Context: an optimization exercise on an open-source flow, tuned for a short achievable clock period and few clock cycles. The choices shown serve that exercise and are no tape-out recipe.
At most, simulation tests tie the RTL to the original design; equivalence was not proved.
Not every run is shown, and edits may drop behaviour that the tests do not exercise.
Function not checked in runs 4 to 6: the RTL went through the layout flow alone.

===== design/flow/run.sh =====
#!/bin/bash
# synth_recipe.tcl (not shown) runs the flow's synth.tcl, then flattens the netlist and writes it again
# the make line also repeats each setting of config.mk as NAME=value (left out here)
make -C /OpenROAD-flow-scripts/flow DESIGN_CONFIG=/design/flow/config.mk WORK_HOME=/design/flow/orfs CLKGATE_MAP_FILE= SYNTH_SCRIPT=/design/flow/synth_recipe.tcl finish

===== design/flow/config.mk =====
export PLATFORM = sky130hd
export DESIGN_NAME = MIPS
export DESIGN_NICKNAME = MIPS
export VERILOG_FILES = /design/flow/design.v
export SDC_FILE = /design/flow/constraint.sdc
export NUM_CORES = 4
export LEC_CHECK = 0
export CAP_MARGIN = 40
export CORE_MARGIN = 2
export CORE_UTILIZATION = 40
export SLEW_MARGIN = 30
export SYNTH_HIERARCHICAL = 1

===== design/flow/constraint.sdc =====
create_clock -name core_clock -period 100.0 [get_ports {clk}]
set_input_delay 20.0000 -clock core_clock [delete_from_list [all_inputs] [get_ports {clk}]]
set_output_delay 20.0000 -clock core_clock [all_outputs]
set_load 0.01 [all_outputs]

===== design/flow/design.v =====
module MUX #(parameter busSIZE=4) (input [busSIZE-1:0] in1, in2, in3, in4, input [1:0] select, output reg [busSIZE-1:0] out);
	always @ (select, in1, in2, in3, in4) begin 
		case(select)
		2'b00: out<=in1;
		2'b01: out<=in2;
		2'b10: out<=in3;
		2'b11: out<=in4;
		default: out<=in1;
		endcase
	end 
endmodule 
module MUX2input #(parameter busSIZE=5) (input [busSIZE-1:0] in1, in2, input select, output [busSIZE-1:0] out);
	assign out = select == 1'b0 ? in1 : in2;
endmodule 
module adder #(parameter SIZE = 32) (input [SIZE-1:0] a, b, output [SIZE-1:0] out, output c);
	assign {c, out}  = a + b;
endmodule  
module shiftLeft #(parameter SIZE = 16, parameter SIZEOUT = 32)(input [SIZE-1:0] val, input [4:0] sh, output [SIZEOUT-1:0] result);
	assign result = val<<sh;
endmodule 
module signExtend #(parameter SIZE = 16) (input [SIZE-1:0] val, output [31:0] extended);
  assign extended = { {(32-SIZE){val[SIZE-1]}} ,val[SIZE-1:0]};
endmodule
module register #(parameter SIZE=32) (input [SIZE-1:0] val, input clk, rst, ld, output reg[SIZE-1:0] out);
  always @ (posedge clk, posedge rst) begin 
    if(rst ==1'b1) out<={(SIZE){1'b0}};
    else if(ld ==1'b1) out <= val;
    else out<={(SIZE){1'b0}};
  end 
endmodule
module registerfile(
  input clk,
	input [4:0] readReg1, readReg2, writeReg, 
	input [31:0] writeData,
	input regWrite, 
	output [31:0] readData1, readData2);
	reg [31:0] regfile [1:31];
	always @(posedge clk) begin 
		if(regWrite == 1'b1 && writeReg != 5'd0)
  		  regfile[writeReg] <= writeData; 
	end 
	assign readData1 = (readReg1 == 5'd0) ? 32'b0 : regfile[readReg1];
	assign readData2 = (readReg2 == 5'd0) ? 32'b0 : regfile[readReg2];
endmodule
module ALU(input clk, hiloWrite,
     input [31:0] a, b, 
     input [3:0] ALUOp,
  output reg [31:0] result,
  output Zero);
  reg  [31:0]hiReg , loReg;
  always @ (ALUOp, a, b, hiReg, loReg) begin 
    case(ALUOp) 
      4'b0000: result = a + b;
      4'b0001: result = a-b; 
      4'b0010: result = a | b;
      4'b0011: result = a & b;      
      4'b0100: result = a ^ b;
      4'b0101: result = (a>b)? 32'b01: 32'b0;
      4'b0111: result = hiReg;
      4'b1000: result = loReg;
      default: result = 32'b0;
    endcase 
  end 
  always @ (posedge clk) begin
    if (hiloWrite) begin
      if (ALUOp == 4'b0110) {hiReg, loReg} <= a * b;
      else if (ALUOp == 4'b1001) {hiReg, loReg} <= (b == 32'b0) ? {32'hFFFFFFFF, a} : {a / b, a % b};
    end
  end
  assign Zero = (result==32'b0)? 1'b1: 1'b0;
endmodule
module controller( input [5:0] opcode,func,
        input zero,
        output reg RegDst, Branch, MemRead, MemWrite, MemToReg, ALUsrc, regWrite, IsJal,IsLui,
        output reg [1:0]PCselect,
        output reg [3:0] ALUop
        );
always @ (opcode , func, zero) begin
  RegDst <=0;
  Branch <=0; 
  MemRead<=1; 
  MemWrite<=0;
  MemToReg <=0; 
  ALUsrc<=0; 
  regWrite<=0; 
  IsJal<=0; 
  IsLui<=0; 
  PCselect<=2'b0;
  ALUop<=4'b0;
	case (opcode) 
		0 : case (func) 
				32 : begin 
					 	regWrite <=1;
					 	ALUsrc <=1;
					 	PCselect<=2'b00;
					 	RegDst <= 1;
					 	ALUop<=4'b0;
					 	MemToReg<=0;
					 	IsJal<=0; 
            			IsLui<=0; 
					 end	
				34 : begin
						 regWrite <=1;
					 	 ALUsrc <=1;
					   	 ALUop<=4'b0001;
					   	 PCselect<=2'b00;
					   	 RegDst <= 1;
					 	 MemToReg<=0;
					 	 IsJal<=0; 
					 	 IsLui<=0; 
					 end
				36 : begin
						regWrite <=1;
						RegDst <= 1;
					 	ALUsrc <=1;
					 	ALUop<=4'b0011;
					 	PCselect<=2'b00;
					 	MemToReg<=0;
					 	IsJal<=0; 
           			 	IsLui<=0; 
					 end	 	
				37 : begin
					 	regWrite <=1;
					 	ALUsrc <=1;
					 	RegDst <= 1;
					 	ALUop<=4'b0010;
					 	PCselect<=2'b00;
					 	MemToReg<=0;
					 	IsJal<=0; 
            			IsLui<=0; 
					 end
				38 : begin
						regWrite <=1;
						PCselect<=2'b00;
					 	ALUsrc <=1;
					 	ALUop<=4'b0100;
					 	MemToReg<=0;
					 	IsJal<=0; 
					 	RegDst <= 1;
            			IsLui<=0; 
					 end
				42 : begin
						regWrite <=1;
						RegDst <=1;
					 	ALUsrc <=1;
					 	ALUop<=4'b0101;
					 	MemToReg<=0;
					 	IsJal<=0; 
            			IsLui<=0; 
            			PCselect <= 2'b00;
					 end
				24 : begin
						regWrite <=0;
					 	ALUsrc <=1;
					 	RegDst <= 0;
					 	PCselect<=2'b00;
					 	ALUop<=4'b0110;
					 	MemToReg<=0;
					 	IsJal<=0; 
            			IsLui<=0; 
					 end
				26 : begin
						regWrite <=0;
					 	ALUsrc <=1;
					 	PCselect<=2'b00;
					 	RegDst <= 0;
					 	ALUop<=4'b1001;
					 	MemToReg<=0;
					 	IsJal<=0; 
            			IsLui<=0; 
					 end 
				8  : begin
					 PCselect <= 2'b10;
				  end 
				18 : begin
						 regWrite <=1;
					 	 ALUsrc <=1;
					 	 RegDst <= 1;
					 	 PCselect<=2'b00;
					 	 ALUop<=4'b1000;
					 	 MemToReg<=0;
					 	 IsJal<=0; 
             			 IsLui<=0; 
					 end
				16 : begin
						 regWrite <=1;
					 	ALUsrc <=1;
					 	ALUop<=4'b0111;
					 	MemToReg<=0;
					 	IsJal<=0;
					 	RegDst <= 1;
					 	PCselect<=2'b00; 
            			IsLui<=0; 
					 end	
		endcase
		35 : begin
						 regWrite <=1;
					 	ALUsrc <=0;
					 	ALUop<=4'b0000;
					 	MemToReg<=1;
					 	MemRead <=1;
					 	IsJal<=0; 
					 	PCselect<=2'b00;
            			IsLui<=0; 
			 end
		43 : begin
				  		regWrite <=0;
					 	ALUsrc <=0;
					 	ALUop<=4'b0000;
					 	MemToReg<=1;
					 	PCselect<=2'b00;
					 	MemWrite<=1;
					 	IsJal<=0; 
            			IsLui<=0;  
			 end
			10 : begin
						regWrite <=1;
					 	ALUsrc <=0;
					 	RegDst <=0;
					 	ALUop<=4'b0101;
					 	MemToReg<=0;
					 	IsJal<=0; 
            			IsLui<=0; 
            			PCselect <=2'b00;
					 end	 
		15 : begin
				 regWrite <=1;
				 RegDst <=0;
				 ALUsrc <= 0;
				 MemToReg <= 0;
				IsJal<=0; 
          		IsLui<=1; 
			 end	 
	     	2 : begin 
	     	   regWrite <=0;
			   PCselect <= 2'b11;
	     	  end
		    3 : begin
			 	   regWrite <=1;
				   PCselect <= 2'b11;
					IsJal<=1; 
            		IsLui<=0;
            		RegDst <= 0; 
     			 end
	     	 8 : begin
				    regWrite <=1;
					 	ALUsrc <=0;
					 	ALUop<=4'b0;
					 	RegDst <=0;
					 	PCselect <= 2'b00;
					 	MemToReg<=0;
					 	IsJal<=0; 
            			IsLui<=0; 
			      end 
		4  : begin 
				RegDst <= 0;
				ALUsrc <= 1;
				ALUop<=4'b1;
				 if(zero) PCselect <= 2'b01;
				 else PCselect <= 2'b00;
			 end
		5  : begin
				RegDst <= 0;
				ALUsrc <= 1;
				ALUop<=4'b1;
				 if(~zero) PCselect <= 2'b01;
				 else PCselect <= 2'b00;
			 end
	endcase
 end
endmodule
module datapath(
    input RegDst, Branch, MemRead, MemWrite, MemToReg, ALUsrc, regWrite, IsJal,IsLui,
    input [1:0]PCselect,
    input [3:0] ALUOp, 
    input clk, rst,
    output zero,
    output [31:0] Instruction,
    output [31:0] imem_addr,
    input  [31:0] imem_rdata,
    output [31:0] dmem_addr,
    output [31:0] dmem_wdata,
    output dmem_we,
    input  [31:0] dmem_rdata
  );
  wire [31:0] A, B, ResultALU;
  wire [31:0] PCprev, PCcurr, PC4, PCbeq, beqoffset, BeqAddress;
  wire junk1, junk2;
  wire [1:0] writeRegMuxSelect,writeRegDataSelect;
  wire [4:0] writeRegister;
  wire [31:0] regReadData1, regReadData2, regWriteData;
  wire [31:0] memReadData;
  wire [31:0] ALUMemResult;
  wire [27:0] J4;
  wire [31:0] Jaddress;
  wire [31:0] luiValue; 
  assign imem_addr = PCcurr;
  assign Instruction = imem_rdata;
  assign dmem_addr = ResultALU;
  assign dmem_wdata = regReadData2;
  assign dmem_we = MemWrite & ~rst;
  assign memReadData = dmem_rdata;
  MUX2input #(32) memoutMUX(ResultALU, memReadData, MemToReg, ALUMemResult); 
  assign writeRegDataSelect = {IsJal, IsLui};
  assign writeRegMuxSelect = {RegDst, IsJal};
  MUX #(5) writeRegMUX(Instruction[20:16],5'b11111 ,Instruction[15:11], 5'b0, writeRegMuxSelect, writeRegister);
  MUX #(32) regWriteDataMux(ALUMemResult, luiValue, PC4, 32'b0, writeRegDataSelect, regWriteData);
  registerfile regfile(clk,Instruction[25:21], Instruction[20:16], writeRegister, regWriteData, regWrite & ~rst, regReadData1, regReadData2);
  ALU alu(clk, ~rst, A, B, ALUOp, ResultALU, zero);
  assign A = regReadData1;
  MUX2input #(32) aluMUX(BeqAddress, regReadData2, ALUsrc, B);
  signExtend #(16) SE(Instruction[15:0], BeqAddress);
  shiftLeft #(32, 32) sl(BeqAddress, 5'd2, beqoffset);
  adder beqAdder (PC4, beqoffset, PCbeq, junk2);
  register PCregister(PCprev, clk, rst , 1'b1, PCcurr); 
  adder PCAdder (PCcurr, 32'b100, PC4, junk1);
  MUX #(32) PCMux( PC4,PCbeq, regReadData1, Jaddress, PCselect, PCprev);
  shiftLeft #(26, 28) slJ(Instruction[25:0], 5'd2, J4);
  assign Jaddress = {PC4[31:28] , J4};
  shiftLeft #(16, 32) lowerHalf(Instruction[15:0], 5'd16, luiValue);
endmodule
module MIPS(
	input clk, rst,
	output [31:0] imem_addr,
	input  [31:0] imem_rdata,
	output [31:0] dmem_addr,
	output [31:0] dmem_wdata,
	output dmem_we,
	input  [31:0] dmem_rdata);
  genvar gi;
  integer i;
  reg [31:0] pa, pb;            
  reg [7:0]  pq;                
  reg [31:0] pa_o, pb_o;        
  reg [31:0] pq_o;              
  reg        e_rw, e_we, e_mult, e_div;
  reg [31:0] e_a, e_b, e_op2, e_imm, e_pc4;
  reg [15:0] e_alo, e_ahi0, e_ahi1;   
  reg        e_ac, e_ac2;             
  reg [4:0]  e_rd;
  reg        e_add, e_sub, e_and, e_or, e_xor, e_sgt, e_lui, e_link, e_hi, e_lo, e_load;
  wire [31:0] hi, lo;
  wire [31:0] rf [0:31];
  wire [31:0] pc = (&pq) ? pa : pb;
  genvar gb;
  generate
    for (gb = 0; gb < 4; gb = gb + 1) begin : g_ia
      assign imem_addr[8*gb+7:8*gb] = (&pq_o[8*gb+7:8*gb]) ? pa_o[8*gb+7:8*gb] : pb_o[8*gb+7:8*gb];
    end
  endgenerate
  assign dmem_addr  = {e_ac2 ? e_ahi1[15:8] : e_ahi0[15:8], e_ac ? e_ahi1[7:0] : e_ahi0[7:0], e_alo};
  assign dmem_wdata = e_b;
  assign dmem_we    = e_we;
  wire [31:0] alu;
  alu32 u_alu(.a(e_a), .b(e_op2), .imm(e_imm[15:0]), .pc4(e_pc4), .hi(hi), .lo(lo),
              .s_add(e_add), .s_sub(e_sub), .s_and(e_and), .s_or(e_or), .s_xor(e_xor),
              .s_sgt(e_sgt), .s_lui(e_lui), .s_link(e_link), .s_hi(e_hi), .s_lo(e_lo),
              .y(alu));
  wire [31:0] result = e_load ? dmem_rdata : alu;
  assign rf[0] = 32'b0;
  generate
    for (gi = 1; gi < 32; gi = gi + 1) begin : g_rf
      reg [31:0] q;
      always @(posedge clk)
        if (e_rw && e_rd == gi) q <= result;
      assign rf[gi] = q;
    end
  endgenerate
  wire md_busy, md_last;
  muldiv u_md(.clk(clk), .rst(rst), .start_mul(e_mult), .start_div(e_div),
              .a(e_a), .b(e_op2), .busy(md_busy), .last(md_last), .hi(hi), .lo(lo));
  wire [31:0] ir = imem_rdata;
  wire [5:0] op = ir[31:26];
  wire [5:0] fn = ir[5:0];
  wire [4:0] rs = ir[25:21];
  wire [4:0] rt = ir[20:16];
  wire [4:0] rd = ir[15:11];
  wire isR    = (op == 6'd0);
  wire d_add  = isR & (fn == 6'd32);
  wire d_sub  = isR & (fn == 6'd34);
  wire d_and  = isR & (fn == 6'd36);
  wire d_or   = isR & (fn == 6'd37);
  wire d_xor  = isR & (fn == 6'd38);
  wire d_slt  = isR & (fn == 6'd42);
  wire d_mult = isR & (fn == 6'd24);
  wire d_div  = isR & (fn == 6'd26);
  wire d_mfhi = isR & (fn == 6'd16);
  wire d_mflo = isR & (fn == 6'd18);
  wire d_jr   = isR & (fn == 6'd8);
  wire d_addi = (op == 6'd8);
  wire d_slti = (op == 6'd10);
  wire d_lui  = (op == 6'd15);
  wire d_lw   = (op == 6'd35);
  wire d_sw   = (op == 6'd43);
  wire d_beq  = (op == 6'd4);
  wire d_bne  = (op == 6'd5);
  wire d_j    = (op == 6'd2);
  wire d_jal  = (op == 6'd3);
  wire d_writes = d_add | d_sub | d_and | d_or | d_xor | d_slt | d_mfhi | d_mflo
                | d_addi | d_slti | d_lui | d_lw | d_jal;
  wire [4:0] d_dest = d_jal ? 5'd31 : isR ? rd : rt;
  wire busy_next = (md_busy & ~md_last) | e_mult | e_div;
  wire stall = (d_mult | d_div | d_mfhi | d_mflo) & busy_next;
  wire [31:0] simm = {{16{ir[15]}}, ir[15:0]};
  wire [31:0] rv [1:31];
  generate
    for (gi = 1; gi < 32; gi = gi + 1) begin : g_rv
      assign rv[gi] = (e_rw && e_rd == gi) ? result : rf[gi];
    end
  endgenerate
  wire [31:0] rf_a, rf_b;
  rfsel u_sela(.sel(rs), .rf0(32'b0), .rfv({rv[31], rv[30], rv[29], rv[28], rv[27], rv[26], rv[25], rv[24],
               rv[23], rv[22], rv[21], rv[20], rv[19], rv[18], rv[17], rv[16], rv[15], rv[14], rv[13], rv[12],
               rv[11], rv[10], rv[9], rv[8], rv[7], rv[6], rv[5], rv[4], rv[3], rv[2], rv[1]}), .y(rf_a));
  rfsel u_selb(.sel(rt), .rf0(32'b0), .rfv({rv[31], rv[30], rv[29], rv[28], rv[27], rv[26], rv[25], rv[24],
               rv[23], rv[22], rv[21], rv[20], rv[19], rv[18], rv[17], rv[16], rv[15], rv[14], rv[13], rv[12],
               rv[11], rv[10], rv[9], rv[8], rv[7], rv[6], rv[5], rv[4], rv[3], rv[2], rv[1]}), .y(rf_b));
  wire [31:0] d_a = rf_a;
  wire [31:0] d_b = rf_b;
  wire [15:0] d_alo;
  wire        d_ac;
  ksadd #(16) u_addr(.a(d_a[15:0]), .b(ir[15:0]), .cin(1'b0), .s(d_alo), .cout(d_ac));
  wire        d_ac2 = (d_a[15] & ir[15]) | ((d_a[15] ^ ir[15]) & ~d_alo[15]);
  wire [15:0] d_ahi0, d_ahi1;
  hisel #(16) u_ahi(.h(d_a[31:16]), .s(ir[15]), .h0(d_ahi0), .h1(d_ahi1));
  wire [31:0] pc4 = pc + 32'd4;
  wire [15:0] bt_lo;
  wire        bt_c;
  ksadd #(16) u_btgt(.a(pc4[17:2]), .b(ir[15:0]), .cin(1'b0), .s(bt_lo), .cout(bt_c));
  wire [13:0] bt_h0, bt_h1;    
  hisel #(14) u_bhi(.h(pc4[31:18]), .s(ir[15]), .h0(bt_h0), .h1(bt_h1));
  wire [31:0] jtgt = {pc4[31:28], ir[25:0], 2'b00};
  reg  [3:0]  jb_v;
  reg  [1:0]  jb_ptr;
  wire [3:0]  jb_m, jb_k;
  wire [29:0] jb_t [0:3];
  wire        jb_ins = d_j & ~(|jb_k);
  generate
    for (gi = 0; gi < 4; gi = gi + 1) begin : g_jb
      reg [29:0] tag, tgt;
      always @(posedge clk)
        if (jb_ins && jb_ptr == gi) begin
          tag <= pc[31:2];
          tgt <= jtgt[31:2];
        end
      assign jb_m[gi] = jb_v[gi] && tag == pc4[31:2];
      assign jb_k[gi] = jb_v[gi] && tag == pc[31:2];
      assign jb_t[gi] = {30{jb_m[gi]}} & tgt;
    end
  endgenerate
  wire        jb_hit = |jb_m;
  wire [29:0] jb_hit_tgt = jb_t[0] | jb_t[1] | jb_t[2] | jb_t[3];
  always @(posedge clk or posedge rst) begin
    if (rst) begin
      jb_v   <= 4'b0;
      jb_ptr <= 2'd0;
    end else if (jb_ins) begin
      jb_v[jb_ptr] <= 1'b1;
      jb_ptr <= jb_ptr + 2'd1;
    end
  end
  wire [31:0] pc_ft = jb_hit ? {jb_hit_tgt, 2'b00} : pc4;
  wire [31:0] pc_fast = stall ? pc : (d_j | d_jal) ? jtgt : pc_ft;
  wire [31:0] bit_eq = ~(d_a ^ d_b);
  wire [7:0]  d_pq;
  wire [31:0] d_pq_o;
  wire [63:0] bit_eq2 = {bit_eq, bit_eq};
  generate
    for (gi = 0; gi < 8; gi = gi + 1) begin : g_eq
      assign d_pq[gi]   = bit_eq[gi] & bit_eq[gi + 8] & bit_eq[gi + 16] & bit_eq[gi + 24];
      for (gb = 0; gb < 4; gb = gb + 1) begin : g_eqo
        assign d_pq_o[8 * gb + gi] = &bit_eq2[4 * gi + gb + 3 : 4 * gi + gb];
      end
    end
  endgenerate
  wire [31:0] pc_nt = d_jr ? d_a : pc_fast;
  wire [13:0] pc_eq_h0 = d_beq ? bt_h0 : pc_nt[31:18];
  wire [13:0] pc_eq_h1 = d_beq ? bt_h1 : pc_nt[31:18];
  wire [13:0] pc_ne_h0 = d_bne ? bt_h0 : pc_nt[31:18];
  wire [13:0] pc_ne_h1 = d_bne ? bt_h1 : pc_nt[31:18];
  wire [31:0] pc_eq = {bt_c ? pc_eq_h1 : pc_eq_h0, d_beq ? {bt_lo, pc4[1:0]} : pc_nt[17:0]};
  wire [31:0] pc_ne = {bt_c ? pc_ne_h1 : pc_ne_h0, d_bne ? {bt_lo, pc4[1:0]} : pc_nt[17:0]};
  always @(posedge clk or posedge rst) begin
    if (rst) begin
      pa     <= 32'b0;
      pb     <= 32'b0;
      e_rw   <= 1'b0;
      e_we   <= 1'b0;
      e_mult <= 1'b0;
      e_div  <= 1'b0;
    end else begin
      pa     <= pc_eq;
      pb     <= pc_ne;
      e_rw   <= d_writes & (d_dest != 5'd0) & ~stall;
      e_we   <= d_sw;
      e_mult <= d_mult & ~stall;
      e_div  <= d_div & ~stall;
    end
  end
  always @(posedge clk) begin
    pq     <= d_pq;
    pa_o   <= rst ? 32'b0 : pc_eq;
    pb_o   <= rst ? 32'b0 : pc_ne;
    pq_o   <= d_pq_o;
    e_a    <= d_a;
    e_b    <= d_b;
    e_op2  <= (d_addi | d_slti) ? simm : d_b;
    e_imm  <= simm;
    e_alo  <= d_alo;
    e_ac   <= d_ac;
    e_ac2  <= d_ac2;
    e_ahi0 <= d_ahi0;
    e_ahi1 <= d_ahi1;
    e_pc4  <= pc4;
    e_rd   <= d_dest;
    e_add  <= d_add | d_addi;
    e_sub  <= d_sub;
    e_and  <= d_and;
    e_or   <= d_or;
    e_xor  <= d_xor;
    e_sgt  <= d_slt | d_slti;
    e_lui  <= d_lui;
    e_link <= d_jal;
    e_hi   <= d_mfhi;
    e_lo   <= d_mflo;
    e_load <= d_lw;
  end
endmodule
module rfsel(input [4:0] sel, input [31:0] rf0, input [32*31-1:0] rfv, output [31:0] y);
  wire [31:0] r [0:31];
  assign r[0] = rf0;
  genvar g;
  generate
    for (g = 1; g < 32; g = g + 1) begin : g_r
      assign r[g] = rfv[32*g-1 : 32*(g-1)];
    end
  endgenerate
  wire [31:0] m [0:7];
  generate
    for (g = 0; g < 8; g = g + 1) begin : g_m
      assign m[g] = sel[1] ? (sel[0] ? r[4*g+3] : r[4*g+2]) : (sel[0] ? r[4*g+1] : r[4*g]);
    end
  endgenerate
  wire [7:0] oh = 8'b1 << sel[4:2];
  assign y = ({32{oh[0]}} & m[0]) | ({32{oh[1]}} & m[1]) | ({32{oh[2]}} & m[2]) | ({32{oh[3]}} & m[3])
           | ({32{oh[4]}} & m[4]) | ({32{oh[5]}} & m[5]) | ({32{oh[6]}} & m[6]) | ({32{oh[7]}} & m[7]);
endmodule
module alu32(input [31:0] a, b, input [15:0] imm, input [31:0] pc4, hi, lo,
  input s_add, s_sub, s_and, s_or, s_xor, s_sgt, s_lui, s_link, s_hi, s_lo,
  output [31:0] y);
  assign y =
      ({32{s_add}}  & (a + b))
    | ({32{s_sub}}  & (a - b))
    | ({32{s_and}}  & (a & b))
    | ({32{s_or}}   & (a | b))
    | ({32{s_xor}}  & (a ^ b))
    | ({32{s_sgt}}  & {31'b0, (a > b)})
    | ({32{s_lui}}  & {imm, 16'b0})
    | ({32{s_link}} & pc4)
    | ({32{s_hi}}   & hi)
    | ({32{s_lo}}   & lo);
endmodule
module muldiv #(parameter STEPS = 8) (
  input clk, rst, start_mul, start_div,
  input [31:0] a, b,
  output reg busy,
  output last,
  output reg [31:0] hi, lo);
  localparam CYC = (32 + STEPS - 1) / STEPS;
  reg        is_div;
  reg [31:0] sq, sr, sd;
  reg [5:0]  cnt;
  wire [63:0] prod;
  mul32 u_mul(.a(sq), .b(sd), .p(prod));
  wire [31:0] qs [0:STEPS];
  wire [31:0] rs [0:STEPS];
  assign qs[0] = sq;
  assign rs[0] = sr;
  genvar k;
  generate
    for (k = 0; k < STEPS; k = k + 1) begin : g_step
      wire [32:0] t;
      wire ge;
      ksadd #(33) u(.a({rs[k], qs[k][31]}), .b(~{1'b0, sd}), .cin(1'b1), .s(t), .cout(ge));
      assign rs[k+1] = ge ? t[31:0] : {rs[k][30:0], qs[k][31]};
      assign qs[k+1] = {qs[k][30:0], ge};
    end
  endgenerate
  assign last = busy & (~is_div | (cnt == CYC - 1));
  always @(posedge clk) begin
    if (start_mul | start_div) begin
      sq <= a;
      sr <= 32'b0;
      sd <= b;
    end else if (busy) begin
      sq <= qs[STEPS];
      sr <= rs[STEPS];
    end
    if (last) begin
      if (is_div) begin
        hi <= qs[STEPS];
        lo <= rs[STEPS];
      end else begin
        hi <= prod[63:32];
        lo <= prod[31:0];
      end
    end
  end
  always @(posedge clk or posedge rst) begin
    if (rst) begin
      busy   <= 1'b0;
      is_div <= 1'b0;
      cnt    <= 6'd0;
    end else if (start_mul | start_div) begin
      busy   <= 1'b1;
      is_div <= start_div;
      cnt    <= 6'd0;
    end else if (busy) begin
      busy <= ~last;
      cnt  <= cnt + 6'd1;
    end
  end
endmodule
module ksadd #(parameter W = 32) (input [W-1:0] a, b, input cin, output [W-1:0] s, output cout);
  wire [W-1:0] g, t, x;
  ks_gt  #(W) u_gt(.a(a), .b(b), .g(g), .t(t));
  ks_x   #(W) u_x(.a(a), .b(b), .x(x));
  ks_pre #(W) u_pre(.g(g), .t(t), .x(x), .cin(cin), .s(s), .cout(cout));
endmodule
module ks_gt #(parameter W = 32) (input [W-1:0] a, b, output [W-1:0] g, t);
  assign g = a & b;
  assign t = a | b;
endmodule
module ks_x #(parameter W = 32) (input [W-1:0] a, b, output [W-1:0] x);
  assign x = a ^ b;
endmodule
module ks_pre #(parameter W = 32) (input [W-1:0] g, t, x, input cin, output [W-1:0] s, output cout);
  localparam L = (W <= 2) ? 1 : (W <= 4) ? 2 : (W <= 8) ? 3 : (W <= 16) ? 4 : (W <= 32) ? 5 : (W <= 64) ? 6 : 7;
  wire [W-1:0] gg [0:L];
  wire [W-1:0] pp [0:L];
  assign gg[0] = g | {{(W-1){1'b0}}, t[0] & cin};
  assign pp[0] = t;
  genvar l, k;
  generate
    for (l = 0; l < L; l = l + 1) begin : g_lvl
      for (k = 0; k < W; k = k + 1) begin : g_bit
        if (k >= (1 << l)) begin : g_op
          assign gg[l+1][k] = gg[l][k] | (pp[l][k] & gg[l][k - (1 << l)]);
          assign pp[l+1][k] = pp[l][k] & pp[l][k - (1 << l)];
        end else begin : g_pass
          assign gg[l+1][k] = gg[l][k];
          assign pp[l+1][k] = pp[l][k];
        end
      end
    end
  endgenerate
  assign s = x ^ {gg[L][W-2:0], cin};
  assign cout = gg[L][W-1];
endmodule
module hisel #(parameter W = 16) (input [W-1:0] h, input s, output [W-1:0] h0, h1);
  wire [W-1:0] hp = h + 1'b1;
  wire [W-1:0] hm = h - 1'b1;
  assign h0 = s ? hm : h;
  assign h1 = s ? h : hp;
endmodule
module mul32(input [31:0] a, input [31:0] b, output [63:0] p);
  wire [63:0] pp [0:31];
  genvar i;
  generate
    for (i = 0; i < 32; i = i + 1) begin : g_pp
      assign pp[i] = {32'b0, a & {32{b[i]}}} << i;
    end
  endgenerate
  wire [63:0] l1 [0:21];
  wire [63:0] l2 [0:14];
  wire [63:0] l3 [0:9];
  wire [63:0] l4 [0:6];
  wire [63:0] l5 [0:4];
  wire [63:0] l6 [0:3];
  wire [63:0] l7 [0:2];
  wire [63:0] l8 [0:1];
  generate
    for (i = 0; i < 10; i = i + 1) begin : g_l1
      csa u(pp[3*i], pp[3*i+1], pp[3*i+2], l1[2*i], l1[2*i+1]);
    end
    assign l1[20] = pp[30];
    assign l1[21] = pp[31];
    for (i = 0; i < 7; i = i + 1) begin : g_l2
      csa u(l1[3*i], l1[3*i+1], l1[3*i+2], l2[2*i], l2[2*i+1]);
    end
    assign l2[14] = l1[21];
    for (i = 0; i < 5; i = i + 1) begin : g_l3
      csa u(l2[3*i], l2[3*i+1], l2[3*i+2], l3[2*i], l3[2*i+1]);
    end
    for (i = 0; i < 3; i = i + 1) begin : g_l4
      csa u(l3[3*i], l3[3*i+1], l3[3*i+2], l4[2*i], l4[2*i+1]);
    end
    assign l4[6] = l3[9];
    for (i = 0; i < 2; i = i + 1) begin : g_l5
      csa u(l4[3*i], l4[3*i+1], l4[3*i+2], l5[2*i], l5[2*i+1]);
    end
    assign l5[4] = l4[6];
    csa u6(l5[0], l5[1], l5[2], l6[0], l6[1]);
    assign l6[2] = l5[3];
    assign l6[3] = l5[4];
    csa u7(l6[0], l6[1], l6[2], l7[0], l7[1]);
    assign l7[2] = l6[3];
    csa u8(l7[0], l7[1], l7[2], l8[0], l8[1]);
  endgenerate
  ksadd #(64) u_fin(.a(l8[0]), .b(l8[1]), .cin(1'b0), .s(p), .cout());
endmodule
module csa(input [63:0] x, y, z, output [63:0] s, c);
  assign s = x ^ y ^ z;
  assign c = {((x[62:0] & y[62:0]) | (x[62:0] & z[62:0]) | (y[62:0] & z[62:0])), 1'b0};
endmodule

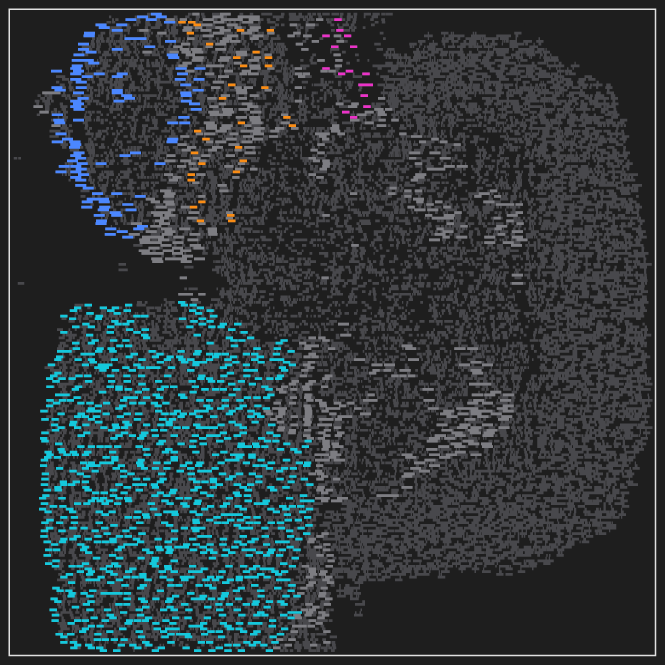
Run 1: where the registers sit
Drawn at 1 px/um. Other sequential cells in the stronger grey, the rest of the logic in the fainter grey.
legend:
  blue:
    netlist_name: g_jb.tag
    flops: 120
    where: north-west
  orange:
    netlist_name: pb_o
    flops: 32
  magenta:
    netlist_name: e_alo
    flops: 16
    where: north
  cyan:
    netlist_name: g_rf.q
    flops: 992
not coloured: 628
register area: 39,890 um^2

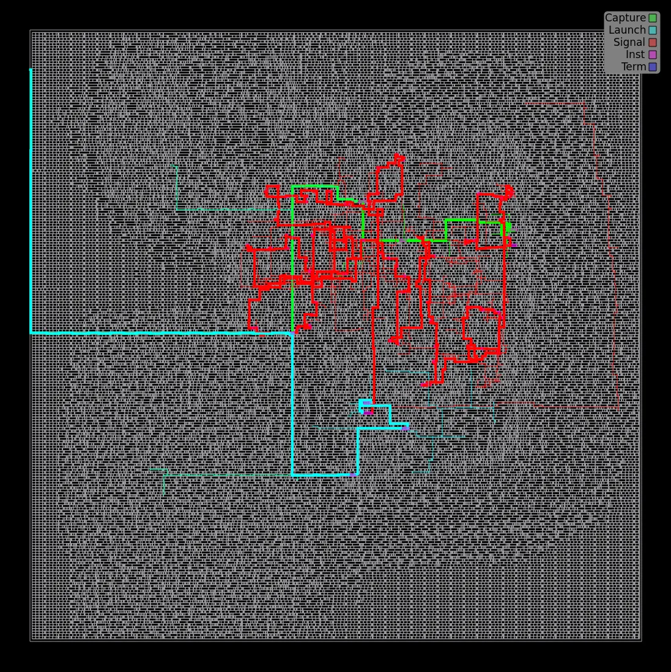
Run 1: path with the least slack
Setup TNS: 0 ns
worst setup margin: 73.98 ns

==> results.txt, run 1 <==
Global Route Usage Sum = 30.48%
Fin crit period = 26.02 ns
Final period util = 26.02%
Routed WL per cell = 27.42 um
Buffers on Ports = 162
DIE HEIGHT = 644.7 um
Worst setup SP type = register
Worst path slowest cell = o31ai_1
Routability congestion estimate = 1.049
Sink Count = 1,788
Number of I/O pins = 163
Initial Util = 40.11%
Core Area = 409,300 um^2
Headroom to the max-slew limit = 27.39%
Critical Path End Type = register
H-tree depth = 4
Largest regs = g_rf.q: 992 flops, g_jb.tag: 120 flops, g_jb.tgt: 120 flops
Setup-failing EPs final = 0
Cts hold-fix bufs = 0
R2r setup slk = 73.98 ns
Setup Skew = 0.1468 ns
Largest net degree at the start of global routing = 123
FF-to-FF path depth = 81
RSZ-0062 raised after global routing = false
CP dominant cell by count = buf_4
GRT overflow = 0
Post-CTS resize count = 0
Post-Layout Cell Count = 23,540
Clock slew at reported path FFs = 0.06 ns
Fmax = 0.03844 GHz
DR vias/cell = 5.756
First-pass GRT wire length = 932,300 um
ANT nets after route = 0
Max clock buf depth = 4
Area after DPL = 176,200 um^2
CTS buffer count = 199
Syn avg cell area = 9.650 um^2
Fillers = 39,610
Via count = 135,500
Register with the most flip-flops = g_rf.q
Count of standard-cell rows = 235
CTS tree = done
Die area = 415,600 um^2
Max reg flops = 992
Status = finished clean
Critical Path Source = u_md.sd[7]
Initial antenna violation count = 34
CP required = 100.66 ns
Share of layout cells above drive strength 1 = 10.89%
Clock root buffer = clkbuf_16
Iteration-0 DRC Markers = 14,420
WL final = 645,500 um
Actual slew at the worst max-slew pin = 1.089 ns
Mapped Cells = 17,010
Worst-path fanout max = 67
Testbench counts for the RTL of run 1, summed over its fixed seeds: cycles 28,997.
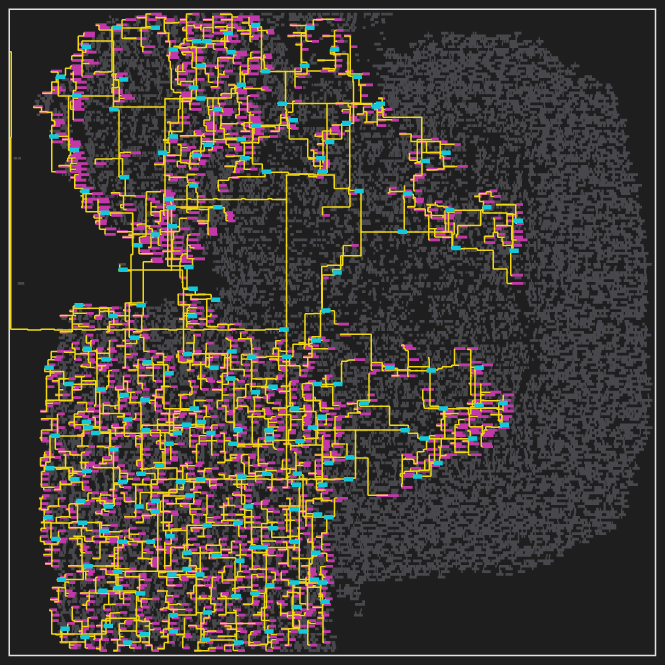
Run 1: clock network drawn from the DEF
Drawn at 1 px/um.
legend:
  magenta:
    item: flip-flops
    count: 1,788
  yellow:
    item: clock wires
    length: 25.5 mm
  cyan:
    item: clock drivers
    count: 199
routed clock nets: 200

-- run 1: per-stage QoR --
step	setup slack (ns)	util, %	hold slack (ns)
5_1_grt	72.98	44.82	0.4848
2_1_floorplan	76.55	-	0.4342
3_3_place_gp	73.80	42.83	0.4507
4_1_cts	74.55	44.75	0.4734
6_report	73.98	44.84	0.4753
3_5_place_dp	74.64	43.05	0.4617
-- run 1: layout by cell type (no fill, tap or decap), drive strengths merged, types with 571 or more instances in the layout --
cell type	instances
fa	1892
and2	1498
dfxtp	1338
a21oi	1240
nor2	1183
conb	1159
mux2i	1109
nand2	1081
o21ai	745
o22ai	595
xor2	571
-- run 1: worst min path at each step --
| stage | from | slack (ns) | to | cells past startpoint |
|---|---|---|---|---|
| final | e_op2[30] | 0.48 | u_md.sd[30] | 0 |
| after global routing | e_op2[6] | 0.48 | u_md.sd[6] | 0 |
| after CTS | e_op2[6] | 0.47 | u_md.sd[6] | 0 |
| after detailed placement | e_op2[30] | 0.46 | u_md.sd[30] | 0 |
| after global placement | e_op2[30] | 0.45 | u_md.sd[30] | 0 |
| after floorplan | e_op2[10] | 0.43 | u_md.sd[10] | 0 |
-- run 1: layout make-up --
cell class	count	area, um^2	area share (%)
Antenna cell	37	92.59	0.05045
Clock buffer	267	5724	3.119
Clock inverter	94	1234	0.6722
Inverter	287	1080	0.5883
Multi-Input combinational cell	14980	123000	67.03
Sequential cell	1788	39890	21.74
Tap cell	5451	6820	3.716
Timing Repair Buffer	638	5674	3.092
-- run 1: critical path, delay by kind of cell, from the launching register on --
kind | cells | cell delay, ns
flops | 1 | 0.33
compound gates | 50 | 13.36
buf+inv | 13 | 5.35
mux | 4 | 1.80
simple gates | 14 | 4.58
-- run 1: metal layers --
layer | vias to the layer above | track usage [%] | share of wire, %
li1 | 60300 | - | -
met1 | 67830 | 38.77 | 40
met2 | 5871 | 47.72 | 44
met3 | 1494 | 4.941 | 7.8
met4 | 24 | 20.64 | 8.1
met5 | - | 0 | 0.027
==> run 2: changes to the inputs <==
--- a/design/flow/design.v
+++ b/design/flow/design.v
@@ -332,11 +332,12 @@
   reg [31:0] pa, pb;            
   reg [7:0]  pq;                
   reg [31:0] pa_o, pb_o;        
-  reg [31:0] pq_o;              
+  reg [15:0] pq_o;              
   reg        e_rw, e_we, e_mult, e_div;
   reg [31:0] e_a, e_b, e_op2, e_imm, e_pc4;
-  reg [15:0] e_alo, e_ahi0, e_ahi1;   
-  reg        e_ac, e_ac2;             
+  reg [7:0]  e_alo, e_am0, e_am1;
+  reg        e_c8, e_c8b, e_c16_0, e_c16_1;
+  reg [15:0] e_ahi0, e_ahi1;
   reg [4:0]  e_rd;
   reg        e_add, e_sub, e_and, e_or, e_xor, e_sgt, e_lui, e_link, e_hi, e_lo, e_load;
   wire [31:0] hi, lo;
@@ -345,10 +346,11 @@
   genvar gb;
   generate
     for (gb = 0; gb < 4; gb = gb + 1) begin : g_ia
-      assign imem_addr[8*gb+7:8*gb] = (&pq_o[8*gb+7:8*gb]) ? pa_o[8*gb+7:8*gb] : pb_o[8*gb+7:8*gb];
+      assign imem_addr[8*gb+7:8*gb] = (&pq_o[4*gb+3:4*gb]) ? pa_o[8*gb+7:8*gb] : pb_o[8*gb+7:8*gb];
     end
   endgenerate
-  assign dmem_addr  = {e_ac2 ? e_ahi1[15:8] : e_ahi0[15:8], e_ac ? e_ahi1[7:0] : e_ahi0[7:0], e_alo};
+  wire a_c16 = e_c8b ? e_c16_1 : e_c16_0;
+  assign dmem_addr  = {a_c16 ? e_ahi1 : e_ahi0, e_c8 ? e_am1 : e_am0, e_alo};
   assign dmem_wdata = e_b;
   assign dmem_we    = e_we;
   wire [31:0] alu;
@@ -417,10 +419,12 @@
                rv[11], rv[10], rv[9], rv[8], rv[7], rv[6], rv[5], rv[4], rv[3], rv[2], rv[1]}), .y(rf_b));
   wire [31:0] d_a = rf_a;
   wire [31:0] d_b = rf_b;
-  wire [15:0] d_alo;
-  wire        d_ac;
-  ksadd #(16) u_addr(.a(d_a[15:0]), .b(ir[15:0]), .cin(1'b0), .s(d_alo), .cout(d_ac));
-  wire        d_ac2 = (d_a[15] & ir[15]) | ((d_a[15] ^ ir[15]) & ~d_alo[15]);
+  wire [7:0]  d_alo, d_am0, d_am1;
+  wire        d_c8, d_c16_0, d_c16_1;
+  ksadd #(8) u_addr(.a(d_a[7:0]), .b(ir[7:0]), .cin(1'b0), .s(d_alo), .cout(d_c8));
+  ksadd #(8) u_am0(.a(d_a[15:8]), .b(ir[15:8]), .cin(1'b0), .s(d_am0), .cout(d_c16_0));
+  ksadd #(8) u_am1(.a(d_a[15:8]), .b(ir[15:8]), .cin(1'b1), .s(d_am1), .cout(d_c16_1));
+  wire        d_c8b = (d_a[7] & ir[7]) | ((d_a[7] ^ ir[7]) & ~d_alo[7]);
   wire [15:0] d_ahi0, d_ahi1;
   hisel #(16) u_ahi(.h(d_a[31:16]), .s(ir[15]), .h0(d_ahi0), .h1(d_ahi1));
   wire [31:0] pc4 = pc + 32'd4;
@@ -463,13 +467,15 @@
   wire [31:0] pc_fast = stall ? pc : (d_j | d_jal) ? jtgt : pc_ft;
   wire [31:0] bit_eq = ~(d_a ^ d_b);
   wire [7:0]  d_pq;
-  wire [31:0] d_pq_o;
+  wire [15:0] d_pq_o;
   wire [63:0] bit_eq2 = {bit_eq, bit_eq};
   generate
     for (gi = 0; gi < 8; gi = gi + 1) begin : g_eq
       assign d_pq[gi]   = bit_eq[gi] & bit_eq[gi + 8] & bit_eq[gi + 16] & bit_eq[gi + 24];
-      for (gb = 0; gb < 4; gb = gb + 1) begin : g_eqo
-        assign d_pq_o[8 * gb + gi] = &bit_eq2[4 * gi + gb + 3 : 4 * gi + gb];
+    end
+    for (gi = 0; gi < 4; gi = gi + 1) begin : g_eqo
+      for (gb = 0; gb < 4; gb = gb + 1) begin : g_eqb
+        assign d_pq_o[4 * gb + gi] = &bit_eq2[8 * gi + 2 * gb + 7 : 8 * gi + 2 * gb];
       end
     end
   endgenerate
@@ -507,8 +513,12 @@
     e_op2  <= (d_addi | d_slti) ? simm : d_b;
     e_imm  <= simm;
     e_alo  <= d_alo;
-    e_ac   <= d_ac;
-    e_ac2  <= d_ac2;
+    e_am0  <= d_am0;
+    e_am1  <= d_am1;
+    e_c8   <= d_c8;
+    e_c8b  <= d_c8b;
+    e_c16_0 <= d_c16_0;
+    e_c16_1 <= d_c16_1;
     e_ahi0 <= d_ahi0;
     e_ahi1 <= d_ahi1;
     e_pc4  <= pc4;
@@ -541,10 +551,14 @@
       assign m[g] = sel[1] ? (sel[0] ? r[4*g+3] : r[4*g+2]) : (sel[0] ? r[4*g+1] : r[4*g]);
     end
   endgenerate
-  wire [7:0] oh = 8'b1 << sel[4:2];
+  wire [7:0] oh;
+  dec3 u_dec(.s(sel[4:2]), .oh(oh));
   assign y = ({32{oh[0]}} & m[0]) | ({32{oh[1]}} & m[1]) | ({32{oh[2]}} & m[2]) | ({32{oh[3]}} & m[3])
            | ({32{oh[4]}} & m[4]) | ({32{oh[5]}} & m[5]) | ({32{oh[6]}} & m[6]) | ({32{oh[7]}} & m[7]);
 endmodule
+module dec3(input [2:0] s, output [7:0] oh);
+  assign oh = 8'b1 << s;
+endmodule
 module alu32(input [31:0] a, b, input [15:0] imm, input [31:0] pc4, hi, lo,
   input s_add, s_sub, s_and, s_or, s_xor, s_sgt, s_lui, s_link, s_hi, s_lo,
   output [31:0] y);
==> design/flow/flow/run.sh (new file) <==
#!/bin/bash
# The standard layout (standard.sh, unchanged synthesis), with these
# differences in how timing repair works; the clock period and constraints
# are the design's:
#  - the repair steps are asked to leave a setup margin well above zero, so
#    they keep improving the paths to and from the ports;
#  - the port buffers are buf_8 cells, and repair may resize cells across
#    footprints.
# make's full output goes to standard_make.log here; ORFS keeps each step's
# own log under orfs/logs.
set -euo pipefail
bash standard.sh SETUP_SLACK_MARGIN=78.5 MATCH_CELL_FOOTPRINT=0 \
  "BUFFER_PORTS_ARGS=-buffer_cell sky130_fd_sc_hd__buf_8" finish > standard_make.log 2>&1
==> design/flow/standard.sh (new file) <==
#!/bin/bash
# synth_recipe.tcl (not shown) runs the flow's synth.tcl, then flattens the netlist and writes it again
# the make line also repeats each setting of config.mk as NAME=value (left out here)
make -C /OpenROAD-flow-scripts/flow DESIGN_CONFIG=/design/flow/config.mk WORK_HOME=/design/flow/orfs CLKGATE_MAP_FILE= SYNTH_SCRIPT=/design/flow/synth_recipe.tcl "${@:-finish}"
--- a/design/flow/config.mk
+++ b/design/flow/config.mk
@@ -7,6 +7,6 @@
 export LEC_CHECK = 0
 export CAP_MARGIN = 40
 export CORE_MARGIN = 2
-export CORE_UTILIZATION = 40
+export CORE_UTILIZATION = 45
 export SLEW_MARGIN = 30
 export SYNTH_HIERARCHICAL = 1
removed: design/flow/run.sh
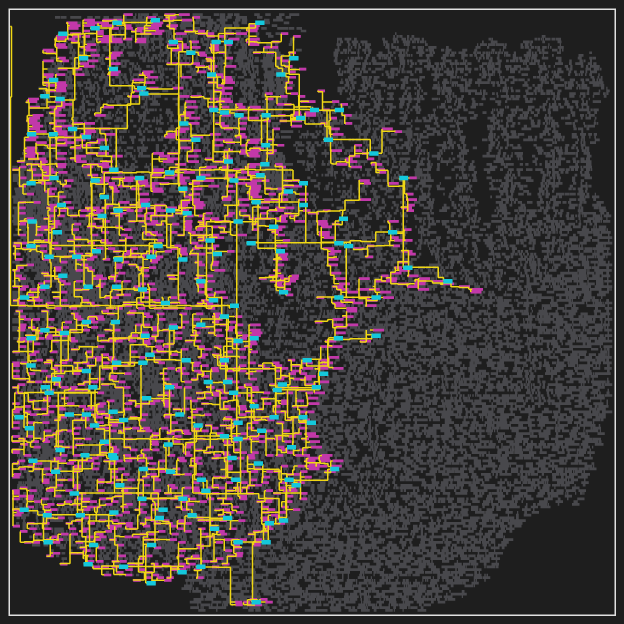
Run 2: clock network drawn from the DEF
Drawn at 1 px/um.
legend:
  magenta:
    item: flip-flops
    count: 1,782
  cyan:
    item: clock drivers
    count: 191
  yellow:
    item: clock wires
    length: 23.9 mm
routed clock nets: 192

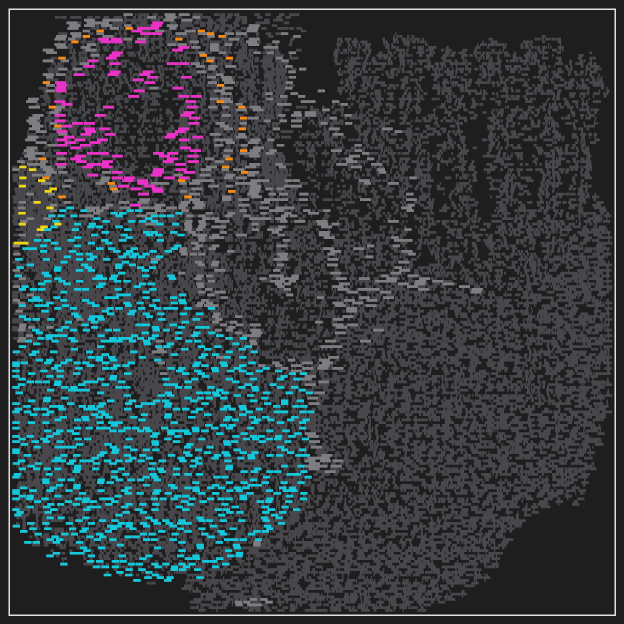
Run 2: where the registers sit
Drawn at 1 px/um. Other sequential cells in the stronger grey, the rest of the logic in the fainter grey.
legend:
  cyan:
    netlist_name: g_rf.q
    flops: 992
  magenta:
    netlist_name: g_jb.tag
    flops: 120
    where: north-west
  yellow:
    netlist_name: e_ahi0
    flops: 16
  orange:
    netlist_name: pb_o
    flops: 32
not coloured: 622
register area: 39,790 um^2

==> run 2 against run 1 <==
- still clean on timing, DRC and antenna
- clock skew fell by 0.060 ns
- non-clock buffer count rose by 581
- register-to-register slack improved by 4.9 ns
- critical path depth shrank 63
- global-route usage grew 4.8 points
- maximum frequency is 17% higher
- cell area grew 6.7%
- die area is 12% lower
- via count up 1.7%
- critical path type is now in -> reg
==> results.txt, run 2 <==
Die area = 365,400 um^2 (-12%)
Number of I/O pins = 163 (unchanged)
Sink Count = 1,782 (-0.34%)
RSZ-0062 raised after global routing = true
Initial Util = 45.20% (+5.1 points)
Area after DPL = 174,500 um^2 (-0.96%)
Routed WL per cell = 28.52 um (+4.0%)
Actual slew at the worst max-slew pin = 0.9710 ns (-0.1181 ns)
Register with the most flip-flops = g_rf.q
WL final = 660,100 um (+2.3%)
Commonest non-fill, non-tap cell in the layout = fa_1
Fillers = 31,960 (-19%)
DIE HEIGHT = 604.4 um (-6.2%)
ANT nets after route = 0 (unchanged)
First-pass GRT wire length = 946,900 um (+1.6%)
Core Area = 358,900 um^2 (-12%)
Buffers on Ports = 162 (unchanged)
Largest regs = g_rf.q: 992 flops, g_jb.tag: 120 flops, g_jb.tgt: 120 flops
Clock slew at reported path FFs = 0.06 ns (about the same)
Global Route Usage Sum = 35.28% (+4.8 points)
Final period util = 22.26% (-3.8 points)
Headroom to the max-slew limit = 33.42% (+6.0 points)
Post-Layout Cell Count = 23,140 (-1.7%)
Status = finished clean
Max reg flops = 992 (unchanged)
Fin crit period = 22.26 ns (-3.758 ns)
CTS tree = done
Critical Path End Type = register
Initial antenna violation count = 26 (-24%)
DR vias/cell = 5.956 (+3.5%)
Setup Skew = 0.08698 ns (-0.05987 ns)
Count of standard-cell rows = 220 (-6.4%)
Mapped Cells = 16,660 (-2.1%)
H-tree depth = 4 (unchanged)
Setup TNS = 0 ns (unchanged)
Setup-failing EPs final = 0 (unchanged)
CTS buffer count = 191 (-4.0%)
Syn avg cell area = 9.739 um^2 (+0.92%)
Clock root buffer = clkbuf_16
Routability congestion estimate = 1.020 (-2.7%)
Cts hold-fix bufs = 0 (unchanged)
Final core utilization = 54.57% (+9.7 points)
Area of the multi-input gates = 126,800 um^2 (+3.1%)
CP required = 100.72 ns (+0.06 ns)
Iteration-0 DRC Markers = 14,470 (+0.33%)
Worst-path fanout max = 8 (-88%)
Share of layout cells above drive strength 1 = 18.85% (+8.0 points)
GRT overflow = 0 (unchanged)
Via count = 137,800 (+1.7%)
Testbench counts for the RTL of run 2, summed over its fixed seeds: cycles 28,997.
[run 2: cell types whose count changed in the layout (fill, tap and decap cells not counted), sizes merged, moves of 33 or more]
cell,delta
a22oi,-33
buf,+683
clkbuf,+79
clkdlybuf4s50,-157
mux2i,-112
mux4,+62
nand2,+73
nand3,+49
nand4b,-51
nor2b,-53
nor3,+34
nor4,-62
o22ai,-91
xnor2,+35
[run 2: repair_timing]
item                                   4_1_cts  5_1_grt
endpoints found under the hold margin        0        0
pin swaps                                  270      267
setup endpoints to repair                  678      482
gates resized for setup                   1060      606
gates cloned                                85       15
buffers inserted                           392      192
[run 2: critical path, stage by stage]
cell     delay, ns
buf_16        0.14
buf_16        0.12
buf_16        0.13
buf_16        0.16
buf_12        0.12
buf_6         0.13
mux2i_1       0.19
o22ai_1       0.11
nor4_2        0.40
nand3_1       0.17
buf_8         0.19
and2_4        0.15
a21o_1        0.15
a21o_1        0.15
a41o_1        0.25
xor2_2        0.16
inv_1         0.06
a21o_1        0.14
[run 2: layout make-up]
cell class              count  share of cell area (%)
clock buffers             274                   2.864
clock inverters            65                  0.2785
diodes                     24                 0.03066
inverters                 308                  0.6254
multi-input cells       14700                   64.74
well taps                4773                   3.049
flip-flops and latches   1782                   20.31
repair buffers           1219                   8.084
repair inverters            2                 0.01022
[run 2: path summary, 6_finish.rpt]
kind / startpoint / endpoint / slack (ns) / cells past startpoint
max in group asynchronous: rst / pb[24] / 79.57 / 4
setup / recovery: imem_rdata[22] / e_c8b / 77.74 / 18
hold reg to reg: g_rf[18].q[22] / g_rf[18].q[22] / 0.46 / 2
hold / removal: g_rf[18].q[22] / g_rf[18].q[22] / 0.46 / 2
setup reg to reg: u_md.sd[3] / u_md.lo[26] / 78.90 / 85
min in group asynchronous: rst / u_md.cnt[5] / 19.25 / 2
[run 2: layer usage]
layer  up-vias  wire, um  global-route usage [%]  share of wire (%)
li1      60110         -                       -                  -
met1     68930    256300                   45.06                 39
met2      6976    295200                   55.45                 45
met3      1827     57130                   6.081                8.7
met4        12     51390                   22.60                7.8
met5         -        80                       0              0.012
[run 2: stage by stage]
stage                     hold slack (ns)  setup WS [ns]
after global placement             0.4453          74.09
final                              0.4568          77.74
after CTS                          0.4592          77.72
after detailed placement           0.4428          74.18
after floorplan                    0.4290          77.67
after global routing               0.4810          77.65
==> run 3: changes to the inputs <==
--- a/design/flow/design.v
+++ b/design/flow/design.v
@@ -574,46 +574,53 @@
     | ({32{s_hi}}   & hi)
     | ({32{s_lo}}   & lo);
 endmodule
-module muldiv #(parameter STEPS = 8) (
+module muldiv (
   input clk, rst, start_mul, start_div,
   input [31:0] a, b,
   output reg busy,
   output last,
   output reg [31:0] hi, lo);
-  localparam CYC = (32 + STEPS - 1) / STEPS;
+  localparam R4 = 6;
   reg        is_div;
   reg [31:0] sq, sr, sd;
-  reg [5:0]  cnt;
+  reg [33:0] sd3;
+  reg [1:0]  cnt;
   wire [63:0] prod;
   mul32 u_mul(.a(sq), .b(sd), .p(prod));
-  wire [31:0] qs [0:STEPS];
-  wire [31:0] rs [0:STEPS];
+  wire [33:0] d3_new;
+  ksadd #(34) u_d3(.a({2'b0, b}), .b({1'b0, b, 1'b0}), .cin(1'b0), .s(d3_new), .cout());
+  wire [31:0] qs [0:R4];
+  wire [31:0] rs [0:R4];
   assign qs[0] = sq;
   assign rs[0] = sr;
   genvar k;
   generate
-    for (k = 0; k < STEPS; k = k + 1) begin : g_step
-      wire [32:0] t;
-      wire ge;
-      ksadd #(33) u(.a({rs[k], qs[k][31]}), .b(~{1'b0, sd}), .cin(1'b1), .s(t), .cout(ge));
-      assign rs[k+1] = ge ? t[31:0] : {rs[k][30:0], qs[k][31]};
-      assign qs[k+1] = {qs[k][30:0], ge};
+    for (k = 0; k < R4; k = k + 1) begin : g_step
+      wire [33:0] x = {rs[k], qs[k][31:30]};
+      wire [33:0] t1, t2, t3;
+      wire ge1, ge2, ge3;
+      ksadd #(34) u1(.a(x), .b(~{2'b0, sd}), .cin(1'b1), .s(t1), .cout(ge1));
+      ksadd #(34) u2(.a(x), .b(~{1'b0, sd, 1'b0}), .cin(1'b1), .s(t2), .cout(ge2));
+      ksadd #(34) u3(.a(x), .b(~sd3), .cin(1'b1), .s(t3), .cout(ge3));
+      assign rs[k+1] = ge3 ? t3[31:0] : ge2 ? t2[31:0] : ge1 ? t1[31:0] : x[31:0];
+      assign qs[k+1] = {qs[k][29:0], ge2, ge3 | (ge1 & ~ge2)};
     end
   endgenerate
-  assign last = busy & (~is_div | (cnt == CYC - 1));
+  assign last = busy & (~is_div | (cnt == 2'd2));
   always @(posedge clk) begin
     if (start_mul | start_div) begin
-      sq <= a;
-      sr <= 32'b0;
-      sd <= b;
+      sq  <= a;
+      sr  <= 32'b0;
+      sd  <= b;
+      sd3 <= d3_new;
     end else if (busy) begin
-      sq <= qs[STEPS];
-      sr <= rs[STEPS];
+      sq <= qs[R4];
+      sr <= rs[R4];
     end
     if (last) begin
       if (is_div) begin
-        hi <= qs[STEPS];
-        lo <= rs[STEPS];
+        hi <= qs[4];
+        lo <= rs[4];
       end else begin
         hi <= prod[63:32];
         lo <= prod[31:0];
@@ -624,14 +631,14 @@
     if (rst) begin
       busy   <= 1'b0;
       is_div <= 1'b0;
-      cnt    <= 6'd0;
+      cnt    <= 2'd0;
     end else if (start_mul | start_div) begin
       busy   <= 1'b1;
       is_div <= start_div;
-      cnt    <= 6'd0;
+      cnt    <= 2'd0;
     end else if (busy) begin
       busy <= ~last;
-      cnt  <= cnt + 6'd1;
+      cnt  <= cnt + 2'd1;
     end
   end
 endmodule
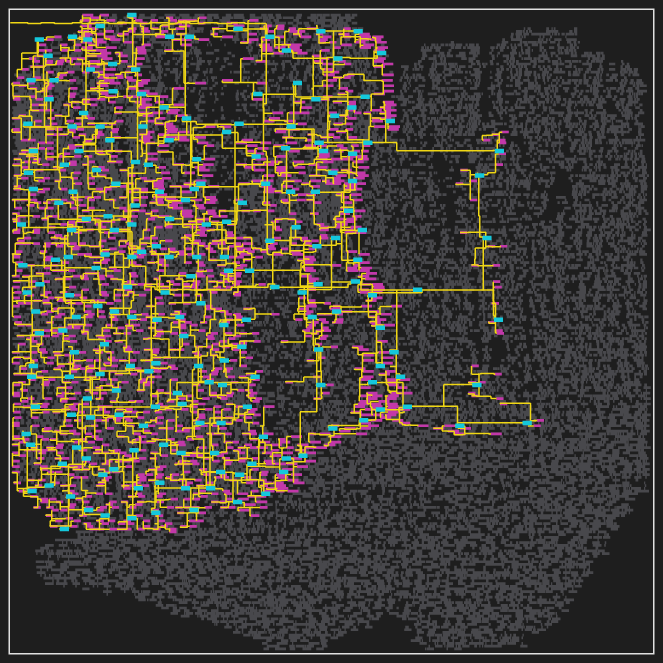
Run 3: clock network drawn from the DEF
Drawn at 1 px/um.
legend:
  cyan:
    item: clock drivers
    count: 206
  magenta:
    item: flip-flops
    count: 1,812
  yellow:
    item: clock wires
    length: 25.8 mm
routed clock nets: 207
clock latency (worst-skew pair): 0.95 ns

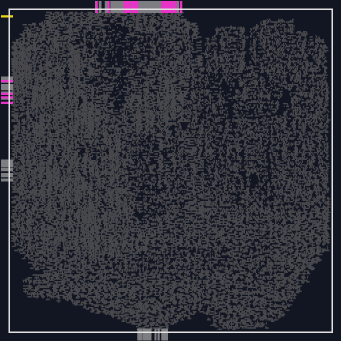
Run 3: pin map
Drawn at 0.5 px/um. Pins as bars across the die edge, other pins in grey.
legend:
  magenta:
    port: imem_rdata
    pins: 32
    direction: input
    edge: 28 north, 4 west
  yellow:
    port: clk
    pins: 1
    direction: input
    edge: west
all pins by edge: 106 north, 33 west, 24 south
Die Wd: 642.9 um
Buffers on Ports: 162

==> run 3 against run 2 <==
- still clean on timing, DRC and antenna
- critical path depth shrank 4
- first-iteration DRC count grew 26%
- sequential cell count grew 30
- setup slack lost 0.11 ns
- area after synthesis grew 13%
- core utilization shrank 0.28 points
- via count grew 19%
- cell area grew 13%
- die area grew 13%
==> results.txt, run 3 <==
Placement Setup Slack = 75.08 ns (+0.9040 ns)
Status = finished clean
Share of layout cells above drive strength 1 = 18.11% (-0.74 points)
Die area = 413,300 um^2 (+13%)
CTS tree = done
Clock root buffer = clkbuf_16
Max reg flops = 992 (unchanged)
WL final = 803,200 um (+22%)
Fillers = 36,570 (+14%)
Fin crit period = 22.36 ns (+0.1063 ns)
Setup Skew = 0.1379 ns (+0.05090 ns)
Syn avg cell area = 9.251 um^2 (-5.0%)
ANT nets after route = 0 (unchanged)
Mapped Cells = 19,860 (+19%)
Final core utilization = 54.29% (-0.28 points)
Largest regs = g_rf.q: 992 flops, g_jb.tag: 120 flops, g_jb.tgt: 120 flops
Register with the most flip-flops = g_rf.q
Iteration-0 DRC Markers = 18,210 (+26%)
Commonest non-fill, non-tap cell in the layout = fa_1
Sink Count = 1,812 (+1.7%)
DR vias/cell = 6.038 (+1.4%)
Via count = 164,200 (+19%)
GRT overflow = 0 (unchanged)
Worst setup margin = 77.64 ns (-0.1063 ns)
Routability congestion estimate = 1.027 (+0.69%)
Critical Path End Type = register
H-tree depth = 4 (unchanged)
Post-Layout Cell Count = 27,200 (+18%)
Actual slew at the worst max-slew pin = 0.9954 ns (+0.02439 ns)
Headroom to the max-slew limit = 33.35% (-0.066 points)
Setup TNS = 0 ns (unchanged)
Testbench counts for the RTL of run 3, summed over its fixed seeds: cycles 28,907.
-- run 3: changes by cell type in the layout (fill, tap and decap cells not counted), sizes merged, moves of 179 or more --
| cell | before | now |
|---|---|---|
| a21o | 163 | 410 |
| nand2 | 1154 | 1333 |
| inv | 305 | 560 |
| or2 | 405 | 795 |
| a21oi | 1237 | 1501 |
| xor2 | 587 | 1233 |
| o21ai | 727 | 959 |
| and2 | 1484 | 1879 |
-- run 3: worst max-delay path, stage by stage --
cell and delay (ns):
buf_12 0.13, nor3b_4 0.17, nand2_2 0.08, buf_8 0.42, o22ai_1 0.24, nor4_4 0.43, nand3_4 0.29, or2_1 0.33
a21o_1 0.17, a21o_1 0.16, a41o_1 0.24, xor2_2 0.14, inv_1 0.05, a21o_1 0.14
-- run 3: repair_timing --
action | in CTS | in global routing
gates cloned | 86 | 17
setup endpoints to repair | 652 | 329
resized for setup | 1219 | 504
setup buffers | 418 | 156
endpoints found under the hold margin | 0 | 0
pin swaps | 268 | 223
-- run 3: area by class of cell --
| class | instances | area, um^2 | share of cell area [%] |
|---|---|---|---|
| diodes | 38 | 95.09 | 0.04310 |
| flip-flops and latches | 1812 | 40780 | 18.48 |
| clock inverters | 74 | 864.6 | 0.3919 |
| clock buffers | 305 | 5991 | 2.716 |
| well taps | 5428 | 6792 | 3.079 |
| multi-input cells | 17620 | 147200 | 66.71 |
| repair buffers | 1365 | 16790 | 7.612 |
| inverters | 557 | 2133 | 0.9670 |
-- run 3: worst paths after layout --
path | slack, ns | startpoint | cells past startpoint | end
max | 77.64 | imem_rdata[23] | 14 | e_c8b
min reg2reg | 0.46 | g_rf[9].q[26] | 2 | g_rf[9].q[26]
max in group asynchronous | 79.30 | rst | 3 | pb[25]
max reg2reg | 79.22 | u_md.sd[3] | 85 | u_md.sr[20]
min | 0.46 | g_rf[9].q[26] | 2 | g_rf[9].q[26]
min in group asynchronous | 19.24 | rst | 2 | u_md.is_div
-- run 3: layer usage --
metal / GRT usage [%] / part of all wire, % / vias up
li1: - / - / 71370
met2: 59.14 / 44 / 8783
met1: 46.80 / 38 / 81590
met4: 27.53 / 9.0 / 38
met5: 0 / 0.030 / -
met3: 6.400 / 8.6 / 2461
==> run 4: a larger rewrite; changed files in full <==
removed: design/flow/flow/run.sh
removed: design/flow/standard.sh
==> design/flow/design.v <==
module MUX #(parameter busSIZE=4) (input [busSIZE-1:0] in1, in2, in3, in4, input [1:0] select, output reg [busSIZE-1:0] out);
	always @ (select, in1, in2, in3, in4) begin 
		case(select)
		2'b00: out<=in1;
		2'b01: out<=in2;
		2'b10: out<=in3;
		2'b11: out<=in4;
		default: out<=in1;
		endcase
	end 
endmodule 
module MUX2input #(parameter busSIZE=5) (input [busSIZE-1:0] in1, in2, input select, output [busSIZE-1:0] out);
	assign out = select == 1'b0 ? in1 : in2;
endmodule 
module adder #(parameter SIZE = 32) (input [SIZE-1:0] a, b, output [SIZE-1:0] out, output c);
	assign {c, out}  = a + b;
endmodule  
module shiftLeft #(parameter SIZE = 16, parameter SIZEOUT = 32)(input [SIZE-1:0] val, input [4:0] sh, output [SIZEOUT-1:0] result);
	assign result = val<<sh;
endmodule 
module signExtend #(parameter SIZE = 16) (input [SIZE-1:0] val, output [31:0] extended);
  assign extended = { {(32-SIZE){val[SIZE-1]}} ,val[SIZE-1:0]};
endmodule
module register #(parameter SIZE=32) (input [SIZE-1:0] val, input clk, rst, ld, output reg[SIZE-1:0] out);
  always @ (posedge clk, posedge rst) begin 
    if(rst ==1'b1) out<={(SIZE){1'b0}};
    else if(ld ==1'b1) out <= val;
    else out<={(SIZE){1'b0}};
  end 
endmodule
module registerfile(
  input clk,
	input [4:0] readReg1, readReg2, writeReg, 
	input [31:0] writeData,
	input regWrite, 
	output [31:0] readData1, readData2);
	reg [31:0] regfile [1:31];
	always @(posedge clk) begin 
		if(regWrite == 1'b1 && writeReg != 5'd0)
  		  regfile[writeReg] <= writeData; 
	end 
	assign readData1 = (readReg1 == 5'd0) ? 32'b0 : regfile[readReg1];
	assign readData2 = (readReg2 == 5'd0) ? 32'b0 : regfile[readReg2];
endmodule
module ALU(input clk, hiloWrite,
     input [31:0] a, b, 
     input [3:0] ALUOp,
  output reg [31:0] result,
  output Zero);
  reg  [31:0]hiReg , loReg;
  always @ (ALUOp, a, b, hiReg, loReg) begin 
    case(ALUOp) 
      4'b0000: result = a + b;
      4'b0001: result = a-b; 
      4'b0010: result = a | b;
      4'b0011: result = a & b;      
      4'b0100: result = a ^ b;
      4'b0101: result = (a>b)? 32'b01: 32'b0;
      4'b0111: result = hiReg;
      4'b1000: result = loReg;
      default: result = 32'b0;
    endcase 
  end 
  always @ (posedge clk) begin
    if (hiloWrite) begin
      if (ALUOp == 4'b0110) {hiReg, loReg} <= a * b;
      else if (ALUOp == 4'b1001) {hiReg, loReg} <= (b == 32'b0) ? {32'hFFFFFFFF, a} : {a / b, a % b};
    end
  end
  assign Zero = (result==32'b0)? 1'b1: 1'b0;
endmodule
module controller( input [5:0] opcode,func,
        input zero,
        output reg RegDst, Branch, MemRead, MemWrite, MemToReg, ALUsrc, regWrite, IsJal,IsLui,
        output reg [1:0]PCselect,
        output reg [3:0] ALUop
        );
always @ (opcode , func, zero) begin
  RegDst <=0;
  Branch <=0; 
  MemRead<=1; 
  MemWrite<=0;
  MemToReg <=0; 
  ALUsrc<=0; 
  regWrite<=0; 
  IsJal<=0; 
  IsLui<=0; 
  PCselect<=2'b0;
  ALUop<=4'b0;
	case (opcode) 
		0 : case (func) 
				32 : begin 
					 	regWrite <=1;
					 	ALUsrc <=1;
					 	PCselect<=2'b00;
					 	RegDst <= 1;
					 	ALUop<=4'b0;
					 	MemToReg<=0;
					 	IsJal<=0; 
            			IsLui<=0; 
					 end	
				34 : begin
						 regWrite <=1;
					 	 ALUsrc <=1;
					   	 ALUop<=4'b0001;
					   	 PCselect<=2'b00;
					   	 RegDst <= 1;
					 	 MemToReg<=0;
					 	 IsJal<=0; 
					 	 IsLui<=0; 
					 end
				36 : begin
						regWrite <=1;
						RegDst <= 1;
					 	ALUsrc <=1;
					 	ALUop<=4'b0011;
					 	PCselect<=2'b00;
					 	MemToReg<=0;
					 	IsJal<=0; 
           			 	IsLui<=0; 
					 end	 	
				37 : begin
					 	regWrite <=1;
					 	ALUsrc <=1;
					 	RegDst <= 1;
					 	ALUop<=4'b0010;
					 	PCselect<=2'b00;
					 	MemToReg<=0;
					 	IsJal<=0; 
            			IsLui<=0; 
					 end
				38 : begin
						regWrite <=1;
						PCselect<=2'b00;
					 	ALUsrc <=1;
					 	ALUop<=4'b0100;
					 	MemToReg<=0;
					 	IsJal<=0; 
					 	RegDst <= 1;
            			IsLui<=0; 
					 end
				42 : begin
						regWrite <=1;
						RegDst <=1;
					 	ALUsrc <=1;
					 	ALUop<=4'b0101;
					 	MemToReg<=0;
					 	IsJal<=0; 
            			IsLui<=0; 
            			PCselect <= 2'b00;
					 end
				24 : begin
						regWrite <=0;
					 	ALUsrc <=1;
					 	RegDst <= 0;
					 	PCselect<=2'b00;
					 	ALUop<=4'b0110;
					 	MemToReg<=0;
					 	IsJal<=0; 
            			IsLui<=0; 
					 end
				26 : begin
						regWrite <=0;
					 	ALUsrc <=1;
					 	PCselect<=2'b00;
					 	RegDst <= 0;
					 	ALUop<=4'b1001;
					 	MemToReg<=0;
					 	IsJal<=0; 
            			IsLui<=0; 
					 end 
				8  : begin
					 PCselect <= 2'b10;
				  end 
				18 : begin
						 regWrite <=1;
					 	 ALUsrc <=1;
					 	 RegDst <= 1;
					 	 PCselect<=2'b00;
					 	 ALUop<=4'b1000;
					 	 MemToReg<=0;
					 	 IsJal<=0; 
             			 IsLui<=0; 
					 end
				16 : begin
						 regWrite <=1;
					 	ALUsrc <=1;
					 	ALUop<=4'b0111;
					 	MemToReg<=0;
					 	IsJal<=0;
					 	RegDst <= 1;
					 	PCselect<=2'b00; 
            			IsLui<=0; 
					 end	
		endcase
		35 : begin
						 regWrite <=1;
					 	ALUsrc <=0;
					 	ALUop<=4'b0000;
					 	MemToReg<=1;
					 	MemRead <=1;
					 	IsJal<=0; 
					 	PCselect<=2'b00;
            			IsLui<=0; 
			 end
		43 : begin
				  		regWrite <=0;
					 	ALUsrc <=0;
					 	ALUop<=4'b0000;
					 	MemToReg<=1;
					 	PCselect<=2'b00;
					 	MemWrite<=1;
					 	IsJal<=0; 
            			IsLui<=0;  
			 end
			10 : begin
						regWrite <=1;
					 	ALUsrc <=0;
					 	RegDst <=0;
					 	ALUop<=4'b0101;
					 	MemToReg<=0;
					 	IsJal<=0; 
            			IsLui<=0; 
            			PCselect <=2'b00;
					 end	 
		15 : begin
				 regWrite <=1;
				 RegDst <=0;
				 ALUsrc <= 0;
				 MemToReg <= 0;
				IsJal<=0; 
          		IsLui<=1; 
			 end	 
	     	2 : begin 
	     	   regWrite <=0;
			   PCselect <= 2'b11;
	     	  end
		    3 : begin
			 	   regWrite <=1;
				   PCselect <= 2'b11;
					IsJal<=1; 
            		IsLui<=0;
            		RegDst <= 0; 
     			 end
	     	 8 : begin
				    regWrite <=1;
					 	ALUsrc <=0;
					 	ALUop<=4'b0;
					 	RegDst <=0;
					 	PCselect <= 2'b00;
					 	MemToReg<=0;
					 	IsJal<=0; 
            			IsLui<=0; 
			      end 
		4  : begin 
				RegDst <= 0;
				ALUsrc <= 1;
				ALUop<=4'b1;
				 if(zero) PCselect <= 2'b01;
				 else PCselect <= 2'b00;
			 end
		5  : begin
				RegDst <= 0;
				ALUsrc <= 1;
				ALUop<=4'b1;
				 if(~zero) PCselect <= 2'b01;
				 else PCselect <= 2'b00;
			 end
	endcase
 end
endmodule
module datapath(
    input RegDst, Branch, MemRead, MemWrite, MemToReg, ALUsrc, regWrite, IsJal,IsLui,
    input [1:0]PCselect,
    input [3:0] ALUOp, 
    input clk, rst,
    output zero,
    output [31:0] Instruction,
    output [31:0] imem_addr,
    input  [31:0] imem_rdata,
    output [31:0] dmem_addr,
    output [31:0] dmem_wdata,
    output dmem_we,
    input  [31:0] dmem_rdata
  );
  wire [31:0] A, B, ResultALU;
  wire [31:0] PCprev, PCcurr, PC4, PCbeq, beqoffset, BeqAddress;
  wire junk1, junk2;
  wire [1:0] writeRegMuxSelect,writeRegDataSelect;
  wire [4:0] writeRegister;
  wire [31:0] regReadData1, regReadData2, regWriteData;
  wire [31:0] memReadData;
  wire [31:0] ALUMemResult;
  wire [27:0] J4;
  wire [31:0] Jaddress;
  wire [31:0] luiValue; 
  assign imem_addr = PCcurr;
  assign Instruction = imem_rdata;
  assign dmem_addr = ResultALU;
  assign dmem_wdata = regReadData2;
  assign dmem_we = MemWrite & ~rst;
  assign memReadData = dmem_rdata;
  MUX2input #(32) memoutMUX(ResultALU, memReadData, MemToReg, ALUMemResult); 
  assign writeRegDataSelect = {IsJal, IsLui};
  assign writeRegMuxSelect = {RegDst, IsJal};
  MUX #(5) writeRegMUX(Instruction[20:16],5'b11111 ,Instruction[15:11], 5'b0, writeRegMuxSelect, writeRegister);
  MUX #(32) regWriteDataMux(ALUMemResult, luiValue, PC4, 32'b0, writeRegDataSelect, regWriteData);
  registerfile regfile(clk,Instruction[25:21], Instruction[20:16], writeRegister, regWriteData, regWrite & ~rst, regReadData1, regReadData2);
  ALU alu(clk, ~rst, A, B, ALUOp, ResultALU, zero);
  assign A = regReadData1;
  MUX2input #(32) aluMUX(BeqAddress, regReadData2, ALUsrc, B);
  signExtend #(16) SE(Instruction[15:0], BeqAddress);
  shiftLeft #(32, 32) sl(BeqAddress, 5'd2, beqoffset);
  adder beqAdder (PC4, beqoffset, PCbeq, junk2);
  register PCregister(PCprev, clk, rst , 1'b1, PCcurr); 
  adder PCAdder (PCcurr, 32'b100, PC4, junk1);
  MUX #(32) PCMux( PC4,PCbeq, regReadData1, Jaddress, PCselect, PCprev);
  shiftLeft #(26, 28) slJ(Instruction[25:0], 5'd2, J4);
  assign Jaddress = {PC4[31:28] , J4};
  shiftLeft #(16, 32) lowerHalf(Instruction[15:0], 5'd16, luiValue);
endmodule
module MIPS(
	input clk, rst,
	output [31:0] imem_addr,
	input  [31:0] imem_rdata,
	output [31:0] dmem_addr,
	output [31:0] dmem_wdata,
	output dmem_we,
	input  [31:0] dmem_rdata);
	wire Zero; 
	wire [31:0] Instruction;
	wire [3:0] ALUop;
	wire [5:0] opcode, func;  
	wire [1:0] PCselect;	 
	wire RegDst, Branch, MemRead, MemWrite, MemToReg, ALUsrc, regWrite, IsJal, IsLui;
  assign opcode = {Instruction[31:26]};
  assign func = {Instruction[5:0]};
	datapath cpuDP(RegDst, Branch, MemRead, MemWrite, MemToReg, ALUsrc, regWrite, IsJal,IsLui, PCselect, ALUop, clk, rst, Zero, Instruction,
		imem_addr, imem_rdata, dmem_addr, dmem_wdata, dmem_we, dmem_rdata);
	controller cpuControl(opcode,func,Zero, RegDst, Branch, MemRead, MemWrite, MemToReg, ALUsrc, regWrite, IsJal,IsLui, PCselect,ALUop);
endmodule
==> design/flow/run.sh <==
#!/bin/bash
# synth_recipe.tcl (not shown) runs the flow's synth.tcl, then flattens the netlist and writes it again
# the make line also repeats each setting of config.mk as NAME=value (left out here)
make -C /OpenROAD-flow-scripts/flow DESIGN_CONFIG=/design/flow/config.mk WORK_HOME=/design/flow/orfs CLKGATE_MAP_FILE= SYNTH_SCRIPT=/design/flow/synth_recipe.tcl finish
==> design/flow/config.mk <==
export PLATFORM = sky130hd
export DESIGN_NAME = MIPS
export DESIGN_NICKNAME = MIPS
export VERILOG_FILES = /design/flow/design.v
export SDC_FILE = /design/flow/constraint.sdc
export NUM_CORES = 4
export LEC_CHECK = 0
export CAP_MARGIN = 20
export CORE_MARGIN = 2
export CORE_UTILIZATION = 40
export SLEW_MARGIN = 20
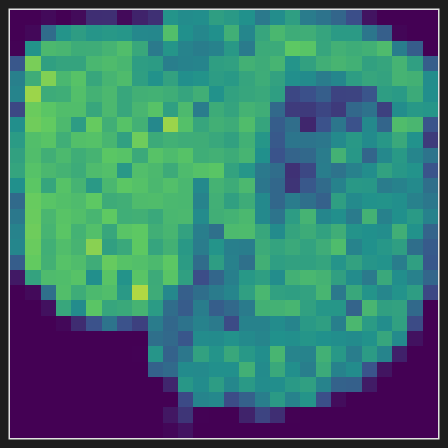
Run 4: cell density map
The die is cut into 28 by 28 equal tiles; dark purple is low, yellow is high, 0 to 100% covered.
fullest tile: 88%
densest ninth of the die: west
tiles over 75% full: 2.2%

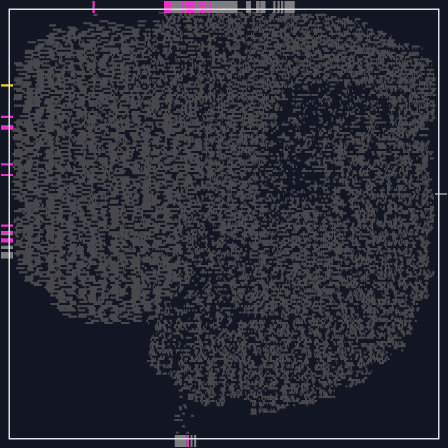
Run 4: pin map
Pins as bars across the die edge, other pins in grey.
legend:
  yellow:
    port: clk
    pins: 1
    direction: input
    edge: west
  magenta:
    port: imem_rdata
    pins: 32
    direction: input
    edge: 20 north, 11 west, 1 south
all pins by edge: 126 north, 18 west, 18 south, 1 east

==> run 4 against run 3 <==
- still clean on timing, DRC and antenna
- sequential share of layout area up 5.6 points
- area after synthesis decreased by 35%
- maximum frequency decreased by 77%
- non-clock buffer count fell by 478
- first-iteration DRC count down 25%
- die area shrank 26%
==> results.txt, run 4 <==
CP max stage delay = 0.72 ns (+0.29 ns)
Fin crit period = 96.12 ns (+73.76 ns)
Clock root buffer = clkbuf_16
Worst path slowest cell = o41ai_2
Fillers = 28,440 (-22%)
Count of standard-cell rows = 201
Share of layout cells above drive strength 1 = 14.51% (-3.6 points)
Iteration-0 DRC Markers = 13,740 (-25%)
Headroom to the max-slew limit = 5.478% (-28 points)
Crit. path cell count = 360 (+346)
Buffers on Ports = 162 (unchanged)
Sink Count = 1,088 (-40%)
Routability congestion estimate = 1.038 (+0.98%)
FF-to-FF path depth = 354 (+320%)
Hold_ws = 0.5518 ns
H-tree depth = 3 (-1)
Actual slew at the worst max-slew pin = 1.412 ns (+0.4162 ns)
Register area = 32,510 um^2 (-20%)
Worst setup margin = 3.876 ns (-73.76 ns)
Area of the multi-input gates = 81,590 um^2 (-45%)
Final Instance Area = 135,000 um^2
Max reg flops = 992 (unchanged)
Fin. max-slew vios = 0
WL final = 538,000 um (-33%)
Commonest non-fill, non-tap cell in the layout = nand2_1
GRT overflow = 0 (unchanged)
Count leader, synth = nand2_1
ANT nets after route = 0 (unchanged)
Crit path max-delay family = compound AO/OA/AOI/OAI gates
Via count = 105,200 (-36%)
Status = finished clean
Mapped Cells = 12,150 (-39%)
Die area = 304,300 um^2 (-26%)
Clock latency (worst-skew pair) = 0.79 ns (-0.16 ns)
Critical Path End Type = register
DR vias/cell = 6.341 (+5.0%)
Post-Layout Cell Count = 16,600 (-39%)
Final core utilization = 45.15% (-9.1 points)
CTS tree = done
Register with the most flip-flops = cpuDP.regfile.regfile
CP required = 100.64 ns
Setup TNS = 0 ns (unchanged)
CP dominant cell by count = o21a_1
Setup Skew = 0.05331 ns (-0.08457 ns)
Syn avg cell area = 9.877 um^2 (+6.8%)
-- run 4: path summary, 6_finish.rpt --
check                                                   start                        to  slack (ns)
max in group asynchronous                                 rst   cpuDP.PCregister.out[8]       79.61
min in group asynchronous                                 rst  cpuDP.PCregister.out[25]       19.69
worst max register to register  cpuDP.regfile.regfile[15][18]       cpuDP.alu.loReg[27]       23.30
worst min-delay path                  cpuDP.PCregister.out[0]   cpuDP.PCregister.out[0]        0.55
worst min register to register        cpuDP.PCregister.out[0]   cpuDP.PCregister.out[0]        0.55
worst max-delay path                           imem_rdata[20]       cpuDP.alu.loReg[27]        3.88
-- run 4: area by class of cell --
class,count,share of cell area [%]
well taps,3958,3.668
clock inverters,68,0.6071
repair buffers,887,5.474
multi-input cells,9153,60.44
diodes,24,0.04449
inverters,1286,3.578
clock buffers,134,2.106
flip-flops and latches,1088,24.08
-- run 4: per-layer routing --
| metal | GRT usage [%] | part of all wire (%) |
|---|---|---|
| met1 | 43.36 | 37 |
| met2 | 53.70 | 44 |
| met3 | 8.505 | 11 |
| met4 | 23.24 | 8.3 |
| met5 | 0 | 0.062 |
-- run 4: worst register-to-register path: cells and delay by family, from the launching register on --
family | cells | cell delay, ns
flip-flops | 1 | 0.40
AO/OA/AOI/OAI | 191 | 40.98
buffers and inverters | 34 | 5.77
AND/OR/NAND/NOR | 91 | 17.57
multiplexers | 8 | 2.40
adder cells (fa/ha/maj) | 30 | 9.49
-- run 4: cell families (layout without fill, tap and decap cells) --
family,count (synthesis),in the layout,synth area share (%)
other,0,24,0
AO/OA/AOI/OAI,2563,2563,14.70
AND/OR/NAND/NOR,3514,3514,13.26
multiplexers,804,804,10.68
adder cells (fa/ha/maj),1820,1820,24.61
buffers and inverters,1905,2375,6.346
flip-flops,1088,1088,27.10
XOR/XNOR,452,452,3.300
-- run 4: what timing repair did --
item / in CTS / in global routing
setup endpoints to repair: 33 / 34
pin swaps: 1 / 30
resized for setup: 24 / 175
buffers inserted: 3 / 27
==> run 5: changes to the inputs <==
--- a/design/flow/design.v
+++ b/design/flow/design.v
@@ -327,15 +327,226 @@
 	output [31:0] dmem_wdata,
 	output dmem_we,
 	input  [31:0] dmem_rdata);
-	wire Zero; 
-	wire [31:0] Instruction;
-	wire [3:0] ALUop;
-	wire [5:0] opcode, func;  
-	wire [1:0] PCselect;	 
-	wire RegDst, Branch, MemRead, MemWrite, MemToReg, ALUsrc, regWrite, IsJal, IsLui;
-  assign opcode = {Instruction[31:26]};
-  assign func = {Instruction[5:0]};
-	datapath cpuDP(RegDst, Branch, MemRead, MemWrite, MemToReg, ALUsrc, regWrite, IsJal,IsLui, PCselect, ALUop, clk, rst, Zero, Instruction,
-		imem_addr, imem_rdata, dmem_addr, dmem_wdata, dmem_we, dmem_rdata);
-	controller cpuControl(opcode,func,Zero, RegDst, Branch, MemRead, MemWrite, MemToReg, ALUsrc, regWrite, IsJal,IsLui, PCselect,ALUop);
+  reg [31:0] e_pc, e_pc4;
+  reg        e_rw, e_we, e_beq, e_bne, e_jmp, e_jr, e_mult, e_div, e_hilo;
+  reg [31:0] e_a, e_b, e_imm, e_tgt;
+  reg [4:0]  e_rd;
+  reg        e_useimm, e_add, e_sub, e_and, e_or, e_xor, e_sgt, e_lui, e_link, e_hi, e_lo, e_load;
+  reg [31:0] hi, lo;
+  wire       dv_busy;
+  wire [31:0] dv_q, dv_r;
+  wire       dv_done;
+  wire stall = e_hilo & dv_busy;
+  wire eq    = (e_a == e_b);
+  wire taken = e_jmp | (e_beq & eq) | (e_bne & ~eq);
+  assign imem_addr = taken ? e_tgt : e_jr ? e_a : stall ? e_pc : e_pc4;
+  assign dmem_addr  = e_a + e_imm;
+  assign dmem_wdata = e_b;
+  assign dmem_we    = e_we;
+  wire [31:0] op2 = e_useimm ? e_imm : e_b;
+  wire [31:0] alu =
+      ({32{e_add}}  & (e_a + op2))
+    | ({32{e_sub}}  & (e_a - op2))
+    | ({32{e_and}}  & (e_a & op2))
+    | ({32{e_or}}   & (e_a | op2))
+    | ({32{e_xor}}  & (e_a ^ op2))
+    | ({32{e_sgt}}  & {31'b0, (e_a > op2)})
+    | ({32{e_lui}}  & {e_imm[15:0], 16'b0})
+    | ({32{e_link}} & e_pc4)
+    | ({32{e_hi}}   & hi)
+    | ({32{e_lo}}   & lo);
+  wire [31:0] result = e_load ? dmem_rdata : alu;
+  wire        wr_en  = e_rw & ~stall;
+  reg [31:0] rf [1:31];
+  always @(posedge clk) begin
+    if (wr_en) rf[e_rd] <= result;
+  end
+  wire [63:0] prod;
+  mul32 u_mul(.a(e_a), .b(e_b), .p(prod));
+  always @(posedge clk) begin
+    if (e_mult & ~dv_busy) {hi, lo} <= prod;
+    else if (dv_done) begin hi <= dv_q; lo <= dv_r; end
+  end
+  div32 u_div(.clk(clk), .rst(rst), .start(e_div & ~dv_busy), .a(e_a), .b(e_b),
+              .busy(dv_busy), .done(dv_done), .q(dv_q), .r(dv_r));
+  wire [31:0] ir = imem_rdata;
+  wire [5:0] op = ir[31:26];
+  wire [5:0] fn = ir[5:0];
+  wire [4:0] rs = ir[25:21];
+  wire [4:0] rt = ir[20:16];
+  wire [4:0] rd = ir[15:11];
+  wire isR    = (op == 6'd0);
+  wire d_add  = isR & (fn == 6'd32);
+  wire d_sub  = isR & (fn == 6'd34);
+  wire d_and  = isR & (fn == 6'd36);
+  wire d_or   = isR & (fn == 6'd37);
+  wire d_xor  = isR & (fn == 6'd38);
+  wire d_slt  = isR & (fn == 6'd42);
+  wire d_mult = isR & (fn == 6'd24);
+  wire d_div  = isR & (fn == 6'd26);
+  wire d_mfhi = isR & (fn == 6'd16);
+  wire d_mflo = isR & (fn == 6'd18);
+  wire d_jr   = isR & (fn == 6'd8);
+  wire d_addi = (op == 6'd8);
+  wire d_slti = (op == 6'd10);
+  wire d_lui  = (op == 6'd15);
+  wire d_lw   = (op == 6'd35);
+  wire d_sw   = (op == 6'd43);
+  wire d_beq  = (op == 6'd4);
+  wire d_bne  = (op == 6'd5);
+  wire d_j    = (op == 6'd2);
+  wire d_jal  = (op == 6'd3);
+  wire d_writes = d_add | d_sub | d_and | d_or | d_xor | d_slt | d_mfhi | d_mflo
+                | d_addi | d_slti | d_lui | d_lw | d_jal;
+  wire [4:0] d_dest = d_jal ? 5'd31 : isR ? rd : rt;
+  wire [31:0] d_pc4 = imem_addr + 32'd4;
+  wire [31:0] d_tgt = (d_j | d_jal) ? {d_pc4[31:28], ir[25:0], 2'b00}
+                                    : d_pc4 + {{14{ir[15]}}, ir[15:0], 2'b00};
+  wire [31:0] rf_a = (rs == 5'd0) ? 32'b0 : rf[rs];
+  wire [31:0] rf_b = (rt == 5'd0) ? 32'b0 : rf[rt];
+  wire [31:0] d_a  = (wr_en && e_rd == rs) ? result : rf_a;
+  wire [31:0] d_b  = (wr_en && e_rd == rt) ? result : rf_b;
+  always @(posedge clk) begin
+    e_a      <= d_a;
+    e_b      <= d_b;
+    e_imm    <= {{16{ir[15]}}, ir[15:0]};
+    e_tgt    <= d_tgt;
+    e_rd     <= d_dest;
+    e_useimm <= d_addi | d_slti | d_lw | d_sw;
+    e_add    <= d_add | d_addi;
+    e_sub    <= d_sub;
+    e_and    <= d_and;
+    e_or     <= d_or;
+    e_xor    <= d_xor;
+    e_sgt    <= d_slt | d_slti;
+    e_lui    <= d_lui;
+    e_link   <= d_jal;
+    e_hi     <= d_mfhi;
+    e_lo     <= d_mflo;
+    e_load   <= d_lw;
+  end
+  always @(posedge clk or posedge rst) begin
+    if (rst) begin
+      e_pc   <= 32'b0;
+      e_pc4  <= 32'b0;
+      e_rw   <= 1'b0;
+      e_we   <= 1'b0;
+      e_beq  <= 1'b0;
+      e_bne  <= 1'b0;
+      e_jmp  <= 1'b0;
+      e_jr   <= 1'b0;
+      e_mult <= 1'b0;
+      e_div  <= 1'b0;
+      e_hilo <= 1'b0;
+    end else begin
+      e_pc   <= imem_addr;
+      e_pc4  <= d_pc4;
+      e_rw   <= d_writes & (d_dest != 5'd0);
+      e_we   <= d_sw;
+      e_beq  <= d_beq;
+      e_bne  <= d_bne;
+      e_jmp  <= d_j | d_jal;
+      e_jr   <= d_jr;
+      e_mult <= d_mult;
+      e_div  <= d_div;
+      e_hilo <= d_mult | d_div | d_mfhi | d_mflo;
+    end
+  end
+endmodule
+module mul32(input [31:0] a, input [31:0] b, output [63:0] p);
+  wire [63:0] pp [0:31];
+  genvar i;
+  generate
+    for (i = 0; i < 32; i = i + 1) begin : g_pp
+      assign pp[i] = {32'b0, a & {32{b[i]}}} << i;
+    end
+  endgenerate
+  wire [63:0] l1 [0:21];
+  wire [63:0] l2 [0:14];
+  wire [63:0] l3 [0:9];
+  wire [63:0] l4 [0:6];
+  wire [63:0] l5 [0:4];
+  wire [63:0] l6 [0:3];
+  wire [63:0] l7 [0:2];
+  wire [63:0] l8 [0:1];
+  generate
+    for (i = 0; i < 10; i = i + 1) begin : g_l1
+      csa u(pp[3*i], pp[3*i+1], pp[3*i+2], l1[2*i], l1[2*i+1]);
+    end
+    assign l1[20] = pp[30];
+    assign l1[21] = pp[31];
+    for (i = 0; i < 7; i = i + 1) begin : g_l2
+      csa u(l1[3*i], l1[3*i+1], l1[3*i+2], l2[2*i], l2[2*i+1]);
+    end
+    assign l2[14] = l1[21];
+    for (i = 0; i < 5; i = i + 1) begin : g_l3
+      csa u(l2[3*i], l2[3*i+1], l2[3*i+2], l3[2*i], l3[2*i+1]);
+    end
+    for (i = 0; i < 3; i = i + 1) begin : g_l4
+      csa u(l3[3*i], l3[3*i+1], l3[3*i+2], l4[2*i], l4[2*i+1]);
+    end
+    assign l4[6] = l3[9];
+    for (i = 0; i < 2; i = i + 1) begin : g_l5
+      csa u(l4[3*i], l4[3*i+1], l4[3*i+2], l5[2*i], l5[2*i+1]);
+    end
+    assign l5[4] = l4[6];
+    csa u6(l5[0], l5[1], l5[2], l6[0], l6[1]);
+    assign l6[2] = l5[3];
+    assign l6[3] = l5[4];
+    csa u7(l6[0], l6[1], l6[2], l7[0], l7[1]);
+    assign l7[2] = l6[3];
+    csa u8(l7[0], l7[1], l7[2], l8[0], l8[1]);
+  endgenerate
+  assign p = l8[0] + l8[1];
+endmodule
+module csa(input [63:0] x, y, z, output [63:0] s, c);
+  assign s = x ^ y ^ z;
+  assign c = {((x & y) | (x & z) | (y & z)), 1'b0} ;
+endmodule
+module div32 #(parameter STEPS = 8) (
+  input clk, rst, start,
+  input [31:0] a, b,
+  output reg busy,
+  output done,
+  output [31:0] q, r);
+  localparam CYC = (32 + STEPS - 1) / STEPS;
+  reg [31:0] sq, sr, sd;
+  reg [5:0]  cnt;
+  wire [31:0] q0 = busy ? sq : a;
+  wire [31:0] r0 = busy ? sr : 32'b0;
+  wire [31:0] d  = busy ? sd : b;
+  reg  [31:0] qn, rn;
+  reg  [32:0] t;
+  integer k;
+  always @* begin
+    qn = q0;
+    rn = r0;
+    for (k = 0; k < STEPS; k = k + 1) begin
+      t  = {rn, qn[31]} - {1'b0, d};
+      rn = t[32] ? {rn[30:0], qn[31]} : t[31:0];
+      qn = {qn[30:0], ~t[32]};
+    end
+  end
+  assign q = qn;
+  assign r = rn;
+  assign done = busy ? (cnt == CYC - 1) : (start && CYC == 1);
+  always @(posedge clk) begin
+    if (busy | start) begin
+      sq <= qn;
+      sr <= rn;
+      if (start) sd <= b;
+    end
+  end
+  always @(posedge clk or posedge rst) begin
+    if (rst) begin
+      busy <= 1'b0;
+      cnt  <= 6'd0;
+    end else if (start) begin
+      busy <= (CYC > 1);
+      cnt  <= 6'd1;
+    end else if (busy) begin
+      busy <= (cnt != CYC - 1);
+      cnt  <= cnt + 6'd1;
+    end
+  end
 endmodule
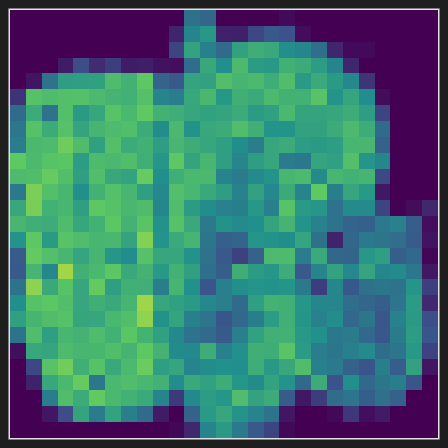
Run 5: cell density map
The die is cut into 27 by 27 equal tiles; dark purple is low, yellow is high, 0 to 100% covered.
tiles over 75% full: 2.3%
fullest tile: 86%
mean over tiles: 42%
densest ninth of the die: west
emptiest ninth of the die: north-east
nearly empty tiles: 17%

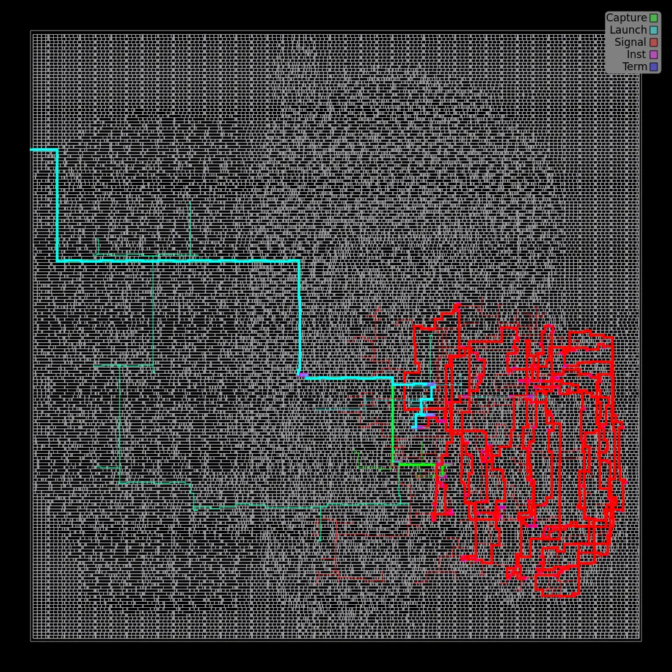
Run 5: path with the least slack
worst setup margin: 62.74 ns
fin crit period: 37.26 ns
Post-Layout Cell Count: 14,420
final core utilization: 44.42%

==> run 5 against run 4 <==
- via count decreased by 18%
- critical endpoint is now lo[21]
- cell count decreased by 13%
- synthesized cell count decreased by 14%
- first-iteration DRC count decreased by 38%
- die area decreased by 4.4%
- setup slack improved by 59 ns
- cell area decreased by 6.2%
- register-to-register slack improved by 39 ns
==> results.txt, run 5 <==
Sequential area share after synthesis = 34.14%
Buffers on Ports = 162 (unchanged)
Headroom to the max-slew limit = 14.66% (+9.2 points)
Routability congestion estimate = 1.019 (-1.8%)
WL final = 422,400 um (-21%)
Initial antenna violation count = 27
Iteration-0 DRC Markers = 8,453 (-38%)
Actual slew at the worst max-slew pin = 1.271 ns (-0.1407 ns)
Die area = 290,800 um^2 (-4.4%)
Status = finished clean
Core Area = 285,200 um^2
Top Usage Layer GRT = met2
Largest net degree at the start of global routing = 154
Final Instance Area = 126,700 um^2 (-6.2%)
Met1 usage = 35.92% (-7.4 points)
H-tree depth = 4 (+1)
Commonest non-fill, non-tap cell in the layout = inv_1
Sink Count = 1,359 (+25%)
Count leader, synth = inv_1
CP max stage delay = 0.64 ns (-0.08 ns)
DR vias/cell = 5.986 (-5.6%)
Area leader, netlist = edfxtp_1
Ys flop type = edfxtp_1
Fillers = 26,300 (-7.5%)
Max reg flops = 992 (unchanged)
Post-CTS setup buffers = 0 (-3)
Clock latency (worst-skew pair) = 0.84 ns (+0.05 ns)
Clock root buffer = clkbuf_16
Count of standard-cell rows = 196 (-2.5%)
Post-CTS resize count = 0 (-100%)
GRT overflow = 0 (unchanged)
CP required = 100.49 ns (-0.15 ns)
Fin. max-slew vios = 0 (unchanged)
DIE HEIGHT = 539.3 um
Register with the most flip-flops = rf
CP dominant cell by count = o21ai_0
DRT Pass-1 Iters = 6
Mapped Cells = 10,470 (-14%)
Post-synth EDFFs = 1,152
M3 GR Usage = 4.634% (-3.9 points)
Setup Skew = 0.09861 ns (+0.04531 ns)
Top-area cell type share of the netlist area = 30.18%
Share of layout cells above drive strength 1 = 11.90% (-2.6 points)
Synth warn = 3
Setup TNS = 0 ns (unchanged)
Syn avg cell area = 10.95 um^2 (+11%)
Worst path slowest cell = a31oi_1
Routed WL per cell = 29.28 um
First-pass GRT wire length = 608,500 um
Critical Path End Type = register
Via count = 86,330 (-18%)
Met2 GRT Util = 45.89% (-7.8 points)
ANT nets after route = 0 (unchanged)
CTS tree = done
CTS buffer count = 148
-- run 5: routing by layer --
metal | wire length [um] | vias to the layer above | part of all wire [%]
met5 | 106 | - | 0.025
met4 | 32860 | 14 | 7.8
met3 | 32920 | 1005 | 7.8
met2 | 194400 | 4056 | 46
met1 | 162000 | 44440 | 38
li1 | - | 36820 | -
-- run 5: through the flow --
stage	std cells	setup slack [ns]	hold WS (ns)
after global placement	14140	63.62	0.4682
after detailed placement	14140	63.21	0.4619
after global routing	14420	60.51	0.4873
after CTS	14420	63.07	0.4737
final	14420	62.74	0.4787
after floorplan	10470	67.86	0.4530
-- run 5: worst max-delay path, delay by kind of cell, from the launching register on --
family	cells	cell delay, ns
AO/OA/AOI/OAI	74	18.39
buffers and inverters	12	5.12
AND/OR/NAND/NOR	26	4.74
multiplexers	11	4.07
adder cells (fa/ha/maj)	8	3.15
flip-flops	1	0.53
XOR/XNOR	3	0.52
-- run 5: kinds of logic (layout without fill, tap and decap cells) --
kind of cell	after synthesis	after routing	synth area share (%)
fa+ha+maj	1610	1610	23.60
simple gates	2548	2548	10.33
compound gates	1891	1891	10.57
xor+xnor	389	389	2.989
other cells	0	8	0
flops	1359	1359	34.14
buf+inv	1766	1948	5.795
mux	908	908	12.58
-- run 5: area by class of cell --
cell class / instances / area, um^2 / share of cell area [%]
Sequential cell: 1359 / 39160 / 30.91
Inverter: 1208 / 4536 / 3.580
Tap cell: 3762 / 4707 / 3.715
Antenna cell: 8 / 20.02 / 0.01580
Clock inverter: 86 / 1006 / 0.7940
Clock buffer: 189 / 3990 / 3.149
Multi-Input combinational cell: 7346 / 69310 / 54.70
Timing Repair Buffer: 465 / 3971 / 3.135
-- run 5: path summary, 6_finish.rpt --
kind	from	endpoint	slack [ns]	cells past startpoint
max in group asynchronous	rst	u_div.busy	79.64	3
setup / recovery	u_div.busy	lo[21]	62.74	134
hold / removal	e_b[9]	u_div.sd[9]	0.48	0
setup reg to reg	u_div.busy	lo[21]	62.74	134
min in group asynchronous	rst	e_pc4[1]	19.76	3
hold reg to reg	e_b[9]	u_div.sd[9]	0.48	0
==> run 6: changes to the inputs <==
--- a/design/flow/config.mk
+++ b/design/flow/config.mk
@@ -5,6 +5,7 @@
 export SDC_FILE = /design/flow/constraint.sdc
 export NUM_CORES = 4
 export LEC_CHECK = 0
+export ABC_CLOCK_PERIOD_IN_PS = 1000
 export CAP_MARGIN = 20
 export CORE_MARGIN = 2
 export CORE_UTILIZATION = 40
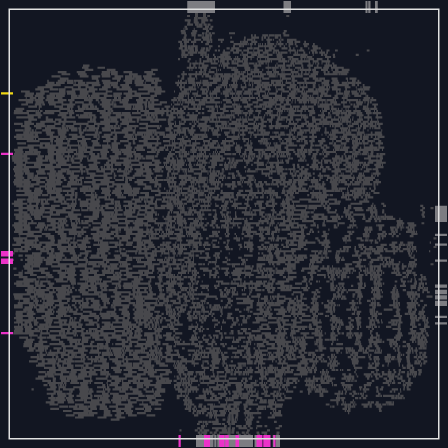
Run 6: pin map
Pins as bars across the die edge, other pins in grey.
legend:
  yellow:
    port: clk
    pins: 1
    direction: input
    edge: west
  magenta:
    port: imem_rdata
    pins: 32
    direction: input
    edge: 23 south, 9 west
Die Wd: 539.3 um
DIE HEIGHT: 539.3 um

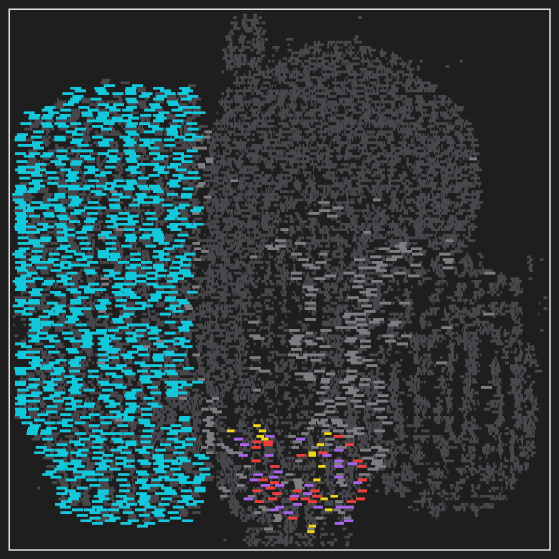
Run 6: where the registers sit
Drawn at 1 px/um. Other sequential cells in the stronger grey, the rest of the logic in the fainter grey.
legend:
  cyan:
    netlist_name: rf
    flops: 992
  yellow:
    netlist_name: e_imm
    flops: 16
    where: south
  red:
    netlist_name: e_pc
    flops: 30
    where: south
  purple:
    netlist_name: e_pc4
    flops: 32
    where: south
not coloured: 289
register area: 39,160 um^2
sequential share of cell area: 30.91%

==> run 6 against run 5 <==
- via count unchanged
- non-clock buffer count unchanged
- core utilization unchanged
- cell count is the same
- sequential cell count is the same
- sequential share of layout area did not move
- clock-buffer cell count stayed put
- synthesized cell count unchanged
- register-to-register slack is essentially flat
==> results.txt, run 6 <==
GRT overflow = 0 (unchanged)
Critical Path End Type = register
Share of layout cells above drive strength 1 = 11.90% (unchanged)
Crit path max-delay family = compound AO/OA/AOI/OAI gates
Fillers = 26,300 (unchanged)
Largest family of logic cells by synthesized area = adder cells
Ys flop type = edfxtp_1
Inst Count DP = 14,140 (unchanged)
Max reg flops = 992 (unchanged)
ANT nets after route = 0 (unchanged)
Core Area = 285,200 um^2 (unchanged)
Placement Setup Slack = 63.21 ns (unchanged)
Die area = 290,800 um^2 (unchanged)
Mux contribution to synthesized area = 12.58% (unchanged)
Post-CTS resize count = 0 (unchanged)
First-pass GRT wire length = 608,500 um (unchanged)
Hold wc startpoint = e_b[9]
Status = finished clean
Largest net degree at the start of global routing = 154 (unchanged)
Count of standard-cell rows = 196 (unchanged)
Routability congestion estimate = 1.019 (unchanged)
Synth warn = 3 (unchanged)
CTS buffer count = 148 (unchanged)
Worst setup margin = 62.74 ns (unchanged)
Top-area cell type share of the netlist area = 30.18% (unchanged)
Post-CTS setup buffers = 0 (unchanged)
Commonest non-fill, non-tap cell in the layout = inv_1
CP dominant cell by count = o21ai_0
Iteration-0 DRC Markers = 8,453 (unchanged)
WL final = 422,400 um (unchanged)
CTS tree = done
Via count = 86,330 (unchanged)
Count leader, synth = inv_1
Area leader, netlist = edfxtp_1
Worst path slowest cell = a31oi_1
Fin crit period = 37.26 ns (unchanged)
H-tree depth = 4 (unchanged)
Adder-cell share of the synthesized area = 23.60% (unchanged)
Setup TNS = 0 ns (unchanged)
DRT Pass-1 Iters = 6 (unchanged)
CP max stage delay = 0.64 ns (about the same)
Post-Layout Cell Count = 14,420 (unchanged)
Headroom to the max-slew limit = 14.66% (unchanged)
Sink Count = 1,359 (unchanged)
Setup Skew = 0.09861 ns (unchanged)
run 6: kinds of logic after synthesis:
logic type / after synthesis
AOI/OAI and AO/OA: 1891
DFF: 1359
xor gates and xnor gates: 389
buffers and inverters: 1766
and+or+nand+nor: 2548
adders and majority gates: 1610
muxes: 908
run 6: area by class of cell:
cell class                      instances  share of cell area, %
Multi-Input combinational cell       7346                  54.70
Antenna cell                            8                0.01580
Clock inverter                         86                 0.7940
Inverter                             1208                  3.580
Sequential cell                      1359                  30.91
Timing Repair Buffer                  465                  3.135
Clock buffer                          189                  3.149
Tap cell                             3762                  3.715
run 6: worst reg2reg max path, delay by kind of cell, from the launching register on:
kind	cells	cell delay, ns
and+or+nand+nor	26	4.74
AOI/OAI and AO/OA	74	18.42
adders and majority gates	8	3.16
muxes	11	4.38
buffers and inverters	12	5.19
DFF	1	0.53
xor gates and xnor gates	3	0.52
run 6: per-layer routing:
metal,GRT usage [%],vias to the layer above,routed length [um]
li1,-,36820,-
met1,35.92,44440,162000
met2,45.89,4056,194400
met3,4.634,1005,32920
met4,18.93,14,32860
met5,0,-,106
run 6: stage by stage:
step | area [um^2] | util, %
4_1_cts | 126700 | 44.41
6_report | 126700 | 44.42
2_1_floorplan | 114600 | -
3_5_place_dp | 121700 | 42.66
5_1_grt | 126700 | 44.42
3_3_place_gp | 121600 | 42.64
run 6: path summary, 6_finish.rpt:
| check | end | slack [ns] | cells past startpoint |
|---|---|---|---|
| worst min-delay path | u_div.sd[9] | 0.48 | 0 |
| max in group asynchronous | u_div.busy | 79.64 | 3 |
| min in group asynchronous | e_pc4[1] | 19.76 | 3 |
| worst min register to register | u_div.sd[9] | 0.48 | 0 |
| worst max-delay path | lo[21] | 62.74 | 134 |
| worst max register to register | lo[21] | 62.74 | 134 |

## what the ideal ports hide
How much do the figures lean on ideal ports? The routed layouts below were timed once more, with nothing changed but the port constraints.
Step 1 (the two cells are an assumption about what drives the block):
set clk [get_ports {clk}]
set_driving_cell -lib_cell sky130_fd_sc_hd__clkbuf_16 $clk
set_driving_cell -lib_cell sky130_fd_sc_hd__buf_2 [delete_from_list [all_inputs] $clk]
Step 2 adds t to the input delays and takes it off the output delays; t is the mean of the earliest and latest rising clock arrival at the registers after step 1. Input paths then give back, and output paths get back, about the clock's delay inside the block.
a / b / c = ideal / step 1 / step 2; a / b = the first two.
run	shift t [ns]	slack for setup (ns)	worst hold slack (ns)	clock arrival spread, ns	worst slew at a driven data input, ns
run 1	0.994	73.983 / 73.983 / 73.983	0.475 / 0.475 / 0.475	0.149 / 0.150	0.15
run 2	0.960	77.741 / 77.457 / 76.498	0.457 / 0.457 / 0.457	0.091 / 0.091	0.43
run 3	0.993	77.635 / 77.472 / 76.479	0.462 / 0.462 / 0.462	0.140 / 0.139	0.52
run 4	0.847	3.876 / 3.759 / 2.912	0.552 / 0.552 / 0.552	0.054 / 0.053	0.37
run 5	0.888	62.741 / 62.741 / 62.741	0.479 / 0.479 / 0.479	0.101 / 0.100	0.06
run 6	0.888	62.741 / 62.741 / 62.741	0.479 / 0.479 / 0.479	0.101 / 0.100	0.06
After both steps setup and hold are still met in every run listed. The setup slack of run 2, which loses most, moves by -0.284 ns with the drivers and by -1.243 ns with both steps.
